Source: an optimization exercise on an open RTL-to-GDS flow (aim: small area and a short achievable clock period). Production flows keep margins and buffers that such runs may drop.
Where RTL was checked, it was by simulation tests only, not by an equivalence proof against the original.
Some runs may be left out. An edit can pass the tests and still lose a function that they never use.
Function not checked in runs 2 to 5: the RTL went through the layout flow alone.

[flow/run.sh]
#!/bin/bash
# synth_recipe.tcl (not shown) runs the flow's synth.tcl, then flattens the netlist and writes it again
# the make line also repeats each setting of config.mk as NAME=value (left out here)
make -C /OpenROAD-flow-scripts/flow DESIGN_CONFIG=/design/flow/config.mk WORK_HOME=/design/flow/orfs CLKGATE_MAP_FILE= SYNTH_SCRIPT=/design/flow/synth_recipe.tcl finish
[flow/config.mk]
export PLATFORM = sky130hd
export DESIGN_NAME = MIPS
export DESIGN_NICKNAME = MIPS
export VERILOG_FILES = /design/flow/design.v
export SDC_FILE = /design/flow/constraint.sdc
export NUM_CORES = 4
export LEC_CHECK = 0
export CAP_MARGIN = 20
export CORE_MARGIN = 2
export CORE_UTILIZATION = 40
export SLEW_MARGIN = 20
[flow/constraint.sdc]
create_clock -name core_clock -period 6.0 [get_ports {clk}]
set_input_delay 1.2000 -clock core_clock [delete_from_list [all_inputs] [get_ports {clk}]]
set_output_delay 1.2000 -clock core_clock [all_outputs]
set_load 0.01 [all_outputs]
[flow/design.v]
module MIPS (
    input  clk,
    input  rst_n,
    input  in_valid,
    input  [31:0] instruction,
    input  [19:0] output_reg,
    output reg          out_valid,
    output reg  [31:0]  out_1,
    output reg  [31:0]  out_2,
    output reg  [31:0]  out_3,
    output reg  [31:0]  out_4,
    output reg          instruction_fail
);
wire  [5:0]  Opcode;
wire  [4:0]  rs, rt, rd_w;
wire  [15:0] immd_w;
wire         Format_w;           
reg          legal;
reg          rs_legal, rt_legal, rd_legal;
wire         legalAddress;
wire         instruction_fail_w;
reg  [31:0]  instrn_reg;
reg  [19:0]  output_reg_1, output_reg_2, output_reg_3;
reg          out_valid_1, out_valid_2, out_valid_3;
reg          instruction_fail_1, instruction_fail_2;
reg  [31:0]  rf0, rf1, rf2, rf3, rf4, rf5;
reg  [31:0]  rf0_n, rf1_n, rf2_n, rf3_n, rf4_n, rf5_n;
reg  [31:0]  x_rs, x_rt;
reg  [31:0]  alu_result;
always @(posedge clk or negedge rst_n) begin
    if (!rst_n) begin
        instrn_reg    <= 32'd0;
        output_reg_1  <= 20'd0;
        out_valid_1   <= 1'b0;
    end else begin
        instrn_reg    <= (in_valid) ? instruction  : 32'd0;
        output_reg_1  <= (in_valid) ? output_reg   : 20'd0;
        out_valid_1   <=  in_valid;
    end
end
assign Opcode     = instrn_reg[31:26];
assign rs         = instrn_reg[25:21];
assign rt         = instrn_reg[20:16];
assign rd_w       = (Format_w) ? instrn_reg[15:11] : rt;  
assign immd_w     = instrn_reg[15:0];
assign Format_w   = ~Opcode[3];                         
always @* begin
    if (Opcode == 6'b000000) begin
        case (instrn_reg[5:0])
            6'b100000, 6'b100100, 6'b100101,
            6'b100111, 6'b000000, 6'b000010: legal = 1'b1;
            default :                         legal = 1'b0;
        endcase
    end
    else if (Opcode == 6'b001000) begin
        legal = 1'b1;         
    end
    else begin
        legal = 1'b0;
    end
end
always @* begin
    case (rs_q)
        5'b10001: x_rs = rf5;
        5'b10010: x_rs = rf4;
        5'b01000: x_rs = rf3;
        5'b10111: x_rs = rf2;
        5'b11111: x_rs = rf1;
        5'b10000: x_rs = rf0;
        default : x_rs = 32'd0;
    endcase
    case (rt_q)
        5'b10001: x_rt = rf5;
        5'b10010: x_rt = rf4;
        5'b01000: x_rt = rf3;
        5'b10111: x_rt = rf2;
        5'b11111: x_rt = rf1;
        5'b10000: x_rt = rf0;
        default : x_rt = 32'd0;
    endcase
end
always @* begin
    case (rs)
        5'b10001,5'b10010,5'b01000,5'b10111,5'b11111,5'b10000: rs_legal = 1'b1;
        default:                                              rs_legal = 1'b0;
    endcase
    case (rt)
        5'b10001,5'b10010,5'b01000,5'b10111,5'b11111,5'b10000: rt_legal = 1'b1;
        default:                                              rt_legal = 1'b0;
    endcase
    case (rd_w)
        5'b10001,5'b10010,5'b01000,5'b10111,5'b11111,5'b10000: rd_legal = 1'b1;
        default:                                              rd_legal = 1'b0;
    endcase
end
assign legalAddress        = rs_legal & rt_legal & rd_legal;
assign instruction_fail_w  = (out_valid_1) ? ~(legal & legalAddress) : 1'b0;
reg  [4:0] rd;
reg  [4:0] rs_q, rt_q;
reg  [15:0] immd;
reg         Format;
always @(posedge clk or negedge rst_n) begin
    if (!rst_n) begin
        output_reg_2      <= 20'd0;
        out_valid_2       <= 1'b0;
        instruction_fail_1<= 1'b0;
        rd                <= 5'd0;
        rs_q              <= 5'd0;
        rt_q              <= 5'd0;
        immd              <= 16'd0;
        Format            <= 1'b0;
    end else begin
        output_reg_2      <= output_reg_1;
        out_valid_2       <= out_valid_1;
        instruction_fail_1<= instruction_fail_w;
        rd                <= rd_w;
        rs_q              <= rs;
        rt_q              <= rt;
        immd              <= immd_w;
        Format            <= Format_w;
    end
end
always @* begin
    if (!Format) begin               
        alu_result = x_rs + {{16{immd[15]}}, immd};  
    end else begin                   
        case (immd[5:0])             
            6'b100000: alu_result = x_rs + x_rt;                
            6'b100100: alu_result = x_rs & x_rt;                
            6'b100101: alu_result = x_rs | x_rt;                
            6'b100111: alu_result = ~(x_rs | x_rt);             
            6'b000000: alu_result = x_rt << immd[10:6];         
            6'b000010: alu_result = x_rt >> immd[10:6];         
            default  : alu_result = 32'd0;
        endcase
    end
end
always @* begin
    {rf5_n, rf4_n, rf3_n, rf2_n, rf1_n, rf0_n} =
        {rf5,  rf4,  rf3,  rf2,  rf1,  rf0};       
    if (!instruction_fail_1) begin
        case (rd)
            5'b10001: rf5_n = alu_result;
            5'b10010: rf4_n = alu_result;
            5'b01000: rf3_n = alu_result;
            5'b10111: rf2_n = alu_result;
            5'b11111: rf1_n = alu_result;
            5'b10000: rf0_n = alu_result;
        endcase
    end
end
always @(posedge clk or negedge rst_n) begin
    if (!rst_n) begin
        {rf5, rf4, rf3, rf2, rf1, rf0} <= 192'd0;
        output_reg_3      <= 20'd0;
        out_valid_3       <= 1'b0;
        instruction_fail_2<= 1'b0;
    end else begin
        {rf5, rf4, rf3, rf2, rf1, rf0} <=
            {rf5_n, rf4_n, rf3_n, rf2_n, rf1_n, rf0_n};
        output_reg_3      <= output_reg_2;
        out_valid_3       <= out_valid_2;
        instruction_fail_2<= instruction_fail_1;
    end
end
always @* begin
    if (instruction_fail_2) begin
        {out_1, out_2, out_3, out_4} = 128'd0;
    end else begin
        {out_1, out_2, out_3, out_4} = 128'd0;
        case (output_reg_3[19:15])    
            5'b10001: out_4 = rf5;
            5'b10010: out_4 = rf4;
            5'b01000: out_4 = rf3;
            5'b10111: out_4 = rf2;
            5'b11111: out_4 = rf1;
            5'b10000: out_4 = rf0;
        endcase
        case (output_reg_3[14:10])    
            5'b10001: out_3 = rf5;
            5'b10010: out_3 = rf4;
            5'b01000: out_3 = rf3;
            5'b10111: out_3 = rf2;
            5'b11111: out_3 = rf1;
            5'b10000: out_3 = rf0;
        endcase
        case (output_reg_3[9:5])      
            5'b10001: out_2 = rf5;
            5'b10010: out_2 = rf4;
            5'b01000: out_2 = rf3;
            5'b10111: out_2 = rf2;
            5'b11111: out_2 = rf1;
            5'b10000: out_2 = rf0;
        endcase
        case (output_reg_3[4:0])      
            5'b10001: out_1 = rf5;
            5'b10010: out_1 = rf4;
            5'b01000: out_1 = rf3;
            5'b10111: out_1 = rf2;
            5'b11111: out_1 = rf1;
            5'b10000: out_1 = rf0;
        endcase
    end
end
always @* begin
    out_valid        = out_valid_3;
    instruction_fail = instruction_fail_2;
end
endmodule
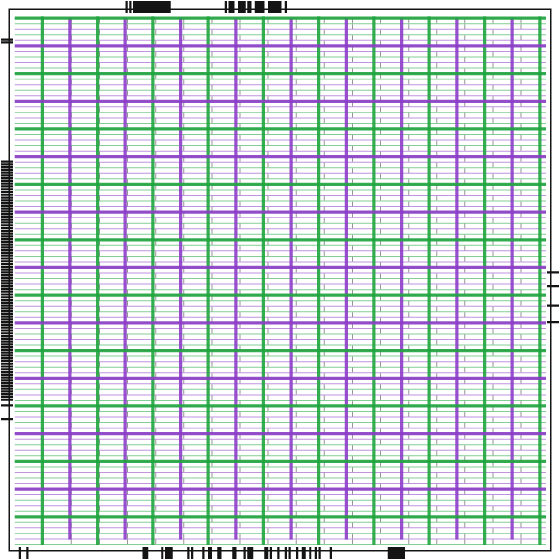
(run_1/power_grid.png)
Pins as bars on the die edge. Tap cells in gray.
legend:
  VSS:
    color: green
  VDD:
    color: purple
met5 straps: 19
met4 straps: 19
Die H: 265 um
Core Area: 0.0674 mm^2
Die Wd: 265 um

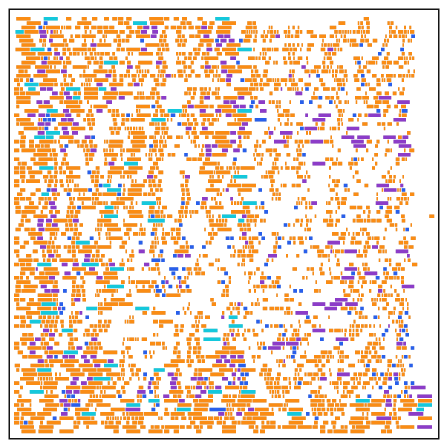
(run_1/sizes.png)
legend:
  _0 and _1 cells:
    color: orange
    cells: 2796
  _6 and larger:
    color: cyan
    cells: 63
  _3 and _4 cells:
    color: blue
    cells: 191
  _2 cells:
    color: purple
    cells: 275
Syn-to-layout area delta: 17.9%
bufs w/o clock: 368

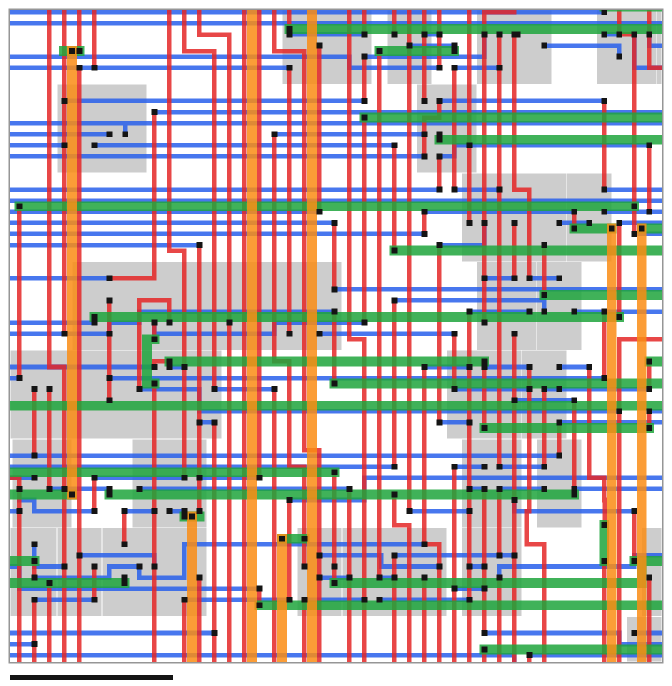
(run_1/detail.png)
Bar = 5 um. Window x 189 to 209, y 189 to 209 um. Cells in gray, sequential cells in the stronger gray; small squares are vias.
legend:
  metal 1:
    color: blue
  metal 3:
    color: green
  metal 4:
    color: orange
  metal 2:
    color: red
most frequent: nor2_1 (4), nand2_1 (4), nor3_1 (4)
sequential cells in the window: 0
cells with their middle in the window: 24

==> results.txt, run 1 <==
CP dominant cell by count=buf_4; multiplexer share of the synthesized area=12.2%; unique cell type count in the Yosys netlist=97; R2R Setup Slk=170 ps; combinational family with the most area after synthesis=compound AO/OA/AOI/OAI gates; Starting Density=40.5%; fin. max-slew vios=0; max_slew headroom=25.1%; I/O Buffers=184; Final setup viols=0; Max Buffers Root-to-Sink=3; CTS tree=yes; EDFF count, synth=0; most common cell after layout, fill and taps aside=a22oi_1; number of antenna violations at the first check in global routing=4; post-placement cell count=4127; cell taking the most area after synthesis=dfrtp_1; I/O Pins=185; Syn Inst Count=3154; Wirelength per Cell=38.6 um; CP Data Required Time=6410 ps; count of hold-fix buffers inserted at cts=0; HPWL after DPL=117000 um; latest clock arrival within the worst-skew pair=580 ps; final instance area=0.0322 mm^2; Worst setup EP type=register; Post-Synthesis Net Count=3306; Critical Path Max Stage Delay=580 ps; Top FF cell, synth=dfrtp_1; GRT overflow=0; clk slew on worst S/H paths=70 ps; RSZ-0062 raised after global routing=no; number of global-route vias before repair=30074; Synth top area share=29.4%; RePlAce Congestion=1.06; met3 Track Usage GR=13.9%; met1 GRT Util=58.7%; Post-route DRC=0; met3 wire len=22900 um; Worst-Margin Slew=1120 ps; crit path from=rt_q[3]; Synth Area in Adders=4.50%; Hold Fails Final Rpt=0; Nets=3447; share of layout cells above drive strength 1=15.9%; Non-Filler Instances=4199; H-tree levels=2; Max-Cap Viols=0; Placed Area=0.0308 mm^2; Layout Skew=36.0 ps; slowest CP cell=a2111oi_0; GRT busiest layer=met2; fin crit share=97.2%; Sink Count=321; Final min period=5830 ps; YS warnings=1; setup TNS=0 ps; WL final=162000 um; Synth Area in Compound Gates=31.9%; cell with the most instances after synthesis=a22oi_1; Cell Area, Synth=0.0273 mm^2; post-route ant nets=0; Top Family by Delay on Critical Path=compound AO/OA/AOI/OAI gates; worst-path maximum fanout=15; first-pass GRT wire length=229000 um; postcts setup bufs=0; clock root cell=clkbuf_16; RR Endpoint=rf3[31]; Detailed Routing Iterations Pass 1=14; critical setup path kind=reg2reg; largest net degree at the start of global routing=134; r2r startpoint=rt_q[3]; Worst EP arrival=6250 ps; met2 Use GR=67.1%; row count=95; highest metal used=met5; DRT met1 WL=60400 um; dpl ws=481 ps; sequential share of the synthesized area=29.4%; async set-reset flop share out of synthesis=100%; crit path launch type=register; Hold Crit Depth=0; fin util=47.7%; synthesized flop and latch total=321; Vias=31626; Iteration-0 DRC Markers=6846; Hold Crit Class=reg2reg; Post-synth top cells=341 x a22oi_1, 321 x dfrtp_1, 261 x nand2_1; Mapped Avg Cell Area=8.65 um^2; met2 WL post-DR=68000 um; Die ar.=0.0703 mm^2; WHS=347 ps; fin worst setup slack=168 ps; status=no timing/DRC/antenna violations; post_cts resized=0; Post-Synth Simple-Gate Area=14.2%; gr usage total=44.9%; XOR/XNOR Fraction of Synth Area=2.47%; Critical Path, Cell by Cell=buf_4 > or4b_1 > nor2_4 > buf_4 > a22o_1 > a211o_1 > ha_1 > and3_1 > and3_1 > nand3_1 > a211o_1 > a2111oi_0 > o32a_1 > xnor2_1 > o2111a_1 > a2bb2oi_1 > buf_4 > o21ai_1; Hold Crit Endpoint=output_reg_3[7]; commonest cells after routing, fill and taps aside=341 x a22oi_1, 314 x dfrtp_1, 258 x nand2_1, 212 x nor2_1, 183 x clkdlybuf4s50_1; Reg2Reg Depth=18; Max Freq=171 MHz; WP buf/inv=3; CTS Buf Count=39; HP Start=output_reg_2[7]; top post-synthesis cells by area=dfrtp_1 29%, a22oi_1 9.4%, mux2_2 6.2%, ha_1 4.4%, nand2_1 3.6%; routed vias/inst=7.53
run 1: worst register-to-register path, cell delays in order, from the launching register on:
cell and delay (ps):
dfrtp_1 490, buf_4 250, or4b_1 520, nor2_4 320, buf_4 310, a22o_1 180
a211o_1 240, ha_1 310, and3_1 280, and3_1 210, nand3_1 380, a211o_1 450
a2111oi_0 580, o32a_1 350, xnor2_1 140, o2111a_1 210, a2bb2oi_1 180, buf_4 200
o21ai_1 90
run 1: area by class of cell:
| class | instances | area [um^2] |
|---|---|---|
| antenna | 1 | 2.50 |
| fill | 6481 | 35200 |
| clock inverter | 19 | 290 |
| sequential | 321 | 8040 |
| clock buffer | 52 | 1090 |
| multi-input combinational | 2473 | 18000 |
| inverter | 92 | 345 |
| timing repair buffer | 368 | 3320 |
| tap | 873 | 1090 |
run 1: worst max path at each step:
stage / end / depth (start not counted)
floorplan: rf5[18] / 21
global placement: rf2[31] / 19
detailed placement: rf3[31] / 19
CTS: rf3[31] / 19
global route: rf2[31] / 17
finish: rf3[31] / 18
--- run 2 (diff from run 1) ---
==> flow/design.v (replaced) <==
module MIPS (
    input             clk,
    input             rst_n,
    input             in_valid,
    input      [31:0] instruction,
    input      [19:0] output_reg,
    output            out_valid,
    output     [31:0] out_1,
    output     [31:0] out_2,
    output     [31:0] out_3,
    output     [31:0] out_4,
    output            instruction_fail
);
function [5:0] dec;
    input [4:0] a;
    begin
        dec[0] = (a == 5'b10000);
        dec[1] = (a == 5'b11111);
        dec[2] = (a == 5'b10111);
        dec[3] = (a == 5'b01000);
        dec[4] = (a == 5'b10010);
        dec[5] = (a == 5'b10001);
    end
endfunction
wire [5:0] op    = instruction[31:26];
wire [5:0] funct = instruction[5:0];
wire       is_r  = (op == 6'b000000);
wire       is_i  = (op == 6'b001000);
wire       f_add = is_r & (funct == 6'b100000);
wire       f_and = is_r & (funct == 6'b100100);
wire       f_or  = is_r & (funct == 6'b100101);
wire       f_nor = is_r & (funct == 6'b100111);
wire       f_sll = is_r & (funct == 6'b000000);
wire       f_srl = is_r & (funct == 6'b000010);
wire       legal = f_add | f_and | f_or | f_nor | f_sll | f_srl | is_i;
wire [5:0] rs_h  = dec(instruction[25:21]);
wire [5:0] rt_h  = dec(instruction[20:16]);
wire [5:0] rd_h  = dec(instruction[15:11]);
wire [5:0] dst_h = is_i ? rt_h : rd_h;
wire       fail  = ~(legal & (|rs_h) & (|rt_h) & (|dst_h));
reg        v1;
reg  [5:0] we1;
reg        f1;
reg  [5:0] ra1, rb1;
reg        add1, and1, or1, nor1, sll1, srl1, imm1;
reg [15:0] immd1;
reg [19:0] oreg1;
always @(posedge clk or negedge rst_n) begin
    if (!rst_n) begin
        v1  <= 1'b0;
        we1 <= 6'd0;
    end else begin
        v1  <= in_valid;
        we1 <= (in_valid & ~fail) ? dst_h : 6'd0;
    end
end
always @(posedge clk) begin
    f1    <= fail;
    ra1   <= rs_h;
    rb1   <= is_i ? 6'd0 : rt_h;
    add1  <= f_add | is_i;
    and1  <= f_and;
    or1   <= f_or;
    nor1  <= f_nor;
    sll1  <= f_sll;
    srl1  <= f_srl;
    imm1  <= is_i;
    immd1 <= instruction[15:0];
    oreg1 <= output_reg;
end
reg [31:0] rf0, rf1, rf2, rf3, rf4, rf5;
wire [31:0] a = ({32{ra1[0]}} & rf0) | ({32{ra1[1]}} & rf1) | ({32{ra1[2]}} & rf2)
              | ({32{ra1[3]}} & rf3) | ({32{ra1[4]}} & rf4) | ({32{ra1[5]}} & rf5);
wire [31:0] b = ({32{rb1[0]}} & rf0) | ({32{rb1[1]}} & rf1) | ({32{rb1[2]}} & rf2)
              | ({32{rb1[3]}} & rf3) | ({32{rb1[4]}} & rf4) | ({32{rb1[5]}} & rf5)
              | ({32{imm1}} & {{16{immd1[15]}}, immd1});
wire [4:0]  sh = immd1[10:6];
wire [31:0] sum = a + b;
wire [31:0] res = ({32{add1}} & sum)
                | ({32{and1}} & (a & b))
                | ({32{or1}}  & (a | b))
                | ({32{nor1}} & ~(a | b))
                | ({32{sll1}} & (b << sh))
                | ({32{srl1}} & (b >> sh));
always @(posedge clk or negedge rst_n) begin
    if (!rst_n) begin
        rf0 <= 32'd0; rf1 <= 32'd0; rf2 <= 32'd0;
        rf3 <= 32'd0; rf4 <= 32'd0; rf5 <= 32'd0;
    end else begin
        if (we1[0]) rf0 <= res;
        if (we1[1]) rf1 <= res;
        if (we1[2]) rf2 <= res;
        if (we1[3]) rf3 <= res;
        if (we1[4]) rf4 <= res;
        if (we1[5]) rf5 <= res;
    end
end
reg        v2;
reg        f2;
reg  [5:0] s1, s2, s3, s4;
always @(posedge clk or negedge rst_n) begin
    if (!rst_n) v2 <= 1'b0;
    else        v2 <= v1;
end
always @(posedge clk) begin
    f2 <= f1;
    s1 <= f1 ? 6'd0 : dec(oreg1[4:0]);
    s2 <= f1 ? 6'd0 : dec(oreg1[9:5]);
    s3 <= f1 ? 6'd0 : dec(oreg1[14:10]);
    s4 <= f1 ? 6'd0 : dec(oreg1[19:15]);
end
function [31:0] rd6;
    input [5:0] s;
    input [31:0] r0, r1, r2, r3, r4, r5;
    rd6 = ({32{s[0]}} & r0) | ({32{s[1]}} & r1) | ({32{s[2]}} & r2)
        | ({32{s[3]}} & r3) | ({32{s[4]}} & r4) | ({32{s[5]}} & r5);
endfunction
assign out_valid        = v2;
assign instruction_fail = f2;
assign out_1 = rd6(s1, rf0, rf1, rf2, rf3, rf4, rf5);
assign out_2 = rd6(s2, rf0, rf1, rf2, rf3, rf4, rf5);
assign out_3 = rd6(s3, rf0, rf1, rf2, rf3, rf4, rf5);
assign out_4 = rd6(s4, rf0, rf1, rf2, rf3, rf4, rf5);
endmodule
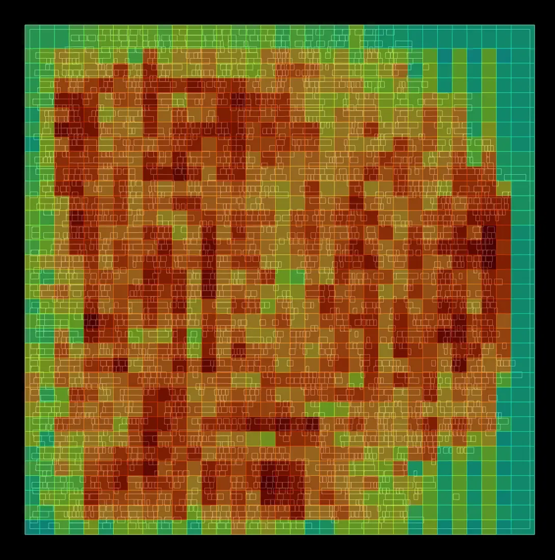
(run_2/congestion.png)
met1 GRT Util: 54.9%
fin util: 46.4%
met3 Track Usage GR: 13.6%
met2 Use GR: 56.4%

==> results.txt, run 2 <==
GRT overflow=0 (unchanged); clock root cell=clkbuf_16; Sink Count=281 (-12%); setup TNS=0 ps (unchanged); Die ar.=0.0570 mm^2 (-19%); Placed Area=0.0244 mm^2 (-21%); Synth Area in Adders=3.73% (-0.78 points); post-placement cell count=3431 (-17%); YS warnings=1 (unchanged); commonest cells after routing, fill and taps aside=582 x a22oi_1, 259 x nor2_1, 251 x a21oi_1, 217 x nand3_1, 194 x dfrtp_1; Post-Synthesis Net Count=2820 (-15%); Nets=2880 (-16%); XOR/XNOR Fraction of Synth Area=0.795% (-1.7 points); Max Freq=205 MHz (+20%); CP Data Required Time=6430 ps (+20 ps); routed vias/inst=7.54 (+0.14%); Syn Inst Count=2700 (-14%); CP dominant cell by count=o211ai_1; Wirelength per Cell=33.9 um (-12%); Hold Crit Depth=0 (unchanged); I/O Pins=185 (unchanged); Hold Fails Final Rpt=0 (unchanged); combinational family with the most area after synthesis=compound AO/OA/AOI/OAI gates; first-pass GRT wire length=169000 um (-26%); latest clock arrival within the worst-skew pair=610 ps (+30 ps); cell taking the most area after synthesis=dfrtp_1; Layout Skew=32.2 ps (-3.76 ps); Max-Cap Viols=0 (unchanged); CTS tree=yes; unique cell type count in the Yosys netlist=84 (-13%); status=no timing/DRC/antenna violations; post_cts resized=0 (unchanged); Post-synth top cells=582 x a22oi_1, 260 x nor2_1, 251 x a21oi_1; Die H=239 um (-10%); Worst Setup EP=rf2[27]; largest net degree at the start of global routing=113 (-16%); most common cell after layout, fill and taps aside=a22oi_1; Final setup viols=0 (unchanged); multiplexer share of the synthesized area=5.55% (-6.7 points); postcts setup bufs=0 (unchanged); Critical Path Max Stage Delay=860 ps (+280 ps); cell with the most instances after synthesis=a22oi_1; crit path from=rb1[0]; Critical Path, Cell by Cell=buf_4 > a22oi_1 > nand3_1 > ha_1 > a211oi_1 > o211ai_1 > a32o_1 > or4_1 > and2_1 > a21oi_1 > xor2_1 > o211ai_1; Post-route DRC=0 (unchanged); Iteration-0 DRC Markers=4913 (-28%); r2r startpoint=rb1[0]; HPWL after DPL=81400 um (-30%); Final min period=4870 ps (-959 ps); count of hold-fix buffers inserted at cts=0 (unchanged); crit path launch type=register; RSZ-0062 raised after global routing=no; number of antenna violations at the first check in global routing=4 (unchanged); gr usage total=39.9% (-5.0 points); Worst-Margin Slew=1240 ps (+121 ps); fin. max-slew vios=0 (unchanged); share of layout cells above drive strength 1=8.01% (-7.9 points); RR Endpoint=rf2[27]; Detailed Routing Iterations Pass 1=11 (-3); RePlAce Congestion=0.965 (-8.9%); dpl ws=1360 ps (+874 ps); clk slew on worst S/H paths=60 ps (about the same); R2R Setup Slk=1130 ps (+960 ps); Worst EP arrival=5300 ps (-950 ps); H-tree levels=1 (-1); Starting Density=40.2% (-0.26 points); critical setup path kind=reg2reg; Synth top area share=22.7% (-6.7 points); Top FF cell, synth=dfrtp_1; Syn-to-layout area delta=15.4%; Cell Area, Synth=0.0220 mm^2 (-19%); EDFF count, synth=0 (unchanged); Reg2Reg Depth=12 (-6); fin worst setup slack=1130 ps (+959 ps); CTS Buf Count=31 (-21%); slowest CP cell=dfxtp_1; Worst setup EP type=register; Vias=26324 (-17%); Max Buffers Root-to-Sink=3 (unchanged); sequential share of the synthesized area=30.1% (+0.63 points); HP Start=v1; fillers=5332 (-18%); post-route ant nets=0 (unchanged); number of global-route vias before repair=24260 (-19%); Non-Filler Instances=3490 (-17%); WHS=359 ps (+12.1 ps); worst-path maximum fanout=17 (+2); max_slew headroom=17.2% (-7.9 points); Die Wd=239 um (-10%); synthesized flop and latch total=281 (-12%); I/O Buffers=184 (unchanged); WL final=118000 um (-27%); Hold Crit Class=reg2reg; async set-reset flop share out of synthesis=71.2% (-29 points); Post-Synth Simple-Gate Area=17.7% (+3.5 points); Synth Area in Compound Gates=36.5% (+4.6 points); fin crit share=81.2% (-16 points); Hold Crit Endpoint=v2; top post-synthesis cells by area=dfrtp_1 23%, a22oi_1 20%, dfxtp_1 7.4%, a21oi_1 5.7%, nand3_1 4.9%; Mapped Avg Cell Area=8.16 um^2 (-5.7%)
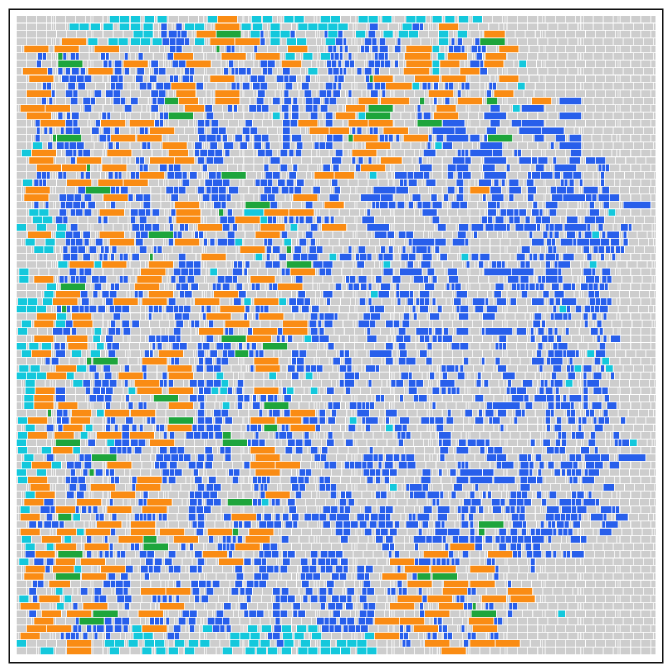
(run_2/placement_by_type.png)
Fill, decap, tap and diode cells in gray.
legend:
  combinational and other logic:
    color: blue
    cells: 2193
  other buffers and delay cells:
    color: cyan
    cells: 253
  flops:
    color: orange
    cells: 281
  clock drivers and dummy loads:
    color: green
    cells: 58
row count: 86
final instance area: 0.0254 mm^2
Core Area: 0.0548 mm^2

## run 2: changes by cell type after synthesis, sizes merged, moves of 65 or more
cell and delta:
mux2 -129, a222oi -65, a31oi -97, nand3 +152, o21ai -105, a21oi +79, dfxtp +81, dfrtp -121
nand2 -166, a22oi +240
## run 2: area by class of cell
cell class | instances | area (um^2) | area share (%)
multi-input cells | 2106 | 14200 | 55.8
flip-flops and latches | 281 | 6650 | 26.2
repair buffers | 253 | 2380 | 9.35
clock buffers | 46 | 935 | 3.68
well taps | 704 | 881 | 3.46
inverters | 87 | 327 | 1.28
clock inverters | 12 | 72.6 | 0.285
diodes | 1 | 2.50 | 0.00984
## run 2: layer usage
metal,track usage [%],wire length [um],up-vias
met5,0,56,-
met4,17.5,6160,6
met3,13.6,17600,528
met2,56.4,48400,2324
met1,54.9,46200,12772
li1,-,-,10694
## run 2: worst max-delay path: cells and delay by family, from the launching register on
kind / cells / cell delay [ps]
flip-flops: 1 / 860
AND/OR/NAND/NOR: 3 / 970
adder cells (fa/ha/maj): 1 / 280
XOR/XNOR: 1 / 660
buffers and inverters: 1 / 400
AO/OA/AOI/OAI: 6 / 1510
--- run 3 (diff from run 2) ---
--- a/flow/design.v
+++ b/flow/design.v
@@ -40,2 +40,4 @@
 wire       fail  = ~(legal & (|rs_h) & (|rt_h) & (|dst_h));
+reg [31:0] rf0, rf1, rf2, rf3, rf4, rf5;
+reg  [5:0] rv;
 reg        v1;
@@ -58,4 +60,4 @@
     f1    <= fail;
-    ra1   <= rs_h;
-    rb1   <= is_i ? 6'd0 : rt_h;
+    ra1   <= rs_h & (rv | we1);
+    rb1   <= is_i ? 6'd0 : (rt_h & (rv | we1));
     add1  <= f_add | is_i;
@@ -70,3 +72,2 @@
 end
-reg [31:0] rf0, rf1, rf2, rf3, rf4, rf5;
 wire [31:0] a = ({32{ra1[0]}} & rf0) | ({32{ra1[1]}} & rf1) | ({32{ra1[2]}} & rf2)
@@ -78,2 +79,9 @@
 wire [31:0] sum = a + b;
+wire [4:0]  r  = srl1 ? sh : -sh;
+wire [31:0] r0 = r[0] ? {b[0], b[31:1]}      : b;
+wire [31:0] r1 = r[1] ? {r0[1:0], r0[31:2]}  : r0;
+wire [31:0] r2 = r[2] ? {r1[3:0], r1[31:4]}  : r1;
+wire [31:0] r3 = r[3] ? {r2[7:0], r2[31:8]}  : r2;
+wire [31:0] r4 = r[4] ? {r3[15:0], r3[31:16]} : r3;
+wire [31:0] msk = ({32{sll1}} & ({32{1'b1}} << sh)) | ({32{srl1}} & ({32{1'b1}} >> sh));
 wire [31:0] res = ({32{add1}} & sum)
@@ -82,16 +90,14 @@
                 | ({32{nor1}} & ~(a | b))
-                | ({32{sll1}} & (b << sh))
-                | ({32{srl1}} & (b >> sh));
+                | (msk & r4);
 always @(posedge clk or negedge rst_n) begin
-    if (!rst_n) begin
-        rf0 <= 32'd0; rf1 <= 32'd0; rf2 <= 32'd0;
-        rf3 <= 32'd0; rf4 <= 32'd0; rf5 <= 32'd0;
-    end else begin
-        if (we1[0]) rf0 <= res;
-        if (we1[1]) rf1 <= res;
-        if (we1[2]) rf2 <= res;
-        if (we1[3]) rf3 <= res;
-        if (we1[4]) rf4 <= res;
-        if (we1[5]) rf5 <= res;
-    end
+    if (!rst_n) rv <= 6'd0;
+    else        rv <= rv | we1;
+end
+always @(posedge clk) begin
+    if (we1[0]) rf0 <= res;
+    if (we1[1]) rf1 <= res;
+    if (we1[2]) rf2 <= res;
+    if (we1[3]) rf3 <= res;
+    if (we1[4]) rf4 <= res;
+    if (we1[5]) rf5 <= res;
 end
@@ -106,6 +112,6 @@
     f2 <= f1;
-    s1 <= f1 ? 6'd0 : dec(oreg1[4:0]);
-    s2 <= f1 ? 6'd0 : dec(oreg1[9:5]);
-    s3 <= f1 ? 6'd0 : dec(oreg1[14:10]);
-    s4 <= f1 ? 6'd0 : dec(oreg1[19:15]);
+    s1 <= f1 ? 6'd0 : (dec(oreg1[4:0])   & (rv | we1));
+    s2 <= f1 ? 6'd0 : (dec(oreg1[9:5])   & (rv | we1));
+    s3 <= f1 ? 6'd0 : (dec(oreg1[14:10]) & (rv | we1));
+    s4 <= f1 ? 6'd0 : (dec(oreg1[19:15]) & (rv | we1));
 end
--- a/flow/config.mk
+++ b/flow/config.mk
@@ -7,2 +7,3 @@
 export LEC_CHECK = 0
+export ABC_CLOCK_PERIOD_IN_PS = 3000
 export CAP_MARGIN = 20
@@ -10,2 +11,3 @@
 export CORE_UTILIZATION = 40
+export SETUP_SLACK_MARGIN = 3.0
 export SLEW_MARGIN = 20
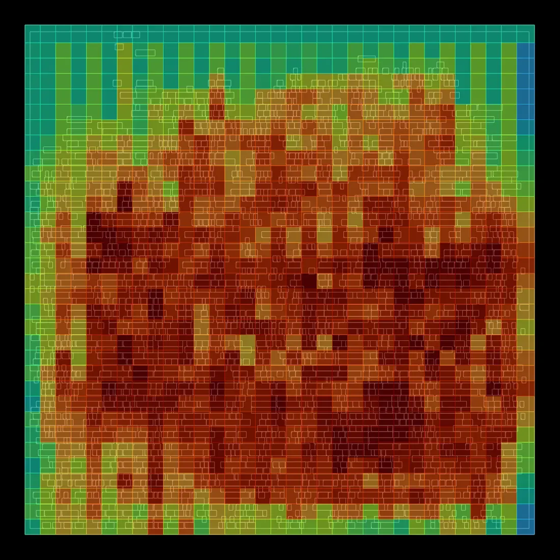
(run_3/congestion.png)
met3 Track Usage GR: 22.2%
Wirelength per Cell: 38.7 um
fin util: 58.2%

==> results.txt, run 3 <==
status=no timing/DRC/antenna violations; RR Endpoint=rf3[28]; Die Wd=229 um (-4.1%); R2R Setup Slk=2240 ps (+1110 ps); Syn-to-layout area delta=43.9%; YS warnings=1 (unchanged); Die ar.=0.0523 mm^2 (-8.1%); Hold Crit Depth=0 (unchanged); GRT busiest layer=met2; number of global-route vias before repair=22892 (-5.6%); EDFF count, synth=192 (+192); Hold Crit Class=reg2reg; CTS tree=yes; WL final=122000 um (+3.4%); Core Area=0.0500 mm^2 (-8.8%); setup TNS=0 ps (unchanged); Hold Crit Endpoint=v2; WP buf/inv=2 (+1); slowest CP cell=o32a_1; async set-reset flop share out of synthesis=4.88% (-66 points); met2 Use GR=63.0% (+6.7 points); I/O Pins=185 (unchanged); Critical Path, Cell by Cell=buf_12 > a22oi_1 > nand4_1 > ha_4 > nand3_2 > o32a_1 > a41oi_4 > a31oi_4 > o311ai_4 > xnor2_4 > o21ai_2 > buf_6; Synth Area in Adders=4.31% (+0.58 points); I/O Buffers=184 (unchanged); crit path launch type=register; CP Data Required Time=6370 ps (-60 ps); cell taking the most area after synthesis=edfxtp_1; RePlAce Congestion=1.04 (+7.5%); row count=82 (-4.7%); Layout Skew=19.2 ps (-13.0 ps); Post-Synth Simple-Gate Area=12.3% (-5.4 points); latest clock arrival within the worst-skew pair=610 ps (about the same); count of hold-fix buffers inserted at cts=0 (unchanged); Nets=2593 (-10%); RSZ-0062 raised after global routing=yes; routed vias/inst=7.82 (+3.6%); Final min period=3760 ps (-1110 ps); HP Start=v1; Detailed Routing Iterations Pass 1=17 (+6); number of antenna violations at the first check in global routing=4 (unchanged); XOR/XNOR Fraction of Synth Area=1.30% (+0.50 points); Top Family by Delay on Critical Path=compound AO/OA/AOI/OAI gates; commonest cells after routing, fill and taps aside=408 x a22oi_1, 192 x edfxtp_1, 180 x buf_4, 154 x a22oi_2, 128 x nand3_1; max_slew headroom=22.1% (+4.9 points); combinational family with the most area after synthesis=compound AO/OA/AOI/OAI gates; crit path from=rb1[2]; Post-route DRC=0 (unchanged); Die H=229 um (-4.1%); critical setup path kind=reg2reg; Non-Filler Instances=3167 (-9.3%); post-placement cell count=2852 (-17%); Worst Setup EP=rf3[28]; largest net degree at the start of global routing=42 (-63%); Cell Area, Synth=0.0202 mm^2 (-8.3%); met2 WL post-DR=48900 um (+1.0%); highest metal used=met5; Starting Density=40.4% (+0.23 points); fin crit share=62.7% (-18 points); clock root cell=clkbuf_16; Vias=24753 (-6.0%); share of layout cells above drive strength 1=37.2% (+29 points); DRT met1 WL=39000 um (-16%); fillers=4149 (-22%); Max Freq=266 MHz (+29%); Worst EP arrival=4130 ps (-1170 ps); most common cell after layout, fill and taps aside=a22oi_1; clk slew on worst S/H paths=60 ps (about the same); Top FF cell, synth=edfxtp_1; dpl ws=1260 ps (-94.9 ps); Mapped Avg Cell Area=9.60 um^2 (+18%); CTS Buf Count=31 (unchanged); CP Depth=12 (unchanged); Syn Inst Count=2106 (-22%); Hold Fails Final Rpt=0 (unchanged); fin. max-slew vios=0 (unchanged); unique cell type count in the Yosys netlist=65 (-23%); Post-Synthesis Net Count=2230 (-21%); Synth top area share=28.5% (+5.8 points); top post-synthesis cells by area=edfxtp_1 29%, a22oi_1 21%, dfxtp_1 8.0%, nand3_1 4.9%, ha_1 4.2%; Max-Cap Viols=0 (unchanged)
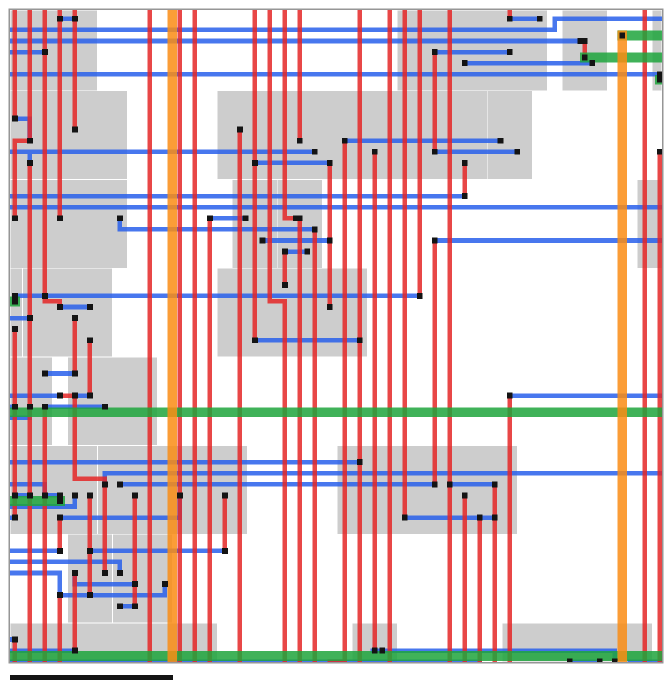
(run_3/detail.png)
Bar = 5 um. Window x 162 to 182, y 162 to 182 um. Cells in gray, sequential cells in the stronger gray; small squares are vias.

==> run 3: area by class of cell <==
type	count	area, um^2	area share (%)
multi-input combinational	1558	13500	46.6
clock inverter	12	150	0.516
sequential	287	7890	27.1
antenna	2	5.00	0.0172
timing repair buffer	502	5440	18.7
clock buffer	45	858	2.95
tap	672	841	2.89
inverter	89	350	1.20
==> run 3: repair_timing <==
item | 4_1_cts | 5_1_grt
cloned | 25 | 8
pin swaps | 107 | 145
buffers inserted | 158 | 65
endpoints found under the setup margin | 326 | 308
resized for setup | 681 | 411
==> run 3: metrics by stage <==
| stage | hold WS, ps | cell area, um^2 |
|---|---|---|
| after global routing | 370 | 29100 |
| after CTS | 358 | 27000 |
| final | 357 | 29100 |
| after global placement | 338 | 22900 |
| after detailed placement | 336 | 22900 |
| after floorplan | 331 | 20400 |
--- run 4 (diff from run 3) ---
--- a/flow/config.mk
+++ b/flow/config.mk
@@ -7,3 +7,3 @@
 export LEC_CHECK = 0
-export ABC_CLOCK_PERIOD_IN_PS = 3000
+export ABC_CLOCK_PERIOD_IN_PS = 2400
 export CAP_MARGIN = 20
@@ -11,3 +11,3 @@
 export CORE_UTILIZATION = 40
-export SETUP_SLACK_MARGIN = 3.0
+export SETUP_SLACK_MARGIN = 3.6
 export SLEW_MARGIN = 20
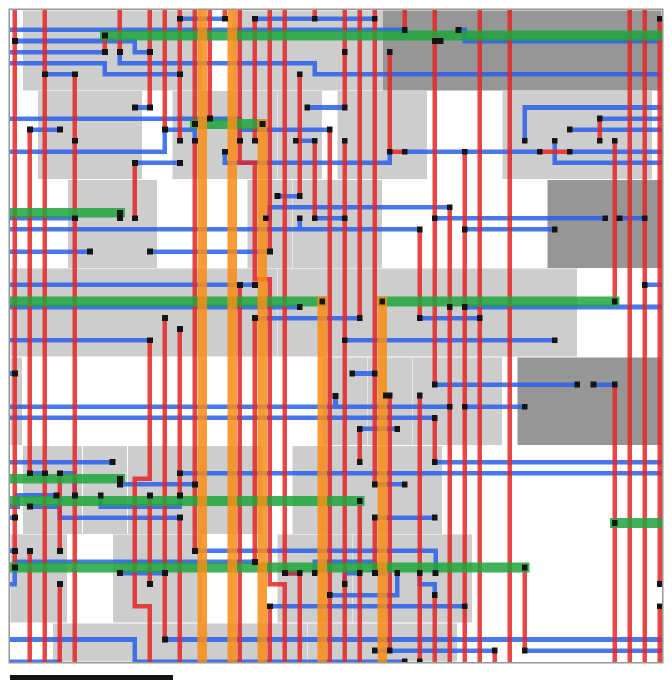
(run_4/detail.png)
Bar = 5 um. Window x 162 to 182, y 162 to 182 um. Cells in gray, sequential cells in the stronger gray; small squares are vias.
legend:
  metal 3:
    color: green
  metal 1:
    color: blue
  metal 4:
    color: orange
  metal 2:
    color: red
most frequent: inv_1 (5), buf_4 (4)
sequential cells in the window: 1
cells with their middle in the window: 24
netlist names of flops here include: rf5 (1)

==> results.txt, run 4 <==
RR Endpoint=rf2[27]; Placed Area=0.0230 mm^2 (+0.36%); RSZ-0062 raised after global routing=yes; fillers=3863 (-6.9%); WP buf/inv=2 (unchanged); WL final=121000 um (-0.98%); Clock-cell share=3.83% (+0.37 points); Post-Synth Simple-Gate Area=12.3% (unchanged); clk slew on worst S/H paths=70 ps (about the same); Ant. Diodes=1 (-1); unique cell type count in the Yosys netlist=65 (unchanged); share of layout cells above drive strength 1=44.8% (+7.6 points); Storage cell area=0.00788 mm^2 (about the same); Worst EP arrival=4120 ps (about the same); crit path launch type=register; WHS=371 ps (+13.9 ps); max_slew headroom=36.3% (+14 points); setup TNS=0 ps (unchanged); most common cell after layout, fill and taps aside=a22oi_1; Top Family by Delay on Critical Path=compound AO/OA/AOI/OAI gates; latest clock arrival within the worst-skew pair=630 ps (+20 ps); slowest CP cell=a222oi_1; row count=82 (unchanged); CTS tree=yes; I/O Buffers=184 (unchanged); Layout Skew=19.4 ps (+0.202 ps); combinational family with the most area after synthesis=compound AO/OA/AOI/OAI gates; fin. max-slew vios=0 (unchanged); Synth Area in Adders=4.31% (unchanged); fin crit share=63.0% (+0.29 points); R2R Setup Slk=2220 ps (-20 ps); Final min period=3780 ps (+17.5 ps); sequential cells=287 (unchanged); Starting Density=40.4% (unchanged); Critical Path, Cell by Cell=buf_12 > a222oi_1 > nand3_2 > ha_4 > o211ai_1 > o21ai_2 > o211ai_1 > buf_4 > a211oi_4 > o211ai_1 > a21oi_1 > xor2_1 > a221o_1; number of global-route vias before repair=23031 (+0.61%); Die ar.=0.0523 mm^2 (unchanged); Post-Synthesis Net Count=2230 (unchanged); bufs w/o clock=592 (+18%); #MultiIn Comb=1559 (+0.064%); number of antenna violations at the first check in global routing=3 (-1); largest cell class by area=multi-input combinational cells; Hold Fails Final Rpt=0 (unchanged); Cell Area, Synth=0.0202 mm^2 (unchanged); HP Start=v1; Worst Setup EP=rf2[27]; proportion of cell area occupied by registers=25.6% (-1.6 points); Detailed Routing Iterations Pass 1=14 (-3); Synth top area share=28.5% (unchanged); dpl ws=1430 ps (+167 ps); status=no timing/DRC/antenna violations; Mapped Avg Cell Area=9.60 um^2 (unchanged); Hold Crit Endpoint=v2; CP Depth=13 (+1); Hold Crit Class=reg2reg; critical setup path kind=reg2reg; fraction of area in multi-input gates=45.9% (-0.70 points); Top FF cell, synth=edfxtp_1
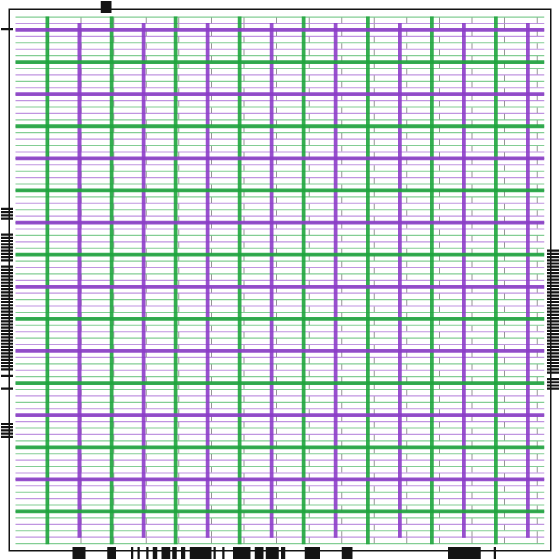
(run_4/power_grid.png)
Pins as bars on the die edge. Tap cells in gray.
legend:
  VSS:
    color: green
  VDD:
    color: purple
met5 straps: 16
signal pins: 185
Die Wd: 229 um
Core Area: 0.0500 mm^2
Die H: 229 um

[run 4: cell counts after synthesis]
Identical to the previous run, type by type.
[run 4: per-layer routing]
| metal | GRT usage [%] | vias up | part of all wire, % |
|---|---|---|---|
| met5 | 0 | - | 0.022 |
| met4 | 35.1 | 4 | 11 |
| met3 | 16.7 | 900 | 15 |
| met2 | 64.3 | 2515 | 42 |
| met1 | 47.5 | 11576 | 32 |
| li1 | - | 9481 | - |
[run 4: repair_timing]
action / CTS / global route
gates resized for setup: 999 / 322
endpoints found under the setup margin: 329 / 331
pin swaps: 186 / 166
hold buffers: 0 / 0
buffers inserted: 271 / 67
gates cloned: 12 / 5
[run 4: per-stage QoR]
step	std cells	utilization [%]
floorplan	2106	-
global placement	2845	46.0
detailed placement	2845	46.0
CTS	3186	57.6
global route	3258	61.7
finish	3259	61.7
--- run 5 (diff from run 4) ---
--- a/flow/design.v
+++ b/flow/design.v
@@ -48,2 +48,3 @@
 reg [15:0] immd1;
+reg  [4:0] rot1;
 reg [19:0] oreg1;
@@ -70,2 +71,3 @@
     immd1 <= instruction[15:0];
+    rot1  <= f_srl ? instruction[10:6] : -instruction[10:6];
     oreg1 <= output_reg;
@@ -79,3 +81,3 @@
 wire [31:0] sum = a + b;
-wire [4:0]  r  = srl1 ? sh : -sh;
+wire [4:0]  r  = rot1;
 wire [31:0] r0 = r[0] ? {b[0], b[31:1]}      : b;
--- a/flow/config.mk
+++ b/flow/config.mk
@@ -7,7 +7,6 @@
 export LEC_CHECK = 0
-export ABC_CLOCK_PERIOD_IN_PS = 2400
 export CAP_MARGIN = 20
 export CORE_MARGIN = 2
-export CORE_UTILIZATION = 40
-export SETUP_SLACK_MARGIN = 3.6
+export CORE_UTILIZATION = 55
+export SETUP_SLACK_MARGIN = 2.4
 export SLEW_MARGIN = 20
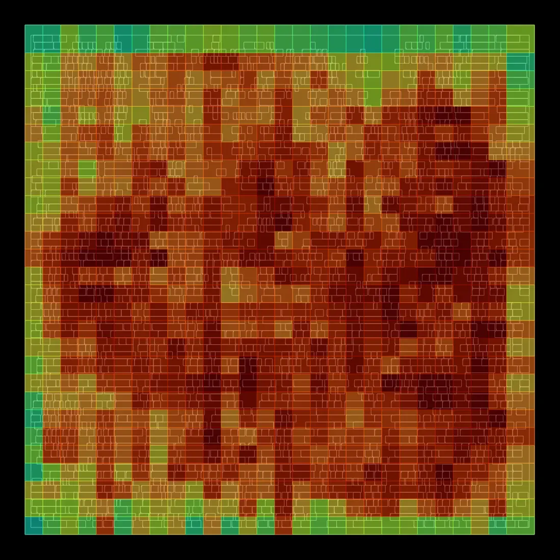
(run_5/congestion.png)
met2 Use GR: 75.6%
Wirelength per Cell: 35.5 um
gr usage total: 51.2%
met3 Track Usage GR: 22.5%

==> results.txt, run 5 <==
Layout Skew=16.9 ps (-2.51 ps); Post-synth top cells=557 x a22oi_1, 194 x nand3_1, 192 x edfxtp_1; Hold Crit Class=reg2reg; crit path launch type=register; count of hold-fix buffers inserted at cts=0 (unchanged); YS warnings=1; sequential cells=291 (+1.4%); Synth Area in Adders=4.06% (-0.24 points); setup TNS=0 ps (unchanged); RePlAce Congestion=1.05; num tapcells=468; CP dominant cell by count=o211ai_1; H-tree levels=1; WHS=362 ps (-9.40 ps); Worst setup EP type=register; Mapped Avg Cell Area=9.26 um^2 (-3.5%); Critical Path Max Stage Delay=650 ps; Detailed Routing Iterations Pass 1=17 (+3); Iteration-0 DRC Markers=5309; NonClk Buf Share=13.0%; HPWL after DPL=66500 um; Clock-cell share=3.72% (-0.11 points); Top Family by Delay on Critical Path=compound AO/OA/AOI/OAI gates; area of the multi-input gates=0.0124 mm^2; met1 GRT Util=58.7% (+11 points); unique cell type count in the Yosys netlist=69 (+6.2%); Storage cell area=0.00795 mm^2 (+0.83%); Die Wd=197 um (-14%); Die H=197 um (-14%); share of layout cells above drive strength 1=17.0% (-28 points); clock root cell=clkbuf_16; met3 wire len=17700 um (-2.6%); Inverters=95; Critical Path, Cell by Cell=a21boi_4 > nand4_1 > nand2_1 > a222oi_1 > and2_1 > o21ba_2 > o211ai_1 > o211ai_1 > buf_4; Worst EP arrival=4400 ps (+280 ps); sequential share of the synthesized area=38.1%; I/O Buffers=184 (unchanged); RSZ-0062 raised after global routing=yes; cell with the most instances after synthesis=a22oi_1; bufs w/o clock=346 (-42%); CP Data Required Time=6340 ps; async set-reset flop share out of synthesis=4.81%; Starting Density=55.9% (+15 points); #MultiIn Comb=1654 (+6.1%); Top FF cell, synth=edfxtp_1; routed vias/inst=8.30; status=no timing/DRC/antenna violations; Max-Cap Viols=0; GRT busiest layer=met2; fraction of area in multi-input gates=48.5% (+2.7 points); Die ar.=0.0388 mm^2 (-26%); first-pass GRT wire length=147000 um; fin crit share=67.7% (+4.7 points); EDFF count, synth=192; Post-Synth Simple-Gate Area=14.0% (+1.7 points); Hold Fails Final Rpt=0 (unchanged); post-route ant nets=0; WP buf/inv=1 (-1); slowest CP cell=dfxtp_2; Ant. Diodes=2 (+1); row count=70 (-15%); fillers=2812 (-27%); Post-route DRC=0; synthesized flop and latch total=291; largest cell class by area=multi-input combinational cells; combinational family with the most area after synthesis=compound AO/OA/AOI/OAI gates; Final min period=4060 ps (+280 ps); number of antenna violations at the first check in global routing=7 (+4); CTS tree=yes; Max Buffers Root-to-Sink=3; I/O Pins=185; cell taking the most area after synthesis=edfxtp_1; Core Area=0.0367 mm^2 (-27%); fin. max-slew vios=0 (unchanged); largest net degree at the start of global routing=41; Sink Count=291; CLK BUF=41; top post-synthesis cells by area=edfxtp_1 28%, a22oi_1 20%, dfxtp_1 8.3%, nand3_1 4.7%, ha_1 4.0%; worst-path maximum fanout=11; commonest cells after routing, fill and taps aside=542 x a22oi_1, 192 x edfxtp_1, 184 x clkdlybuf4s50_1, 174 x nand3_1, 136 x buf_4; Max Freq=246 MHz; Cell Area, Synth=0.0205 mm^2 (+1.4%); Nets=2538; met2 WL post-DR=42400 um (-17%); Syn Inst Count=2213; fin util=69.8% (+8.1 points); most common cell after layout, fill and taps aside=a22oi_1; max_slew headroom=28.3% (-8.0 points); clk slew on worst S/H paths=70 ps (about the same); Syn-to-layout area delta=24.9%; XOR/XNOR Fraction of Synth Area=1.28%; Final setup viols=0; multiplexer share of the synthesized area=4.94%; DRT met1 WL=31700 um (-18%); CTS Buf Count=29; latest clock arrival within the worst-skew pair=590 ps (-40 ps); final instance area=0.0256 mm^2; WL final=103000 um (-15%); Worst-Margin Slew=1070 ps; Vias=24144; GRT overflow=0; critical setup path kind=reg2reg; Placed Area=0.0225 mm^2 (-1.9%); highest metal used=met5; number of global-route vias before repair=22327 (-3.1%); Synth Area in Compound Gates=32.4%; proportion of cell area occupied by registers=31.0% (+5.5 points); Synth top area share=28.1% (-0.41 points); Post-Synthesis Net Count=2334 (+4.7%)
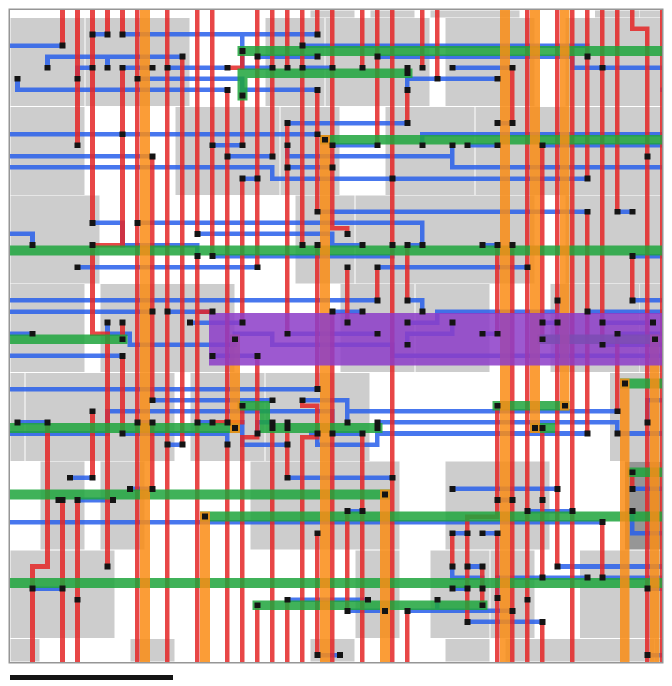
(run_5/detail.png)
Bar = 5 um. Window x 138 to 158, y 138 to 158 um. Cells in gray, sequential cells in the stronger gray; small squares are vias.
legend:
  metal 5:
    color: purple
  metal 3:
    color: green
  metal 1:
    color: blue
  metal 2:
    color: red
  metal 4:
    color: orange
sequential cells in the window: 0
cells with their middle in the window: 33
most frequent: ha_1 (5), nor2b_1 (4)

==> run 5: worst reg2reg max path, stage by stage (launching register included) <==
cell,delay (ps)
dfxtp_2,650
a21boi_4,480
nand4_1,520
nand2_1,400
a222oi_1,150
and2_1,230
o21ba_2,260
o211ai_1,630
o211ai_1,240
buf_4,250
==> run 5: worst paths after layout <==
path,start,end,slack [ps],cells past startpoint
max,rot1[1],rf2[21],1940,9
min,v1,v2,360,0
max reg2reg,rot1[1],rf2[21],1940,9
min reg2reg,v1,v2,360,0
max in group asynchronous,rst_n,we1[0],4640,1
min in group asynchronous,rst_n,v2,980,1
==> run 5: stage by stage <==
stage                     cells  setup slack [ps]
final                      2910              1940
after global routing       2908              2040
after CTS                  2842              2330
after detailed placement   2732              1590
after global placement     2732              1640
after floorplan            2213              2470
==> run 5: repair_timing <==
action	4_1_cts	5_1_grt
cloned	3	1
buffers inserted	53	65
endpoints found under the setup margin	296	186
pin swaps	47	65
gates resized for setup	159	84
## Run 6: files that changed since run 5, shown whole
==> flow/design.v <==
module MIPS (
    input             clk,
    input             rst_n,
    input             in_valid,
    input      [31:0] instruction,
    input      [19:0] output_reg,
    output            out_valid,
    output     [31:0] out_1,
    output     [31:0] out_2,
    output     [31:0] out_3,
    output     [31:0] out_4,
    output            instruction_fail
);
function [5:0] dec;
    input [4:0] a;
    begin
        dec[0] = (a == 5'b10000);
        dec[1] = (a == 5'b11111);
        dec[2] = (a == 5'b10111);
        dec[3] = (a == 5'b01000);
        dec[4] = (a == 5'b10010);
        dec[5] = (a == 5'b10001);
    end
endfunction
function [31:0] rd6;
    input [5:0]  s;
    input [31:0] r0, r1, r2, r3, r4, r5;
    rd6 = ({32{s[0]}} & r0) | ({32{s[1]}} & r1) | ({32{s[2]}} & r2)
        | ({32{s[3]}} & r3) | ({32{s[4]}} & r4) | ({32{s[5]}} & r5);
endfunction
reg [31:0] rf0, rf1, rf2, rf3, rf4, rf5;
reg  [5:0] rv;         
wire [31:0] res;       
wire [5:0] op    = instruction[31:26];
wire [5:0] funct = instruction[5:0];
wire       is_r  = (op == 6'b000000);
wire       is_i  = (op == 6'b001000);
wire       f_add = is_r & (funct == 6'b100000);
wire       f_and = is_r & (funct == 6'b100100);
wire       f_or  = is_r & (funct == 6'b100101);
wire       f_nor = is_r & (funct == 6'b100111);
wire       f_sll = is_r & (funct == 6'b000000);
wire       f_srl = is_r & (funct == 6'b000010);
wire       legal = f_add | f_and | f_or | f_nor | f_sll | f_srl | is_i;
wire [5:0] rs_h  = dec(instruction[25:21]);
wire [5:0] rt_h  = dec(instruction[20:16]);
wire [5:0] rd_h  = dec(instruction[15:11]);
wire [5:0] dst_h = is_i ? rt_h : rd_h;
reg         v1;
reg   [5:0] dst1;
reg         ok1;       
reg         f1n;
reg  [31:0] a1, b1;
reg         add1, and1, or1, nor1, sll1, srl1;
reg   [4:0] sh1, rot1;
reg  [19:0] oreg1;
wire        f1   = ~(ok1 & (|dst1));
wire  [5:0] we1  = (v1 & ok1) ? dst1 : 6'd0;
wire        fwd_a = |(rs_h & we1);
wire        fwd_b = ~is_i & (|(rt_h & we1));
wire [31:0] pre_a = rd6(rs_h & rv, rf0, rf1, rf2, rf3, rf4, rf5);
wire [31:0] pre_b = is_i ? {{16{instruction[15]}}, instruction[15:0]}
                         : rd6(rt_h & rv, rf0, rf1, rf2, rf3, rf4, rf5);
always @(posedge clk or negedge rst_n) begin
    if (!rst_n) v1 <= 1'b0;
    else        v1 <= in_valid;
end
always @(posedge clk) begin
    dst1  <= dst_h;
    ok1   <= legal & (|rs_h) & (|rt_h);
    a1    <= fwd_a ? res : pre_a;
    b1    <= fwd_b ? res : pre_b;
    add1  <= f_add | is_i;
    and1  <= f_and;
    or1   <= f_or;
    nor1  <= f_nor;
    sll1  <= f_sll;
    srl1  <= f_srl;
    sh1   <= instruction[10:6];
    rot1  <= f_srl ? instruction[10:6] : -instruction[10:6];
    oreg1 <= output_reg;
end
wire [31:0] sum = a1 + b1;
wire [31:0] r0 = rot1[0] ? {b1[0], b1[31:1]}    : b1;
wire [31:0] r1 = rot1[1] ? {r0[1:0], r0[31:2]}  : r0;
wire [31:0] r2 = rot1[2] ? {r1[3:0], r1[31:4]}  : r1;
wire [31:0] r3 = rot1[3] ? {r2[7:0], r2[31:8]}  : r2;
wire [31:0] r4 = rot1[4] ? {r3[15:0], r3[31:16]} : r3;
wire [31:0] msk = ({32{sll1}} & ({32{1'b1}} << sh1)) | ({32{srl1}} & ({32{1'b1}} >> sh1));
assign res = ({32{add1}} & sum)
           | ({32{and1}} & (a1 & b1))
           | ({32{or1}}  & (a1 | b1))
           | ({32{nor1}} & ~(a1 | b1))
           | (msk & r4);
always @(posedge clk or negedge rst_n) begin
    if (!rst_n) rv <= 6'd0;
    else        rv <= rv | we1;
end
always @(posedge clk) begin
    if (we1[0]) rf0 <= res;
    if (we1[1]) rf1 <= res;
    if (we1[2]) rf2 <= res;
    if (we1[3]) rf3 <= res;
    if (we1[4]) rf4 <= res;
    if (we1[5]) rf5 <= res;
end
reg        v2;
reg        f2;
reg  [5:0] s1, s2, s3, s4;
always @(posedge clk or negedge rst_n) begin
    if (!rst_n) v2 <= 1'b0;
    else        v2 <= v1;
end
always @(posedge clk) begin
    f2 <= f1;
    s1 <= f1 ? 6'd0 : (dec(oreg1[4:0])   & (rv | we1));
    s2 <= f1 ? 6'd0 : (dec(oreg1[9:5])   & (rv | we1));
    s3 <= f1 ? 6'd0 : (dec(oreg1[14:10]) & (rv | we1));
    s4 <= f1 ? 6'd0 : (dec(oreg1[19:15]) & (rv | we1));
end
assign out_valid        = v2;
assign instruction_fail = f2;
assign out_1 = rd6(s1, rf0, rf1, rf2, rf3, rf4, rf5);
assign out_2 = rd6(s2, rf0, rf1, rf2, rf3, rf4, rf5);
assign out_3 = rd6(s3, rf0, rf1, rf2, rf3, rf4, rf5);
assign out_4 = rd6(s4, rf0, rf1, rf2, rf3, rf4, rf5);
endmodule
==> flow/config.mk <==
export PLATFORM = sky130hd
export DESIGN_NAME = MIPS
export DESIGN_NICKNAME = MIPS
export VERILOG_FILES = /design/flow/design.v
export SDC_FILE = /design/flow/constraint.sdc
export NUM_CORES = 4
export LEC_CHECK = 0
export CAP_MARGIN = 20
export CORE_MARGIN = 2
export CORE_UTILIZATION = 45
export SETUP_SLACK_MARGIN = 2.8
export SLEW_MARGIN = 20
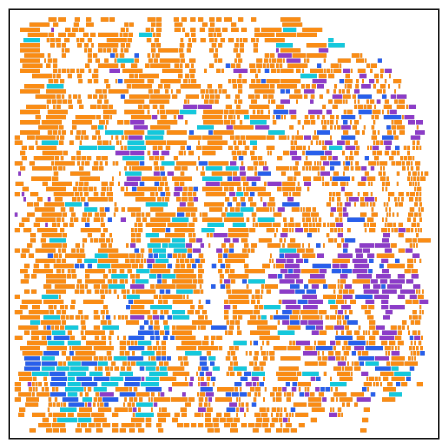
(run_6/sizes.png)
legend:
  _3 and _4 cells:
    color: blue
    cells: 198
  _0 and _1 cells:
    color: orange
    cells: 2025
  _2 cells:
    color: purple
    cells: 237
  _6 and larger:
    color: cyan
    cells: 125
bufs w/o clock: 380
fin worst setup slack: 2650 ps
final instance area: 0.0287 mm^2
Syn-to-layout area delta: 28.6%

==> results.txt, run 6 <==
status=no timing/DRC/antenna violations; DRT met1 WL=40600 um (+28%); first-pass GRT wire length=164000 um (+12%); routed vias/inst=7.65 (-7.8%); async set-reset flop share out of synthesis=2.42% (-2.4 points); Final min period=3350 ps (-716 ps); number of antenna violations at the first check in global routing=8 (+1); Critical Path, Cell by Cell=bufbuf_16 > a22oi_1 > nand3_1 > clkdlybuf4s50_1; met1 GRT Util=54.5% (-4.2 points); commonest cells after routing, fill and taps aside=481 x a22oi_1, 192 x edfxtp_1, 158 x nand3_1, 120 x buf_4, 111 x nor2_1; clock root cell=clkbuf_16; clk slew on worst S/H paths=70 ps (about the same); Wirelength per Cell=36.2 um (+1.9%); unique cell type count in the Yosys netlist=80 (+16%); WHS=441 ps (+79.2 ps); count of hold-fix buffers inserted at cts=0 (unchanged); GRT busiest layer=met2; Detailed Routing Iterations Pass 1=13 (-4); crit path from=s3[5]; combinational family with the most area after synthesis=compound AO/OA/AOI/OAI gates; Storage cell area=0.00873 mm^2 (+9.9%); most common cell after layout, fill and taps aside=a22oi_1; RR Endpoint=b1[23]; WP buf/inv=2 (+1); met2 WL post-DR=47700 um (+13%); postcts setup bufs=124 (+130%); critical setup path kind=reg2out; fin crit share=55.8% (-12 points); sequential share of the synthesized area=38.5% (+0.34 points); Die H=227 um (+15%); R2R Setup Slk=2800 ps (+860 ps); Synth top area share=25.8% (-2.3 points); H-tree levels=2 (+1); I/O Pins=185 (unchanged); met3 Track Usage GR=17.3% (-5.2 points); multiplexer share of the synthesized area=9.43% (+4.5 points); setup TNS=0 ps (unchanged); WL final=118000 um (+14%); Max Freq=299 MHz (+21%); top post-synthesis cells by area=edfxtp_1 26%, a22oi_1 16%, dfxtp_1 12%, nand3_1 4.0%, ha_1 3.6%; I/O Buffers=184 (unchanged); Mapped Avg Cell Area=9.59 um^2 (+3.5%); max_slew headroom=35.3% (+7.0 points); HPWL after DPL=68400 um (+2.9%); Hold Crit Class=reg2reg; Hold Crit Endpoint=s1[1]; Sink Count=331 (+14%); largest net degree at the start of global routing=36 (-12%); dpl ws=1640 ps (+51.1 ps); share of layout cells above drive strength 1=21.7% (+4.7 points); CP Depth=4 (-5); CTS tree=yes; worst-path maximum fanout=16 (+5); highest metal used=met5; RSZ-0062 raised after global routing=yes; GRT overflow=0 (unchanged); CTS Buf Count=39 (+34%); Synth Area in Adders=3.73% (-0.33 points); gr usage total=44.3% (-6.9 points); synthesized flop and latch total=331 (+14%); Synth Area in Compound Gates=29.8% (-2.5 points); slowest CP cell=clkdlybuf4s50_1; Cell Area, Synth=0.0223 mm^2 (+8.9%); YS warnings=1 (unchanged); Layout Skew=28.3 ps (+11.4 ps); cell taking the most area after synthesis=edfxtp_1; cell with the most instances after synthesis=a22oi_1; Max Buffers Root-to-Sink=3 (unchanged); number of global-route vias before repair=23110 (+3.5%); Reg2Reg Depth=10 (+1); Top Family by Delay on Critical Path=buffers and inverters; crit path launch type=register; area of the multi-input gates=0.0133 mm^2 (+7.1%); EDFF count, synth=192 (unchanged); HP Start=oreg1[1]; XOR/XNOR Fraction of Synth Area=0.706% (-0.58 points); post_cts resized=235 (+48%); Post-Synth Simple-Gate Area=12.6% (-1.4 points); post-route ant nets=0 (unchanged); Post-route DRC=0 (unchanged); fillers=4191 (+49%); Die ar.=0.0514 mm^2 (+32%); Nets=2676 (+5.4%); Top FF cell, synth=edfxtp_1; fin. max-slew vios=0 (unchanged); Post-Synthesis Net Count=2450 (+5.0%); Hold Crit Depth=2 (+2); Iteration-0 DRC Markers=6126 (+15%); met2 Use GR=63.8% (-12 points); post-placement cell count=3026 (+11%); Worst Setup EP=out_3[26]; r2r startpoint=rot1[2]; Hold Fails Final Rpt=0 (unchanged); CP Data Required Time=4800 ps (-1540 ps); Max-Cap Viols=0 (unchanged); Post-synth top cells=486 x a22oi_1, 192 x edfxtp_1, 179 x nand3_1; RePlAce Congestion=0.996 (-5.4%); Critical Path Max Stage Delay=540 ps (-110 ps)
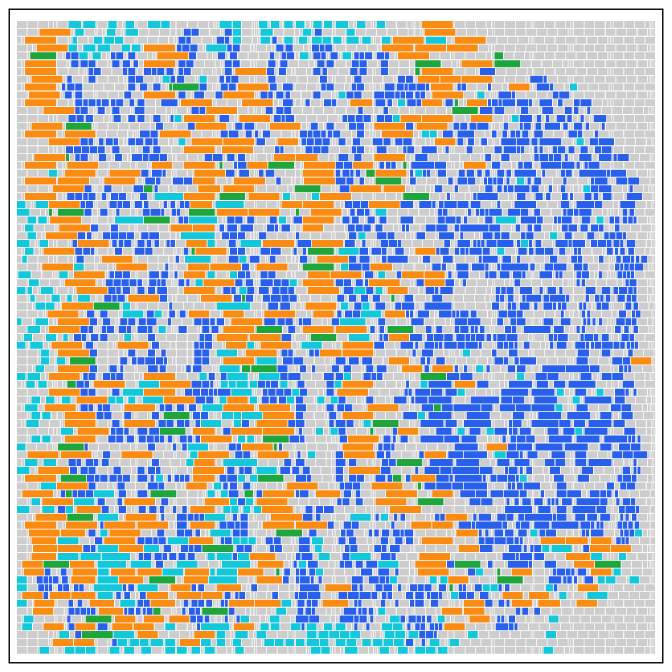
(run_6/placement_by_type.png)
Fill, decap, tap and diode cells in gray.
legend:
  clock drivers and dummy loads:
    color: green
    cells: 71
  combinational and other logic:
    color: blue
    cells: 1803
  other buffers and delay cells:
    color: cyan
    cells: 380
  flops:
    color: orange
    cells: 331
proportion of cell area occupied by registers: 30.4%
Core Area: 0.0490 mm^2
row count: 81
fin util: 58.7%

-- run 6: changes by cell type in the layout (fill, tap and decap cells not counted), sizes merged, moves of 27 or more --
cell and change:
a222oi +44, a22oi -72, buf +33, clkdlybuf4s50 -126, dfxtp +46, dlygate4sd2 +79
dlymetal6s2s +32, mux2 +57, nand4 -42, nor2 +27, o21ai +29
-- run 6: final cells by class --
type | instances | share of cell area [%]
multi-input combinational | 1703 | 46.3
sequential | 331 | 30.4
inverter | 100 | 1.32
antenna | 1 | 0.00871
clock buffer | 55 | 3.76
tap | 664 | 2.89
timing repair buffer | 380 | 14.6
clock inverter | 16 | 0.645
-- run 6: logic make-up (layout without fill, tap and decap cells) --
logic type,Yosys count,count (layout)
other cells,0,1
flops,331,331
fa+ha+maj,66,66
buf+inv,296,551
compound gates,899,899
mux,150,150
simple gates,569,570
xor+xnor,18,18
-- run 6: worst register-to-register path: stages, from the launching register on --
cell and delay [ps]:
dfxtp_4 460, buf_6 220, mux4_2 610, mux4_2 510
nand2_1 90, nand2_1 200, a221oi_2 370, o31ai_1 180
buf_4 220, o21ai_1 140, nand2_1 60
--- run 7 (diff from run 6) ---
==> flow/flow/run.sh (new file) <==
#!/bin/bash
# The standard layout, with every input and output port buffered by a
# sky130_fd_sc_hd__buf_2 instead of the cell buffer_ports picks by default.
set -euo pipefail
export BUFFER_PORTS_ARGS="-buffer_cell sky130_fd_sc_hd__buf_2"
bash standard.sh > standard_flow.log 2>&1
==> flow/standard.sh (new file) <==
#!/bin/bash
# synth_recipe.tcl (not shown) runs the flow's synth.tcl, then flattens the netlist and writes it again
# the make line also repeats each setting of config.mk as NAME=value (left out here)
make -C /OpenROAD-flow-scripts/flow DESIGN_CONFIG=/design/flow/config.mk WORK_HOME=/design/flow/orfs CLKGATE_MAP_FILE= SYNTH_SCRIPT=/design/flow/synth_recipe.tcl "${@:-finish}"
removed: flow/run.sh
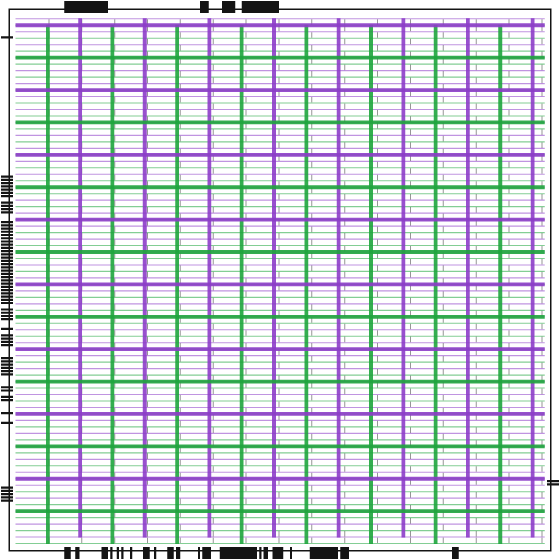
(run_7/power_grid.png)
Pins as bars on the die edge. Tap cells in gray.
legend:
  VSS:
    color: green
  VDD:
    color: purple
tap cells: 664
rows: 81
met1 rails: 82
Die H: 227 um
Die Wd: 227 um

==> results.txt, run 7 <==
post-route ant nets=0 (unchanged); first-pass GRT wire length=153000 um (-6.5%); Critical Path, Cell by Cell=buf_2 > nor3b_1 > and3_1 > buf_4 > a222oi_1 > a31oi_1 > a22o_1; Hold Fails Final Rpt=0 (unchanged); multiplexer share of the synthesized area=9.43% (unchanged); sequential share of the synthesized area=38.5% (unchanged); post-placement cell count=3041 (+0.50%); fin. max-slew vios=0 (unchanged); Hold Crit Class=in2async; most common cell after layout, fill and taps aside=a22oi_1; Post-route DRC=0 (unchanged); Cell Area, Synth=0.0223 mm^2 (unchanged); CTS tree=yes; YS warnings=1 (unchanged); Max-Cap Viols=0 (unchanged); Max Freq=309 MHz (+3.5%); Synth Area in Compound Gates=29.8% (unchanged); critical setup path kind=in2reg; Sink Count=331 (unchanged); clk slew on worst S/H paths=60 ps (about the same); fillers=4388 (+4.7%); I/O Pins=185 (unchanged); Top FF cell, synth=edfxtp_1; CP Depth=7 (+3); cell with the most instances after synthesis=a22oi_1; combinational family with the most area after synthesis=compound AO/OA/AOI/OAI gates; Die ar.=0.0514 mm^2 (unchanged); I/O Buffers=184 (unchanged); Top Family by Delay on Critical Path=compound AO/OA/AOI/OAI gates; Nets=2567 (-4.1%); Mapped Avg Cell Area=9.59 um^2 (unchanged); CP Data Required Time=6520 ps (+1720 ps); largest net degree at the start of global routing=36 (unchanged); Post-Synth Simple-Gate Area=12.6% (unchanged); Detailed Routing Iterations Pass 1=14 (+1); RSZ-0062 raised after global routing=yes; setup TNS=0 ps (unchanged); Core Area=0.0490 mm^2 (unchanged); WHS=435 ps (-5.57 ps); H-tree levels=2 (unchanged); top post-synthesis cells by area=edfxtp_1 26%, a22oi_1 16%, dfxtp_1 12%, nand3_1 4.0%, ha_1 3.6%; RR Endpoint=a1[9]; Worst Setup EP=b1[3]; status=no timing/DRC/antenna violations; slowest CP cell=a31oi_1; final instance area=0.0259 mm^2 (-9.7%); dpl ws=2050 ps (+413 ps); fin crit share=53.9% (-1.9 points); HPWL after DPL=65400 um (-4.4%); row count=81 (unchanged); fin util=53.0% (-5.7 points); fin worst setup slack=2770 ps (+114 ps); clock root cell=clkbuf_16; RePlAce Congestion=0.996 (about the same); async set-reset flop share out of synthesis=2.42% (unchanged); EDFF count, synth=192 (unchanged); CTS Buf Count=40 (+2.6%); Syn Inst Count=2329; Critical Path Max Stage Delay=710 ps (+170 ps); WP buf/inv=2 (unchanged); r2r startpoint=a1[6]; GRT overflow=0 (unchanged); count of hold-fix buffers inserted at cts=0 (unchanged); share of layout cells above drive strength 1=22.9% (+1.3 points); Starting Density=45.6%; crit path from=instruction[17]; Synth Area in Adders=3.73% (unchanged); WL final=108000 um (-8.6%); Syn-to-layout area delta=16.2%; synthesized flop and latch total=331 (unchanged); Final min period=3230 ps (-114 ps); Max Buffers Root-to-Sink=3 (unchanged); number of antenna violations at the first check in global routing=3 (-5); Iteration-0 DRC Markers=5728 (-6.5%); max_slew headroom=39.4% (+4.2 points); XOR/XNOR Fraction of Synth Area=0.706% (unchanged); Reg2Reg Depth=12 (+2); Synth top area share=25.8% (unchanged); routed vias/inst=7.63 (-0.24%); cell taking the most area after synthesis=edfxtp_1; R2R Setup Slk=2810 ps (about the same); number of global-route vias before repair=22887 (-0.96%); Post-synth top cells=486 x a22oi_1, 192 x edfxtp_1, 179 x nand3_1
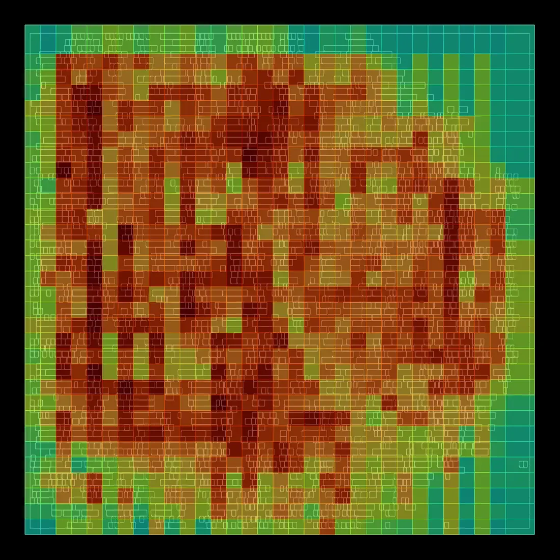
(run_7/congestion.png)
met2 Use GR: 57.9%
met3 Track Usage GR: 17.0%
Wirelength per Cell: 34.2 um
gr usage total: 40.7%
GRT busiest layer: met2

-- run 7: timing repair --
action	CTS	global route
endpoints found under the setup margin	270	180
buffers inserted	16	10
gates cloned	0	1
resized for setup	60	87
pin swaps	9	13
-- run 7: metal layers --
layer | wire (um) | track usage (%)
met1 | 38200 | 52.3
met2 | 43900 | 57.9
met3 | 18400 | 17.0
met4 | 6970 | 21.4
met5 | 138 | 0
-- run 7: worst min path at each step --
| stage | depth (start not counted) | start | slack (ps) | to |
|---|---|---|---|---|
| 2_1_floorplan | 1 | oreg1[12] | 410 | s3[4] |
| 3_3_place_gp | 1 | oreg1[12] | 440 | s3[4] |
| 3_5_place_dp | 2 | oreg1[1] | 440 | s1[1] |
| 4_1_cts | 1 | rst_n | 420 | v2 |
| 5_1_grt | 1 | rst_n | 450 | v2 |
| 6_report | 1 | rst_n | 440 | v2 |
-- run 7: final cells by class --
cell class                      instances  area (um^2)  area share [%]
Sequential cell                       331         8630            33.3
Timing Repair Buffer                  271         1790            6.88
Antenna cell                            2         5.00          0.0193
Clock inverter                         27          253           0.975
Multi-Input combinational cell       1702        13000            50.1
Clock buffer                           47         1060            4.08
Inverter                              100          378            1.46
Tap cell                              664          831            3.20
--- run 8 (diff from run 7) ---
--- a/flow/config.mk
+++ b/flow/config.mk
@@ -10,3 +10,3 @@
 export CORE_UTILIZATION = 45
-export SETUP_SLACK_MARGIN = 2.8
+export SETUP_SLACK_MARGIN = 3.1
 export SLEW_MARGIN = 20
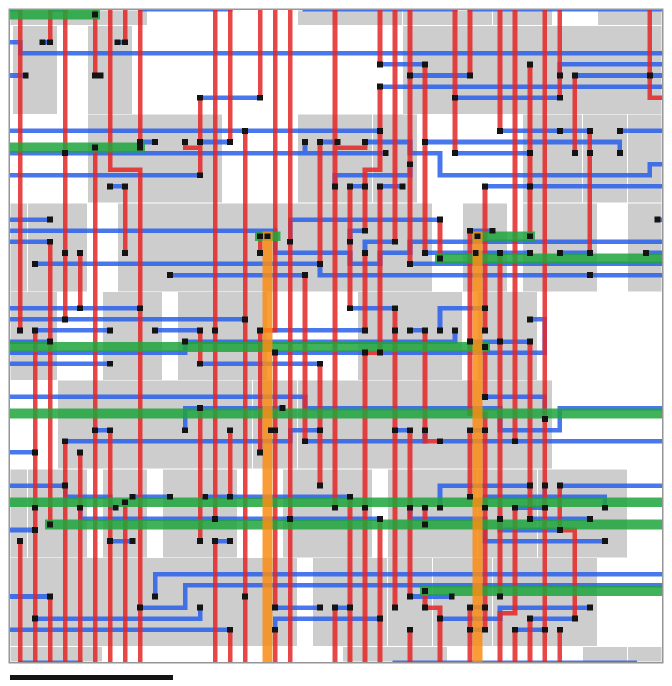
(run_8/detail.png)
Bar = 5 um. Window x 160 to 180, y 160 to 180 um. Cells in gray, sequential cells in the stronger gray; small squares are vias.
legend:
  metal 2:
    color: red
  metal 3:
    color: green
  metal 4:
    color: orange
  metal 1:
    color: blue
cells with their middle in the window: 32
most frequent: inv_1 (7), a21oi_1 (4), a221oi_4 (3)
sequential cells in the window: 0

==> results.txt, run 8 <==
WHS=433 ps (-2.73 ps); row count=81 (unchanged); I/O Pins=185 (unchanged); Hold Fails Final Rpt=0 (unchanged); Critical Path, Cell by Cell=buf_2 > and3_1 > and3_4 > buf_4 > a222oi_1 > a31oi_1 > a22o_1; Post-synth top cells=486 x a22oi_1, 192 x edfxtp_1, 179 x nand3_1; gr usage total=40.0% (-0.65 points); #MultiIn Comb=1704 (+0.12%); XOR/XNOR Fraction of Synth Area=0.706% (unchanged); slowest CP cell=a222oi_1; routed vias/inst=7.68 (+0.58%); Post-Synth Simple-Gate Area=12.6% (unchanged); H-tree levels=2 (unchanged); max_slew headroom=29.7% (-9.7 points); RSZ-0062 raised after global routing=yes; clk slew on worst S/H paths=60 ps (about the same); NonClk Buf Share=10.7% (+3.8 points); crit path from=instruction[17]; Syn-to-layout area delta=28.7%; HPWL after DPL=65100 um (-0.45%); area of the multi-input gates=0.0143 mm^2 (+10%); Ant. Diodes=1 (-1); RR Endpoint=rf0[19]; cell taking the most area after synthesis=edfxtp_1; CP Data Required Time=6450 ps (-70 ps); Die ar.=0.0514 mm^2 (unchanged); post-placement cell count=3042 (+0.033%); commonest cells after routing, fill and taps aside=393 x a22oi_1, 192 x edfxtp_1, 173 x buf_2, 142 x nand3_1, 109 x nor2_1; num tapcells=664 (unchanged); largest cell class by area=multi-input combinational cells; Synth top area share=25.8% (unchanged); fin crit share=50.2% (-3.7 points); I/O Buffers=184 (unchanged); Max-Cap Viols=0 (unchanged); final instance area=0.0287 mm^2 (+11%); combinational family with the most area after synthesis=compound AO/OA/AOI/OAI gates; YS warnings=1 (unchanged); Final min period=3010 ps (-219 ps); sequential share of the synthesized area=38.5% (unchanged); CTS tree=yes; Sink Count=331 (unchanged); Hold Crit Endpoint=s3[4]; Syn Inst Count=2329 (unchanged); Iteration-0 DRC Markers=6060 (+5.8%); Detailed Routing Iterations Pass 1=12 (-2); Wirelength per Cell=35.3 um (+3.1%); Mapped Avg Cell Area=9.59 um^2 (unchanged); Max Freq=332 MHz (+7.3%); synthesized flop and latch total=331 (unchanged); critical setup path kind=in2reg; post-route ant nets=0 (unchanged); fin. max-slew vios=0 (unchanged); cell with the most instances after synthesis=a22oi_1; Starting Density=45.6% (unchanged); GRT overflow=0 (unchanged); Die H=227 um (unchanged); number of global-route vias before repair=22716 (-0.75%); Max Buffers Root-to-Sink=3 (unchanged); dpl ws=1980 ps (-65.9 ps); HP Start=oreg1[12]; first-pass GRT wire length=151000 um (-1.6%); Synth Area in Adders=3.73% (unchanged); fraction of area in multi-input gates=49.9% (-0.19 points); CTS Buf Count=39 (-2.5%); Core Area=0.0490 mm^2 (unchanged); clock root cell=clkbuf_16; most common cell after layout, fill and taps aside=a22oi_1; bufs w/o clock=337 (+24%); Synth Area in Compound Gates=29.8% (unchanged); fin util=58.7% (+5.7 points); fin worst setup slack=2990 ps (+219 ps); Critical Path Max Stage Delay=760 ps (+50 ps); number of antenna violations at the first check in global routing=3 (unchanged); sequential cells=331 (unchanged); proportion of cell area occupied by registers=30.4% (-2.9 points); Hold Crit Depth=1; top post-synthesis cells by area=edfxtp_1 26%, a22oi_1 16%, dfxtp_1 12%, nand3_1 4.0%, ha_1 3.6%; R2R Setup Slk=3030 ps (+220 ps); multiplexer share of the synthesized area=9.43% (unchanged); Cell Area, Synth=0.0223 mm^2 (unchanged); EDFF count, synth=192 (unchanged); Die Wd=227 um (unchanged); setup TNS=0 ps (unchanged); Top FF cell, synth=edfxtp_1; WL final=113000 um (+5.2%); Post-route DRC=0 (unchanged); share of layout cells above drive strength 1=34.5% (+12 points); Nets=2634 (+2.6%); Clock-cell share=4.76% (-0.30 points); Inverters=100 (unchanged); CLK BUF=58 (+23%); status=no timing/DRC/antenna violations; RePlAce Congestion=0.977 (-1.9%)
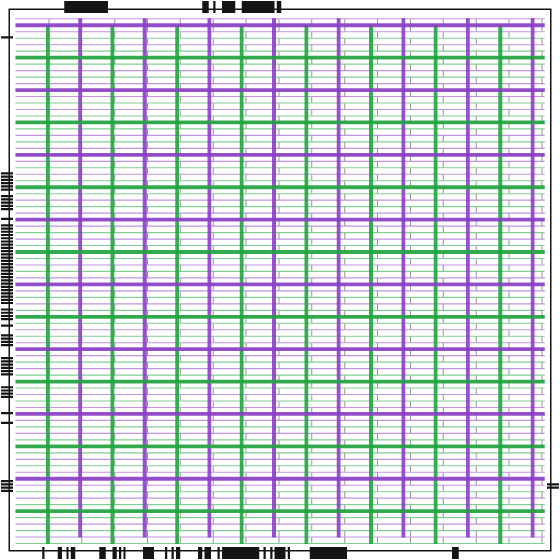
(run_8/power_grid.png)
Pins as bars on the die edge. Tap cells in gray.
legend:
  VDD:
    color: purple
  VSS:
    color: green
signal pins: 185
met1 rails: 82
met5 straps: 16

## run 8: cell types whose count changed in the layout (fill, tap and decap cells not counted), sizes merged
cell,change
clkinv,-12
inv,-6
buf,+53
bufinv,+2
and2,+1
diode,-1
clkinvlp,+2
and3,+1
clkbuf,+24
## run 8: timing repair
action	4_1_cts	5_1_grt
setup buffers	40	33
resized for setup	253	301
setup endpoints to repair	384	245
hold buffers	0	0
pin swaps	32	87
gates cloned	3	17
## run 8: metal layers
metal | wire length (um) | track usage (%) | part of all wire [%]
met1 | 39500 | 51.7 | 35
met2 | 46100 | 58.7 | 41
met3 | 18300 | 14.4 | 16
met4 | 9050 | 20.8 | 8.0
met5 | 158 | 0 | 0.14
## run 8: worst max-delay path, delay by kind of cell
| family | cells | cell delay, ps |
|---|---|---|
| AO/OA/AOI/OAI | 3 | 1270 |
| buffers and inverters | 2 | 400 |
| AND/OR/NAND/NOR | 2 | 570 |
--- run 9 (diff from run 8) ---
--- a/flow/design.v
+++ b/flow/design.v
@@ -120,8 +120,22 @@
 end
-assign out_valid        = v2;
-assign instruction_fail = f2;
-assign out_1 = rd6(s1, rf0, rf1, rf2, rf3, rf4, rf5);
-assign out_2 = rd6(s2, rf0, rf1, rf2, rf3, rf4, rf5);
-assign out_3 = rd6(s3, rf0, rf1, rf2, rf3, rf4, rf5);
-assign out_4 = rd6(s4, rf0, rf1, rf2, rf3, rf4, rf5);
+reg         v3;
+reg         f3;
+reg  [31:0] o1, o2, o3, o4;
+always @(posedge clk or negedge rst_n) begin
+    if (!rst_n) v3 <= 1'b0;
+    else        v3 <= v2;
+end
+always @(posedge clk) begin
+    f3 <= f2;
+    o1 <= rd6(s1, rf0, rf1, rf2, rf3, rf4, rf5);
+    o2 <= rd6(s2, rf0, rf1, rf2, rf3, rf4, rf5);
+    o3 <= rd6(s3, rf0, rf1, rf2, rf3, rf4, rf5);
+    o4 <= rd6(s4, rf0, rf1, rf2, rf3, rf4, rf5);
+end
+assign out_valid        = v3;
+assign instruction_fail = f3;
+assign out_1 = o1;
+assign out_2 = o2;
+assign out_3 = o3;
+assign out_4 = o4;
 endmodule
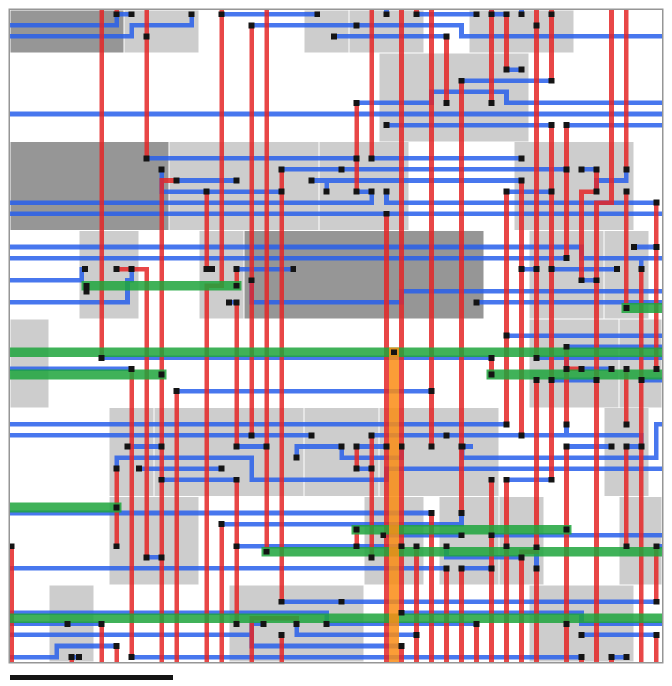
(run_9/detail.png)
Bar = 5 um. Window x 169 to 189, y 169 to 189 um. Cells in gray, sequential cells in the stronger gray; small squares are vias.

==> results.txt, run 9 <==
status=no timing/DRC/antenna violations; post-route ant nets=0 (unchanged); Hold Fails Final Rpt=0 (unchanged); synthesized flop and latch total=461 (+39%); Top FF cell, synth=dfxtp_1; #MultiIn Comb=1714 (+0.59%); Syn-to-layout area delta=19.1%; met1 GRT Util=48.3% (-3.4 points); EDFF count, synth=192 (unchanged); Starting Density=45.6% (about the same); area of the multi-input gates=0.0131 mm^2 (-8.7%); commonest cells after routing, fill and taps aside=522 x a22oi_1, 215 x dfxtp_1, 205 x nand3_1, 192 x edfxtp_1, 184 x buf_2; Post-route DRC=0 (unchanged); proportion of cell area occupied by registers=38.5% (+8.0 points); Synth top area share=23.4% (-2.4 points); Critical Path, Cell by Cell=buf_12 > clkbuf_16 > mux4_2 > nand2_1 > nand2_1 > mux2i_1 > mux2i_1 > a221oi_2 > buf_4 > inv_4; sequential cells=461 (+39%); highest metal used=met5; CTS Buf Count=48 (+23%); Critical Path Max Stage Delay=510 ps (-250 ps); WP buf/inv=4 (+2); I/O Pins=185 (unchanged); Nets=2763 (+4.9%); Post-synth top cells=523 x a22oi_1, 260 x dfxtp_1, 205 x nand3_1; clk slew on worst S/H paths=60 ps (about the same); critical setup path kind=reg2reg; RePlAce Congestion=0.987 (+1.1%); first-pass GRT wire length=153000 um (+1.5%); share of layout cells above drive strength 1=24.7% (-9.9 points); cell taking the most area after synthesis=edfxtp_1; XOR/XNOR Fraction of Synth Area=0.853% (+0.15 points); number of global-route vias before repair=23311 (+2.6%); met2 Use GR=52.0% (-6.7 points); GRT overflow=0 (unchanged); GRT busiest layer=met2; fin crit share=49.5% (-0.72 points); Core Area=0.0540 mm^2 (+10%); met3 Track Usage GR=12.5% (-1.9 points); setup TNS=0 ps (unchanged); fin util=54.3% (-4.3 points); NonClk Buf Share=7.16% (-3.5 points); YS warnings=1 (unchanged); routed vias/inst=7.29 (-5.0%); postcts setup bufs=43 (+7.5%); RSZ-0062 raised after global routing=yes; Max-Cap Viols=0 (unchanged); sequential share of the synthesized area=45.4% (+6.9 points); top post-synthesis cells by area=edfxtp_1 23%, dfxtp_1 21%, a22oi_1 16%, nand3_1 4.2%, ha_1 3.3%; bufs w/o clock=307 (-8.9%); met3 wire len=16400 um (-11%); Final min period=2970 ps (-43.4 ps); dpl ws=1920 ps (-60.8 ps); multiplexer share of the synthesized area=6.66% (-2.8 points); gr usage total=36.2% (-3.8 points); Detailed Routing Iterations Pass 1=11 (-1); Clock-cell share=5.38% (+0.63 points); Sink Count=461 (+39%); max_slew headroom=14.6% (-15 points); WHS=330 ps (-103 ps); most common cell after layout, fill and taps aside=a22oi_1; CTS tree=yes; HPWL after DPL=64600 um (-0.74%); combinational family with the most area after synthesis=compound AO/OA/AOI/OAI gates; I/O Buffers=184 (unchanged); num tapcells=696 (+4.8%); Inverters=110 (+10%)
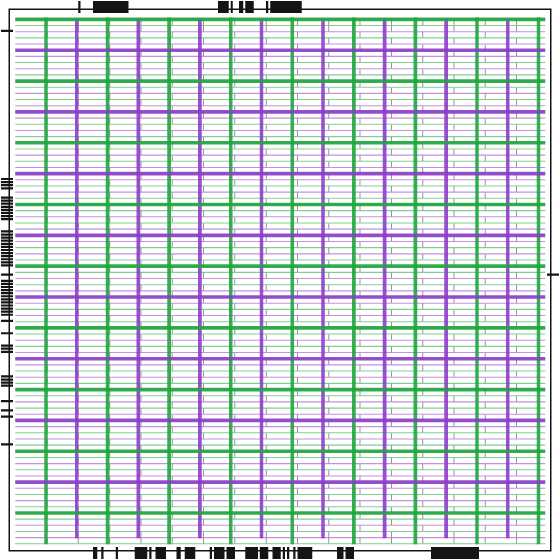
(run_9/power_grid.png)
Pins as bars on the die edge. Tap cells in gray.
Die Wd: 238 um

[run 9: changes by cell type in the layout (fill, tap and decap cells not counted), moves of 26 or more]
cell	previous run	this run
a22oi_2	93	1
dfxtp_1	73	215
buf_12	38	11
a22oi_1	393	522
nand3_1	142	205
a221oi_1	14	40
a222oi_1	64	30
nand3_2	37	0
[run 9: worst paths after layout]
check | slack [ps] | cells past startpoint | end | from
setup / recovery | 3030 | 10 | rf3[23] | rot1[2]
hold / removal | 330 | 0 | f3 | f2
setup reg to reg | 3030 | 10 | rf3[23] | rot1[2]
hold reg to reg | 330 | 0 | f3 | f2
max in group asynchronous | 5370 | 1 | v3 | rst_n
min in group asynchronous | 440 | 1 | rv[2] | rst_n
--- run 10 (diff from run 9) ---
--- a/flow/design.v
+++ b/flow/design.v
@@ -22,2 +22,13 @@
         dec[5] = (a == 5'b10001);
+    end
+endfunction
+function [5:0] dec_g;
+    input [4:0] a;
+    begin
+        dec_g[0] =  a[4] & ~a[3] & ~a[2] & ~a[1] & ~a[0];
+        dec_g[1] =  a[4] &  a[3] &  a[2] &  a[1] &  a[0];
+        dec_g[2] =  a[4] & ~a[3] &  a[2] &  a[1] &  a[0];
+        dec_g[3] = ~a[4] &  a[3] & ~a[2] & ~a[1] & ~a[0];
+        dec_g[4] =  a[4] & ~a[3] & ~a[2] &  a[1] & ~a[0];
+        dec_g[5] =  a[4] & ~a[3] & ~a[2] & ~a[1] &  a[0];
     end
@@ -108,3 +119,4 @@
 reg        f2;
-reg  [5:0] s1, s2, s3, s4;
+reg  [5:0] s1, s2, s3, s4;       
+reg  [5:0] t1, t2, t3, t4;       
 always @(posedge clk or negedge rst_n) begin
@@ -119,23 +131,21 @@
     s4 <= f1 ? 6'd0 : (dec(oreg1[19:15]) & (rv | we1));
+    t1 <= f1 ? 6'd0 : (dec_g(oreg1[4:0])   & (rv | we1));
+    t2 <= f1 ? 6'd0 : (dec_g(oreg1[9:5])   & (rv | we1));
+    t3 <= f1 ? 6'd0 : (dec_g(oreg1[14:10]) & (rv | we1));
+    t4 <= f1 ? 6'd0 : (dec_g(oreg1[19:15]) & (rv | we1));
 end
-reg         v3;
-reg         f3;
-reg  [31:0] o1, o2, o3, o4;
-always @(posedge clk or negedge rst_n) begin
-    if (!rst_n) v3 <= 1'b0;
-    else        v3 <= v2;
-end
-always @(posedge clk) begin
-    f3 <= f2;
-    o1 <= rd6(s1, rf0, rf1, rf2, rf3, rf4, rf5);
-    o2 <= rd6(s2, rf0, rf1, rf2, rf3, rf4, rf5);
-    o3 <= rd6(s3, rf0, rf1, rf2, rf3, rf4, rf5);
-    o4 <= rd6(s4, rf0, rf1, rf2, rf3, rf4, rf5);
-end
-assign out_valid        = v3;
-assign instruction_fail = f3;
-assign out_1 = o1;
-assign out_2 = o2;
-assign out_3 = o3;
-assign out_4 = o4;
+assign out_valid        = v2;
+assign instruction_fail = f2;
+wire [31:0] o1l = rd6(s1, rf0, rf1, rf2, rf3, rf4, rf5);
+wire [31:0] o2l = rd6(s2, rf0, rf1, rf2, rf3, rf4, rf5);
+wire [31:0] o3l = rd6(s3, rf0, rf1, rf2, rf3, rf4, rf5);
+wire [31:0] o4l = rd6(s4, rf0, rf1, rf2, rf3, rf4, rf5);
+wire [31:0] o1h = rd6(t1, rf0, rf1, rf2, rf3, rf4, rf5);
+wire [31:0] o2h = rd6(t2, rf0, rf1, rf2, rf3, rf4, rf5);
+wire [31:0] o3h = rd6(t3, rf0, rf1, rf2, rf3, rf4, rf5);
+wire [31:0] o4h = rd6(t4, rf0, rf1, rf2, rf3, rf4, rf5);
+assign out_1 = {o1h[31:16], o1l[15:0]};
+assign out_2 = {o2h[31:16], o2l[15:0]};
+assign out_3 = {o3h[31:16], o3l[15:0]};
+assign out_4 = {o4h[31:16], o4l[15:0]};
 endmodule
--- a/flow/config.mk
+++ b/flow/config.mk
@@ -10,3 +10,3 @@
 export CORE_UTILIZATION = 45
-export SETUP_SLACK_MARGIN = 3.1
+export SETUP_SLACK_MARGIN = 2.8
 export SLEW_MARGIN = 20
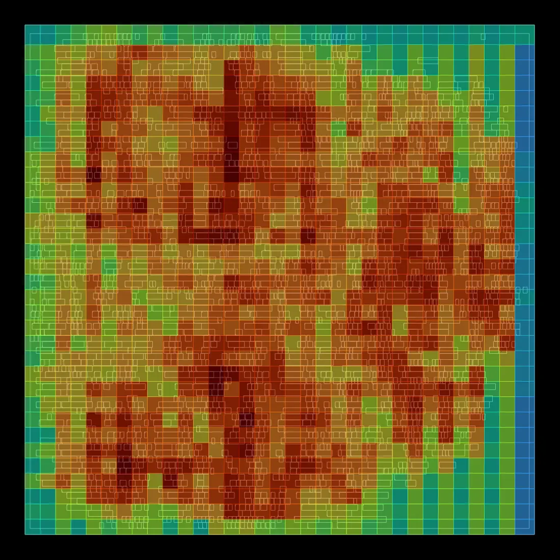
(run_10/congestion.png)
met1 GRT Util: 49.5%
Wirelength per Cell: 31.5 um
met2 Use GR: 55.9%

==> results.txt, run 10 <==
status=no timing/DRC/antenna violations; Hold Crit Endpoint=s3[2]; Post-route DRC=0 (unchanged); Reg2Reg Depth=10 (unchanged); Core Area=0.0502 mm^2 (-7.1%); HP Start=oreg1[13]; Detailed Routing Iterations Pass 1=11 (unchanged); number of global-route vias before repair=22128 (-5.1%); YS warnings=1 (unchanged); bufs w/o clock=243 (-21%); combinational family with the most area after synthesis=compound AO/OA/AOI/OAI gates; routed vias/inst=7.38 (+1.2%); Placed Area=0.0241 mm^2; postcts setup bufs=4 (-91%); post-route ant nets=0 (unchanged); XOR/XNOR Fraction of Synth Area=0.726% (-0.13 points); synthesized flop and latch total=355 (-23%); EDFF count, synth=192 (unchanged); GRT overflow=0 (unchanged); Die Wd=230 um (-3.5%); Top FF cell, synth=edfxtp_1; CTS tree=yes; count of hold-fix buffers inserted at cts=0; share of layout cells above drive strength 1=20.9% (-3.8 points); Die H=230 um; Layout Skew=35.0 ps; Hold Fails Final Rpt=0 (unchanged); most common cell after layout, fill and taps aside=a22oi_1; WHS=469 ps (+139 ps); crit path from=instruction[24]; Starting Density=45.7% (about the same); sequential share of the synthesized area=39.6% (-5.8 points); Nets=2679 (-3.0%); fin crit share=53.9% (+4.4 points); fin util=52.2% (-2.1 points); multiplexer share of the synthesized area=6.05% (-0.61 points); post_cts resized=91; Clock-cell share=5.19% (-0.19 points); area of the multi-input gates=0.0130 mm^2 (-1.0%); HPWL after DPL=67800 um (+5.0%); top post-synthesis cells by area=edfxtp_1 25%, a22oi_1 18%, dfxtp_1 14%, nand3_1 4.0%, ha_1 3.6%; RSZ-0062 raised after global routing=yes; sequential cells=355 (-23%); cell taking the most area after synthesis=edfxtp_1; Max-Cap Viols=0 (unchanged); async set-reset flop share out of synthesis=2.25%; I/O Buffers=184 (unchanged); first-pass GRT wire length=149000 um (-2.9%); num tapcells=672 (-3.4%); gr usage total=37.4% (+1.2 points); Final min period=3230 ps (+261 ps); commonest cells after routing, fill and taps aside=540 x a22oi_1, 192 x edfxtp_1, 184 x nand3_1, 184 x buf_2, 174 x nand2_1; Worst Setup EP=a1[18]; dpl ws=1800 ps (-124 ps); Syn-to-layout area delta=14.4%; Hold Crit Depth=1 (+1); proportion of cell area occupied by registers=35.0% (-3.4 points); Synth Area in Adders=3.64%; largest net degree at the start of global routing=53; RePlAce Congestion=1.03 (+3.9%); Synth top area share=25.2% (+1.8 points); Sink Count=355 (-23%); r2r startpoint=b1[13]; #MultiIn Comb=1805 (+5.3%); CTS Buf Count=39 (-19%); critical setup path kind=in2reg; R2R Setup Slk=2840 ps (-190 ps); max_slew headroom=22.9% (+8.3 points); Post-synth top cells=540 x a22oi_1, 197 x clkbuf_1, 192 x edfxtp_1; I/O Pins=185 (unchanged); RR Endpoint=rf2[24]; setup TNS=0 ps (unchanged)
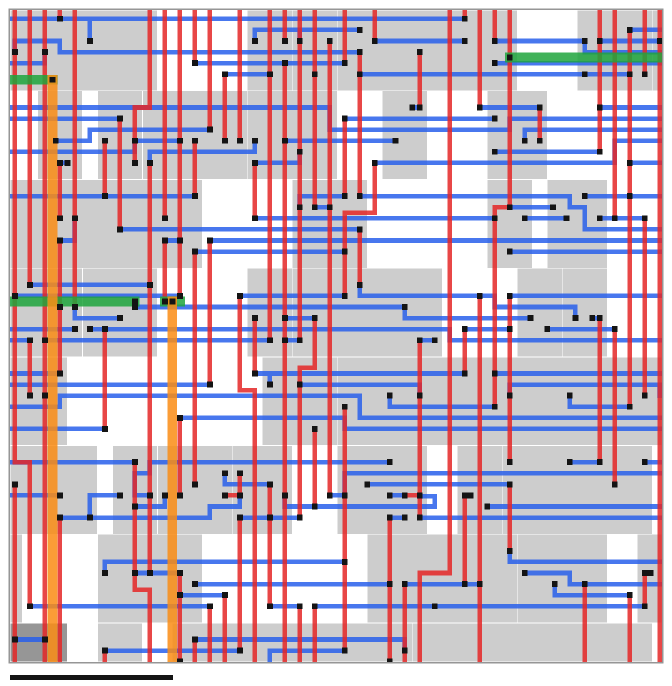
(run_10/detail.png)
Bar = 5 um. Window x 162 to 182, y 162 to 182 um. Cells in gray, sequential cells in the stronger gray; small squares are vias.

## run 10: changes by cell type after synthesis, moves of 13 or more
| cell | previous run | this run |
|---|---|---|
| a21oi_1 | 83 | 111 |
| a221oi_1 | 51 | 25 |
| a222oi_1 | 30 | 17 |
| a22oi_1 | 523 | 540 |
| clkbuf_1 | 166 | 197 |
| dfxtp_1 | 260 | 155 |
| mux2_2 | 42 | 28 |
| nand2_1 | 113 | 175 |
| nand3_1 | 205 | 184 |
| nand4_1 | 12 | 30 |
| o21ai_0 | 51 | 81 |
## run 10: metal layers
layer / global-route usage (%) / vias up / wire, um
li1: - / 9894 / -
met1: 49.5 / 11514 / 37900
met2: 55.9 / 2161 / 43600
met3: 11.7 / 495 / 15000
met4: 16.9 / 8 / 6180
met5: 0 / - / 48
## run 10: critical path, cell delays in order
cell and delay, ps:
buf_2 160, and3b_1 240, and3_1 930, buf_4 450
a22oi_1 110, nand3_1 110, nor2_1 60, a21oi_1 360
--- run 11 (diff from run 10) ---
--- a/flow/config.mk
+++ b/flow/config.mk
@@ -10,3 +10,3 @@
 export CORE_UTILIZATION = 45
-export SETUP_SLACK_MARGIN = 2.8
+export SETUP_SLACK_MARGIN = 3.1
 export SLEW_MARGIN = 20
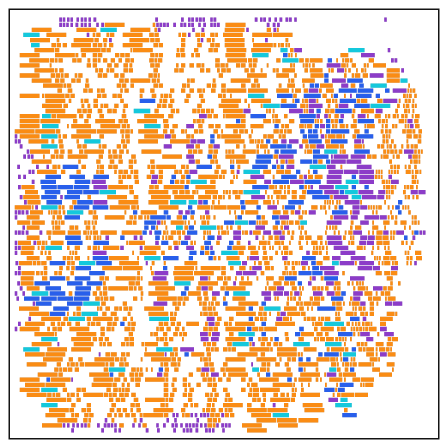
(run_11/sizes.png)
legend:
  _0 and _1 cells:
    color: orange
    cells: 1966
  _6 and larger:
    color: cyan
    cells: 68
  _2 cells:
    color: purple
    cells: 388
  _3 and _4 cells:
    color: blue
    cells: 221
bufs w/o clock: 299
fin worst setup slack: 3000 ps
final instance area: 0.0273 mm^2
Syn-to-layout area delta: 19.1%

==> results.txt, run 11 <==
status=no timing/DRC/antenna violations; WL final=104000 um; Top FF cell, synth=edfxtp_1; CTS tree=yes; Post-route DRC=0 (unchanged); count of hold-fix buffers inserted at cts=0 (unchanged); H-tree levels=2; combinational family with the most area after synthesis=compound AO/OA/AOI/OAI gates; r2r startpoint=b1[6]; Synth Area in Adders=3.64% (unchanged); post-placement cell count=3170; CP Data Required Time=6310 ps; Critical Path, Cell by Cell=inv_2 > ha_4 > a21o_1 > a21o_1 > a2111oi_4 > buf_4 > a211oi_4 > or3_4 > a21o_1 > a311oi_2 > buf_4 > inv_4; Mapped Avg Cell Area=9.18 um^2; Worst-Margin Slew=1090 ps; Syn Inst Count=2495; clock root cell=clkbuf_16; share of layout cells above drive strength 1=25.6% (+4.7 points); post-route ant nets=0 (unchanged); dpl ws=1970 ps (+170 ps); Hold Crit Class=reg2reg; max_slew headroom=26.5% (+3.7 points); Final setup viols=0; Hold Crit Depth=1 (unchanged); Top Family by Delay on Critical Path=compound AO/OA/AOI/OAI gates; Nets=2735 (+2.1%); CTS Buf Count=39 (unchanged); I/O Buffers=184 (unchanged); Worst EP arrival=3310 ps; DRT met1 WL=38200 um (+0.71%); number of global-route vias before repair=22280 (+0.69%); Non-Filler Instances=3317; Die Wd=230 um (unchanged); Cell Area, Synth=0.0229 mm^2; met2 WL post-DR=44600 um (+2.3%); CP Depth=12 (+4); crit path from=b1[6]; Core Area=0.0502 mm^2 (unchanged); largest net degree at the start of global routing=62 (+17%); clk slew on worst S/H paths=60 ps; top post-synthesis cells by area=edfxtp_1 25%, a22oi_1 18%, dfxtp_1 14%, nand3_1 4.0%, ha_1 3.6%; RePlAce Congestion=1.05 (+2.2%); first-pass GRT wire length=149000 um (+0.24%); Max Freq=333 MHz; HPWL after DPL=67800 um (about the same); cell taking the most area after synthesis=edfxtp_1; Layout Skew=18.0 ps (-17.0 ps); unique cell type count in the Yosys netlist=83; CP dominant cell by count=a21o_1; commonest cells after routing, fill and taps aside=524 x a22oi_1, 192 x edfxtp_1, 184 x buf_2, 176 x nand3_1, 173 x nand2_1; Worst setup EP type=register; XOR/XNOR Fraction of Synth Area=0.726% (unchanged); Starting Density=45.7% (unchanged); crit path launch type=register; Critical Path Max Stage Delay=380 ps (-550 ps); critical setup path kind=reg2reg; YS warnings=1 (unchanged); synthesized flop and latch total=355 (unchanged); fin. max-slew vios=0; RSZ-0062 raised after global routing=yes; number of antenna violations at the first check in global routing=10; cell with the most instances after synthesis=a22oi_1; multiplexer share of the synthesized area=6.05% (unchanged); most common cell after layout, fill and taps aside=a22oi_1; Detailed Routing Iterations Pass 1=9 (-2); Die H=230 um (unchanged); Max-Cap Viols=0 (unchanged); async set-reset flop share out of synthesis=2.25% (unchanged); Synth top area share=25.2% (unchanged); post_cts resized=192 (+110%); slowest CP cell=or3_4; WHS=474 ps (+4.77 ps); postcts setup bufs=27 (+23); Placed Area=0.0241 mm^2 (about the same); routed vias/inst=7.38 (about the same); I/O Pins=185 (unchanged); setup TNS=0 ps (unchanged); met3 wire len=15500 um (+2.9%); GRT overflow=0 (unchanged); sequential share of the synthesized area=39.6% (unchanged); Iteration-0 DRC Markers=4376; Wirelength per Cell=31.4 um (-0.23%); Hold Fails Final Rpt=0 (unchanged); Synth Area in Compound Gates=29.7%; Die ar.=0.0527 mm^2; gr usage total=37.3% (-0.097 points); Post-Synthesis Net Count=2616; WP buf/inv=4 (+2); RR Endpoint=rf0[21]; Sink Count=355 (unchanged); Post-Synth Simple-Gate Area=14.6%; Post-synth top cells=540 x a22oi_1, 197 x clkbuf_1, 192 x edfxtp_1; fin crit share=50.1% (-3.8 points); R2R Setup Slk=3000 ps (+160 ps); Final min period=3000 ps (-228 ps); Reg2Reg Depth=12 (+2); latest clock arrival within the worst-skew pair=570 ps; highest metal used=met5; EDFF count, synth=192 (unchanged); Worst Setup EP=rf0[21]; Max Buffers Root-to-Sink=3; Vias=24468; worst-path maximum fanout=6
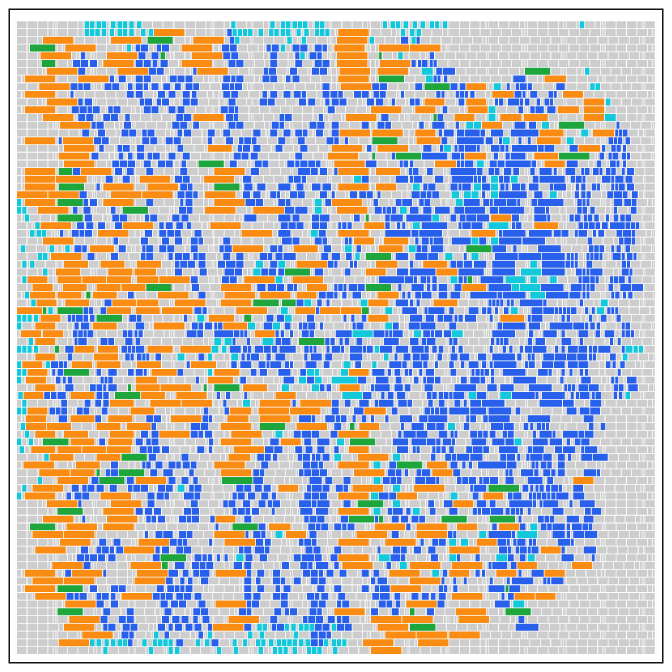
(run_11/placement_by_type.png)
Fill, decap, tap and diode cells in gray.
legend:
  other buffers and delay cells:
    color: cyan
    cells: 299
  flops:
    color: orange
    cells: 355
  clock drivers and dummy loads:
    color: green
    cells: 70
  combinational and other logic:
    color: blue
    cells: 1919
proportion of cell area occupied by registers: 34.2%
row count: 82
fin util: 54.4%

[run 11: cell counts after synthesis]
Identical to the previous run, type by type.
[run 11: final cells by class]
class	count	area, um^2
Fill cell	4462	22900
Timing Repair Buffer	299	1930
Inverter	114	442
Clock buffer	55	1190
Multi-Input combinational cell	1805	13400
Antenna cell	2	5.00
Sequential cell	355	9330
Clock inverter	15	154
Tap cell	672	841
[run 11: worst min-delay path by stage]
stage,from,end,slack (ps)
final,oreg1[13],s3[2],470
after global routing,rst_n,v1,500
after CTS,rst_n,rv[4],470
after detailed placement,oreg1[13],s3[2],480
after global placement,oreg1[13],s3[2],470
after floorplan,v1,v2,410
[run 11: cells by family (layout without fill, tap and decap cells)]
family	after synthesis	count (layout)
simple gates	676	677
compound gates	948	948
mux	95	95
xor+xnor	19	19
buf+inv	336	483
flops	355	355
other cells	0	2
fa+ha+maj	66	66
[run 11: per-layer routing]
metal	vias to the layer above	track usage, %
li1	10012	-
met1	11698	49.7
met2	2245	56.4
met3	499	11.3
met4	14	15.2
met5	-	0
--- run 12 (diff from run 11) ---
--- a/flow/config.mk
+++ b/flow/config.mk
@@ -10,2 +10,3 @@
 export CORE_UTILIZATION = 45
+export CTS_BUF_LIST = sky130_fd_sc_hd__clkbuf_8
 export SETUP_SLACK_MARGIN = 3.1
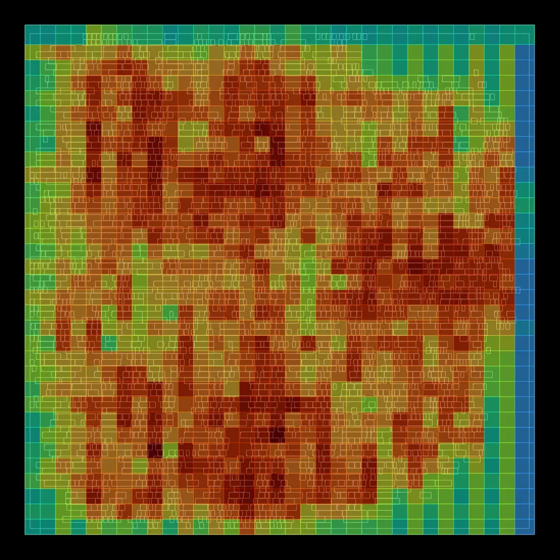
(run_12/congestion.png)
Wirelength per Cell: 30.4 um
gr usage total: 37.7%
fin util: 58.1%
met3 Track Usage GR: 13.6%

==> results.txt, run 12 <==
Placed Area=0.0241 mm^2 (unchanged); first-pass GRT wire length=151000 um (+1.2%); Worst-Margin Slew=1060 ps (-27.7 ps); num tapcells=672 (unchanged); Final min period=3030 ps (+28.2 ps); GRT overflow=0 (unchanged); postcts setup bufs=98 (+260%); XOR/XNOR Fraction of Synth Area=0.726% (unchanged); cell taking the most area after synthesis=edfxtp_1; met2 WL post-DR=45900 um (+3.0%); met2 Use GR=56.7% (+0.32 points); Iteration-0 DRC Markers=4243 (-3.0%); fillers=4336 (-2.8%); Post-Synth Simple-Gate Area=14.6% (unchanged); Mapped Avg Cell Area=9.18 um^2 (unchanged); Top Family by Delay on Critical Path=flip-flops; number of global-route vias before repair=22881 (+2.7%); Die Wd=230 um (unchanged); Max-Cap Viols=0 (unchanged); Die H=230 um (unchanged); sequential cells=355 (unchanged); top post-synthesis cells by area=edfxtp_1 25%, a22oi_1 18%, dfxtp_1 14%, nand3_1 4.0%, ha_1 3.6%; post-route ant nets=0 (unchanged); status=no timing/DRC/antenna violations; CLK BUF=68 (+24%); count of hold-fix buffers inserted at cts=0 (unchanged); WL final=106000 um (+1.7%); Synth Area in Compound Gates=29.7% (unchanged); Critical Path Max Stage Delay=490 ps (+110 ps); clock root cell=clkbuf_8; Max Freq=330 MHz (-0.93%); CTS Buf Count=58 (+49%); number of antenna violations at the first check in global routing=10 (unchanged); GRT busiest layer=met2; Worst setup EP type=output pin; combinational family with the most area after synthesis=compound AO/OA/AOI/OAI gates; RSZ-0062 raised after global routing=yes; Hold Crit Class=in2async; clk slew on worst S/H paths=70 ps (about the same); Storage cell area=0.00934 mm^2 (+0.12%); fin crit share=50.5% (+0.47 points); Hold Fails Final Rpt=0 (unchanged); Syn Inst Count=2495 (unchanged); Max Buffers Root-to-Sink=3 (unchanged); sequential share of the synthesized area=39.6% (unchanged); met1 GRT Util=49.0% (-0.70 points); NonClk Buf Share=10.5% (+3.4 points); row count=82 (unchanged); Vias=25241 (+3.2%); RePlAce Congestion=1.05 (unchanged); crit path launch type=register; YS warnings=1 (unchanged); multiplexer share of the synthesized area=6.05% (unchanged); Clock-cell share=4.11% (-0.83 points); async set-reset flop share out of synthesis=2.25% (unchanged); unique cell type count in the Yosys netlist=83 (unchanged); highest metal used=met5; fin. max-slew vios=0 (unchanged); final instance area=0.0291 mm^2 (+6.8%); largest net degree at the start of global routing=62 (unchanged); CTS tree=yes; met3 wire len=15600 um (+0.87%); Starting Density=45.7% (unchanged); Final setup viols=0 (unchanged); synthesized flop and latch total=355 (unchanged); most common cell after layout, fill and taps aside=a22oi_1; WP buf/inv=1 (-3); bufs w/o clock=433 (+45%); Nets=2887 (+5.6%); I/O Buffers=184 (unchanged); commonest cells after routing, fill and taps aside=369 x a22oi_1, 227 x buf_4, 192 x edfxtp_1, 174 x nand2_1, 171 x a22oi_2; Sink Count=355 (unchanged); Synth Area in Adders=3.64% (unchanged); max_slew headroom=28.4% (+1.9 points); DRT met1 WL=38500 um (+0.91%); #MultiIn Comb=1804 (-0.055%); HPWL after DPL=67800 um (unchanged); Post-synth top cells=540 x a22oi_1, 197 x clkbuf_1, 192 x edfxtp_1; share of layout cells above drive strength 1=35.9% (+10 points); Layout Skew=42.4 ps (+24.4 ps); CP Data Required Time=4800 ps (-1510 ps); Top FF cell, synth=edfxtp_1; Critical Path, Cell by Cell=a22oi_2 > nand3_1 > buf_2; H-tree levels=2 (unchanged); routed vias/inst=7.23 (-1.9%); worst-path maximum fanout=5 (-1); Synth top area share=25.2% (unchanged); Post-Synthesis Net Count=2616 (unchanged); I/O Pins=185 (unchanged); EDFF count, synth=192 (unchanged); Post-route DRC=0 (unchanged); Worst EP arrival=1830 ps (-1480 ps); area of the multi-input gates=0.0143 mm^2 (+6.5%); setup TNS=0 ps (unchanged); Cell Area, Synth=0.0229 mm^2 (unchanged); Ant. Diodes=3 (+1); slowest CP cell=edfxtp_1; latest clock arrival within the worst-skew pair=690 ps (+120 ps); Syn-to-layout area delta=27.2%; Detailed Routing Iterations Pass 1=10 (+1); Die ar.=0.0527 mm^2 (unchanged); critical setup path kind=reg2out; post_cts resized=252 (+31%); largest cell class by area=multi-input combinational cells; Inverters=114 (unchanged); cell with the most instances after synthesis=a22oi_1; fraction of area in multi-input gates=48.9% (-0.15 points)
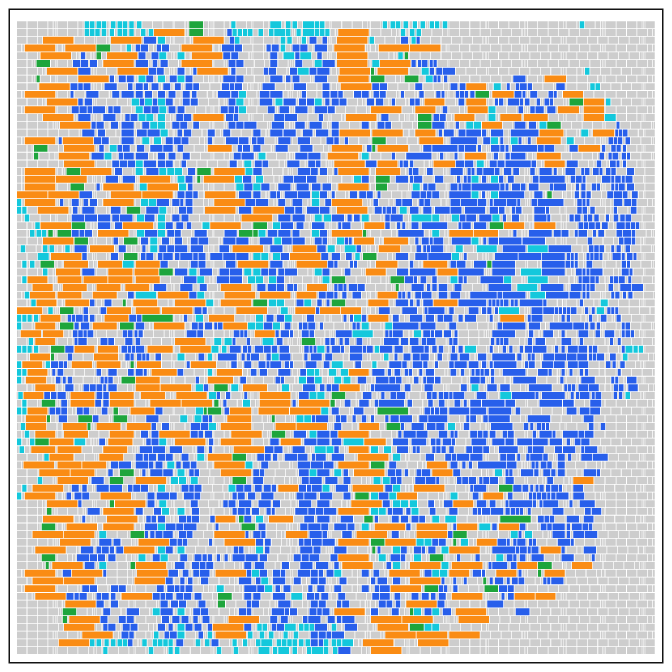
(run_12/placement_by_type.png)
Fill, decap, tap and diode cells in gray.
Core Area: 0.0502 mm^2
proportion of cell area occupied by registers: 32.0%

run 12: cell count changes in the layout (fill, tap and decap cells not counted), moves of 46 or more:
cell	change
a22oi_1	-155
clkbuf_8	+65
buf_4	+129
a22oi_2	+155
clkbuf_16	-46
run 12: worst paths after layout:
kind / slack (ps) / cells past startpoint / from / endpoint
worst max-delay path: 2970 / 3 / rf3[26] / out_2[26]
worst min-delay path: 370 / 1 / rst_n / rv[4]
worst max register to register: 3070 / 12 / b1[6] / rf1[30]
worst min register to register: 480 / 1 / oreg1[13] / s3[2]
max in group asynchronous: 5410 / 1 / rst_n / rv[2]
min in group core_clock: 480 / 1 / oreg1[13] / s3[2]
run 12: per-stage QoR:
step / hold WS, ps / cells / util [%] / setup slack, ps
2_1_floorplan: 415 / 2495 / - / 3100
3_3_place_gp: 474 / 3170 / 48.1 / 2020
3_5_place_dp: 476 / 3170 / 48.1 / 1970
4_1_cts: 342 / 3376 / 53.7 / 3040
5_1_grt: 378 / 3486 / 58.1 / 2950
6_report: 373 / 3489 / 58.1 / 2970

## Gallery

Placed cells, one color a class.
Fill, decap, tap and diode cells in gray.
image #1
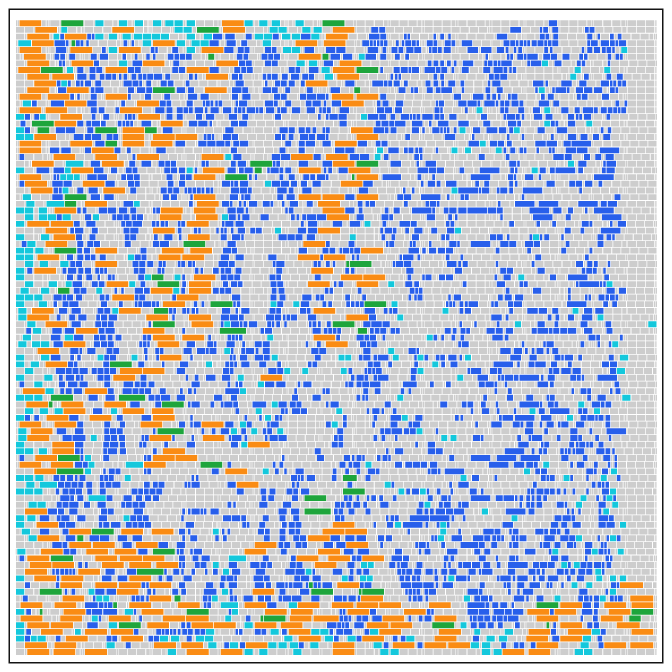
image #2
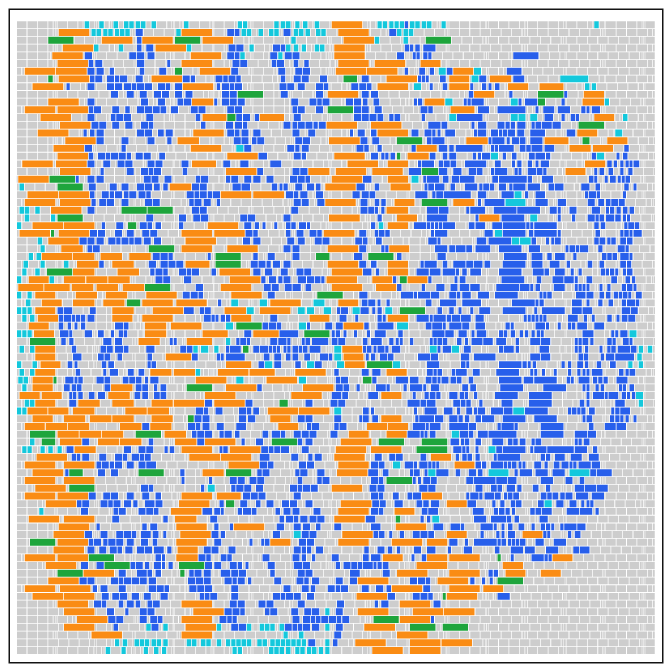
image #3
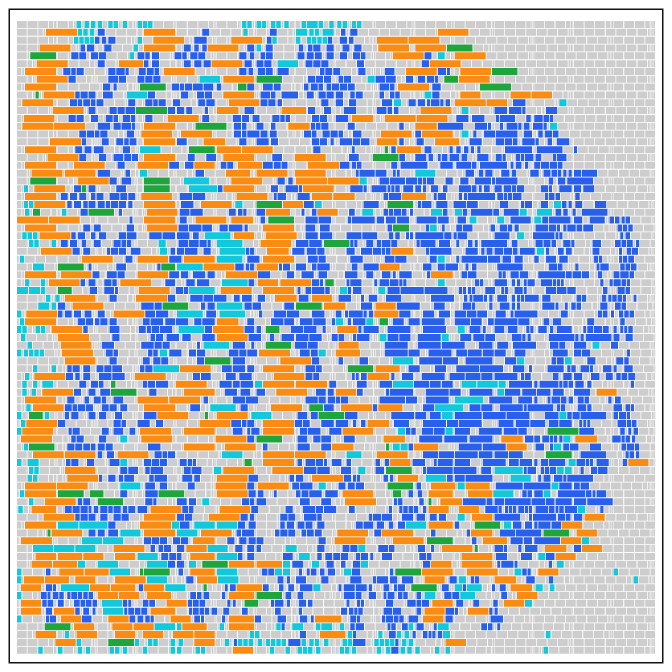
image #4
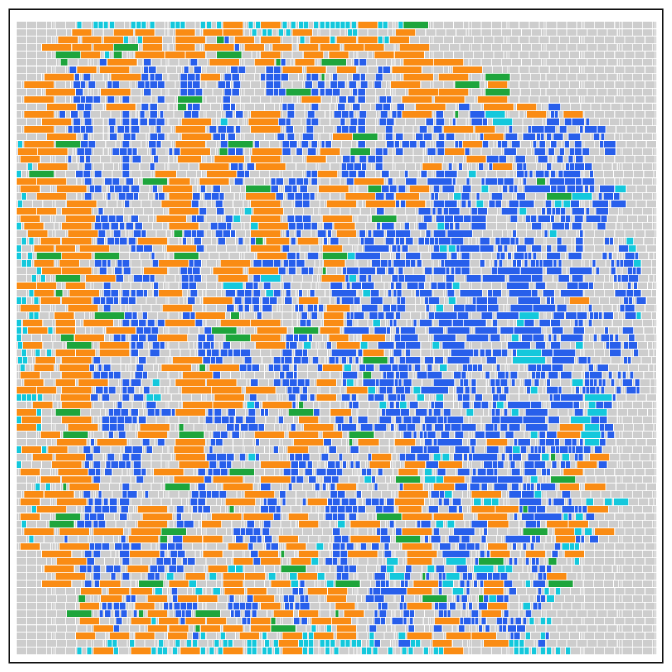
image #5
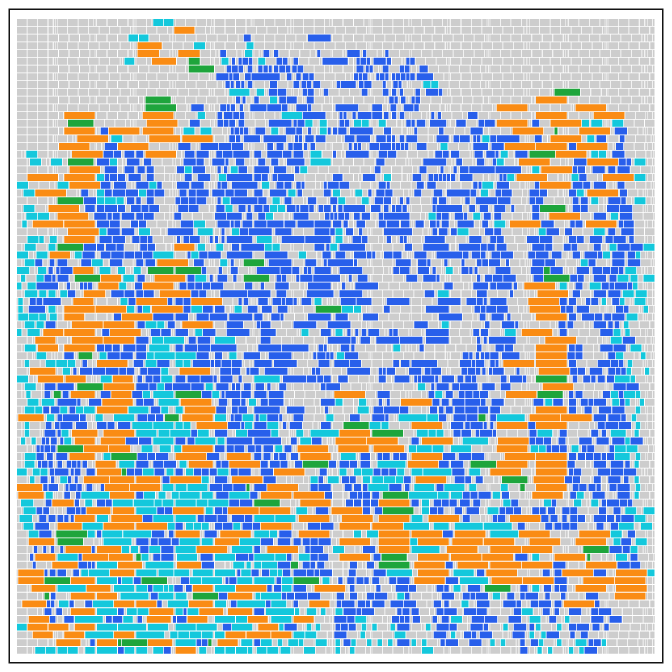
image #6
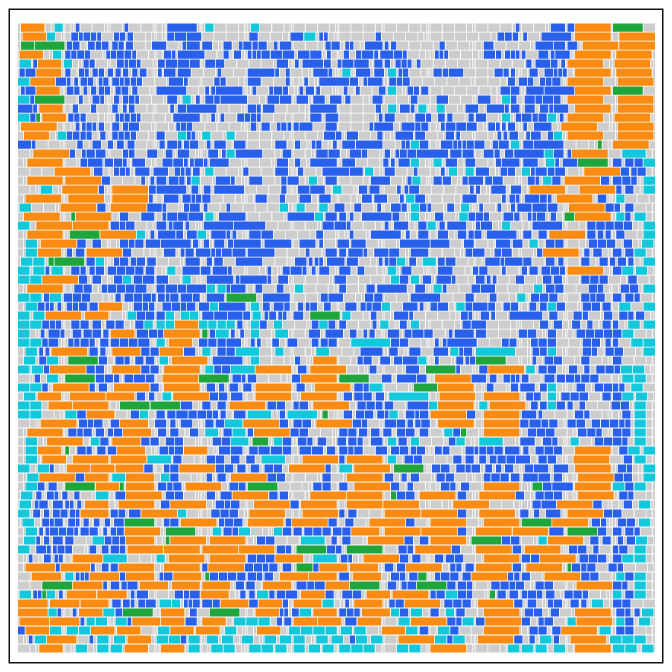
For run 9, see image #4.
For run 1, see image #1.
For run 5, see image #6.
For run 8, see image #3.
For run 10, see image #2.
For run 4, see image #5.


==> notes/layouts.md <==
Pictures saved along the way, in no particular order.

Drive-strength map.
picture 1
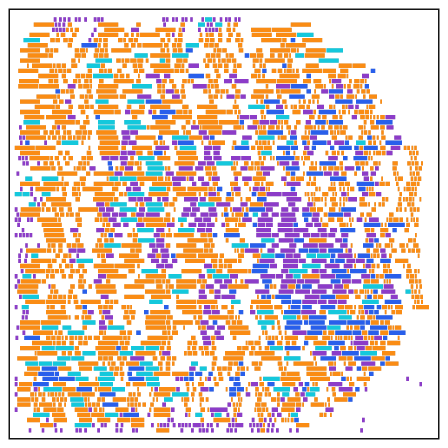
picture 2
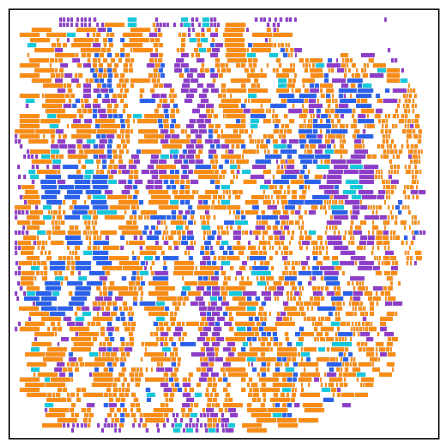
picture 3
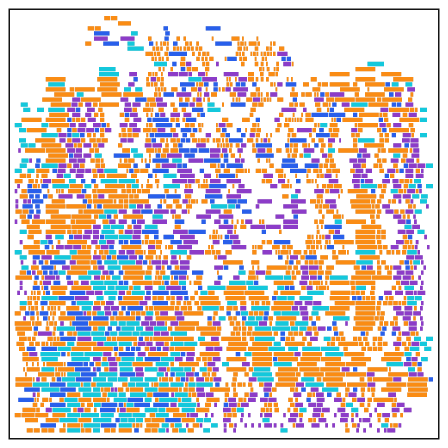
picture 4
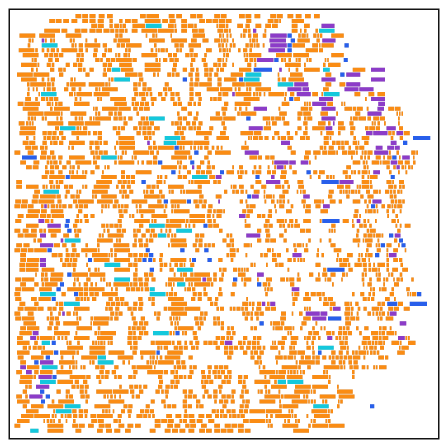
picture 5
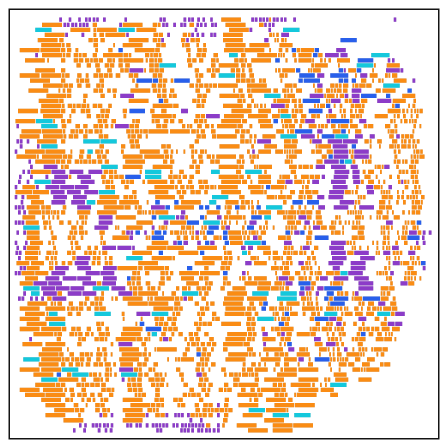
picture 6
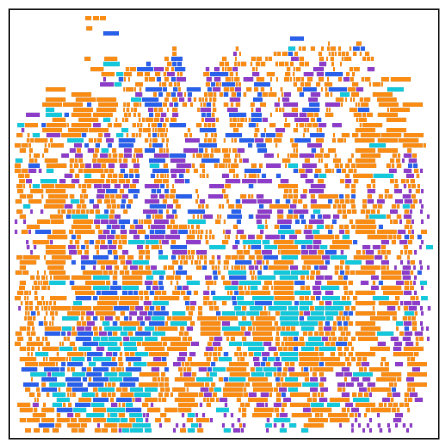
Picture 6 comes from run 3.
Picture 1 comes from run 8.
Picture 2 comes from run 12.
Picture 3 comes from run 4.
Picture 4 comes from run 2.
Picture 5 comes from run 10.

==> port drivers added, routing unchanged <==
The flow's constraints put no driver on any port. The routed layouts listed below were extracted and timed again, unchanged, in two steps. Step 1 assumes that a clkbuf_16 drives the clock port and a buf_2 every other input. Step 2 moves the port delays by t, midway between the first and last clock arrival at a register: inputs arrive t later, outputs are due t later. That takes back most of the time a late clock gives input paths. Slacks: ideal ports / drivers / drivers and shift; pairs: ideal ports / drivers.
| run | shift t [ns] | setup WS [ns] | slew at the worst register clock pin (ns) | pins driven straight from the clock port |
|---|---|---|---|---|
| run 1 | 0.635 | 0.168 / 0.168 / 0.168 | 0.07 / 0.07 | 1 |
| run 2 | 0.655 | 1.127 / 1.127 / 1.127 | 0.08 / 0.08 | 1 |
| run 3 | 0.657 | 2.235 / 2.235 / 2.235 | 0.07 / 0.07 | 1 |
| run 4 | 0.675 | 2.218 / 2.218 / 2.218 | 0.07 / 0.07 | 1 |
| run 5 | 0.637 | 1.938 / 1.938 / 1.938 | 0.07 / 0.07 | 1 |
| run 6 | 0.631 | 2.654 / 2.593 / 2.076 | 0.07 / 0.07 | 1 |
| run 7 | 0.633 | 2.768 / 2.743 / 2.172 | 0.07 / 0.07 | 1 |
| run 8 | 0.632 | 2.987 / 2.968 / 2.394 | 0.07 / 0.07 | 1 |
| run 9 | 0.655 | 3.030 / 3.030 / 2.475 | 0.07 / 0.07 | 1 |
| run 10 | 0.629 | 2.769 / 2.771 / 2.141 | 0.07 / 0.07 | 1 |
| run 11 | 0.621 | 2.996 / 2.996 / 2.456 | 0.07 / 0.07 | 1 |
| run 12 | 0.731 | 2.968 / 2.901 / 2.248 | 0.07 / 0.07 | 1 |
After both steps every run listed still meets setup and hold. For run 12, which loses most, drivers alone change the setup slack by -0.067 ns; drivers and shift together by -0.720 ns.
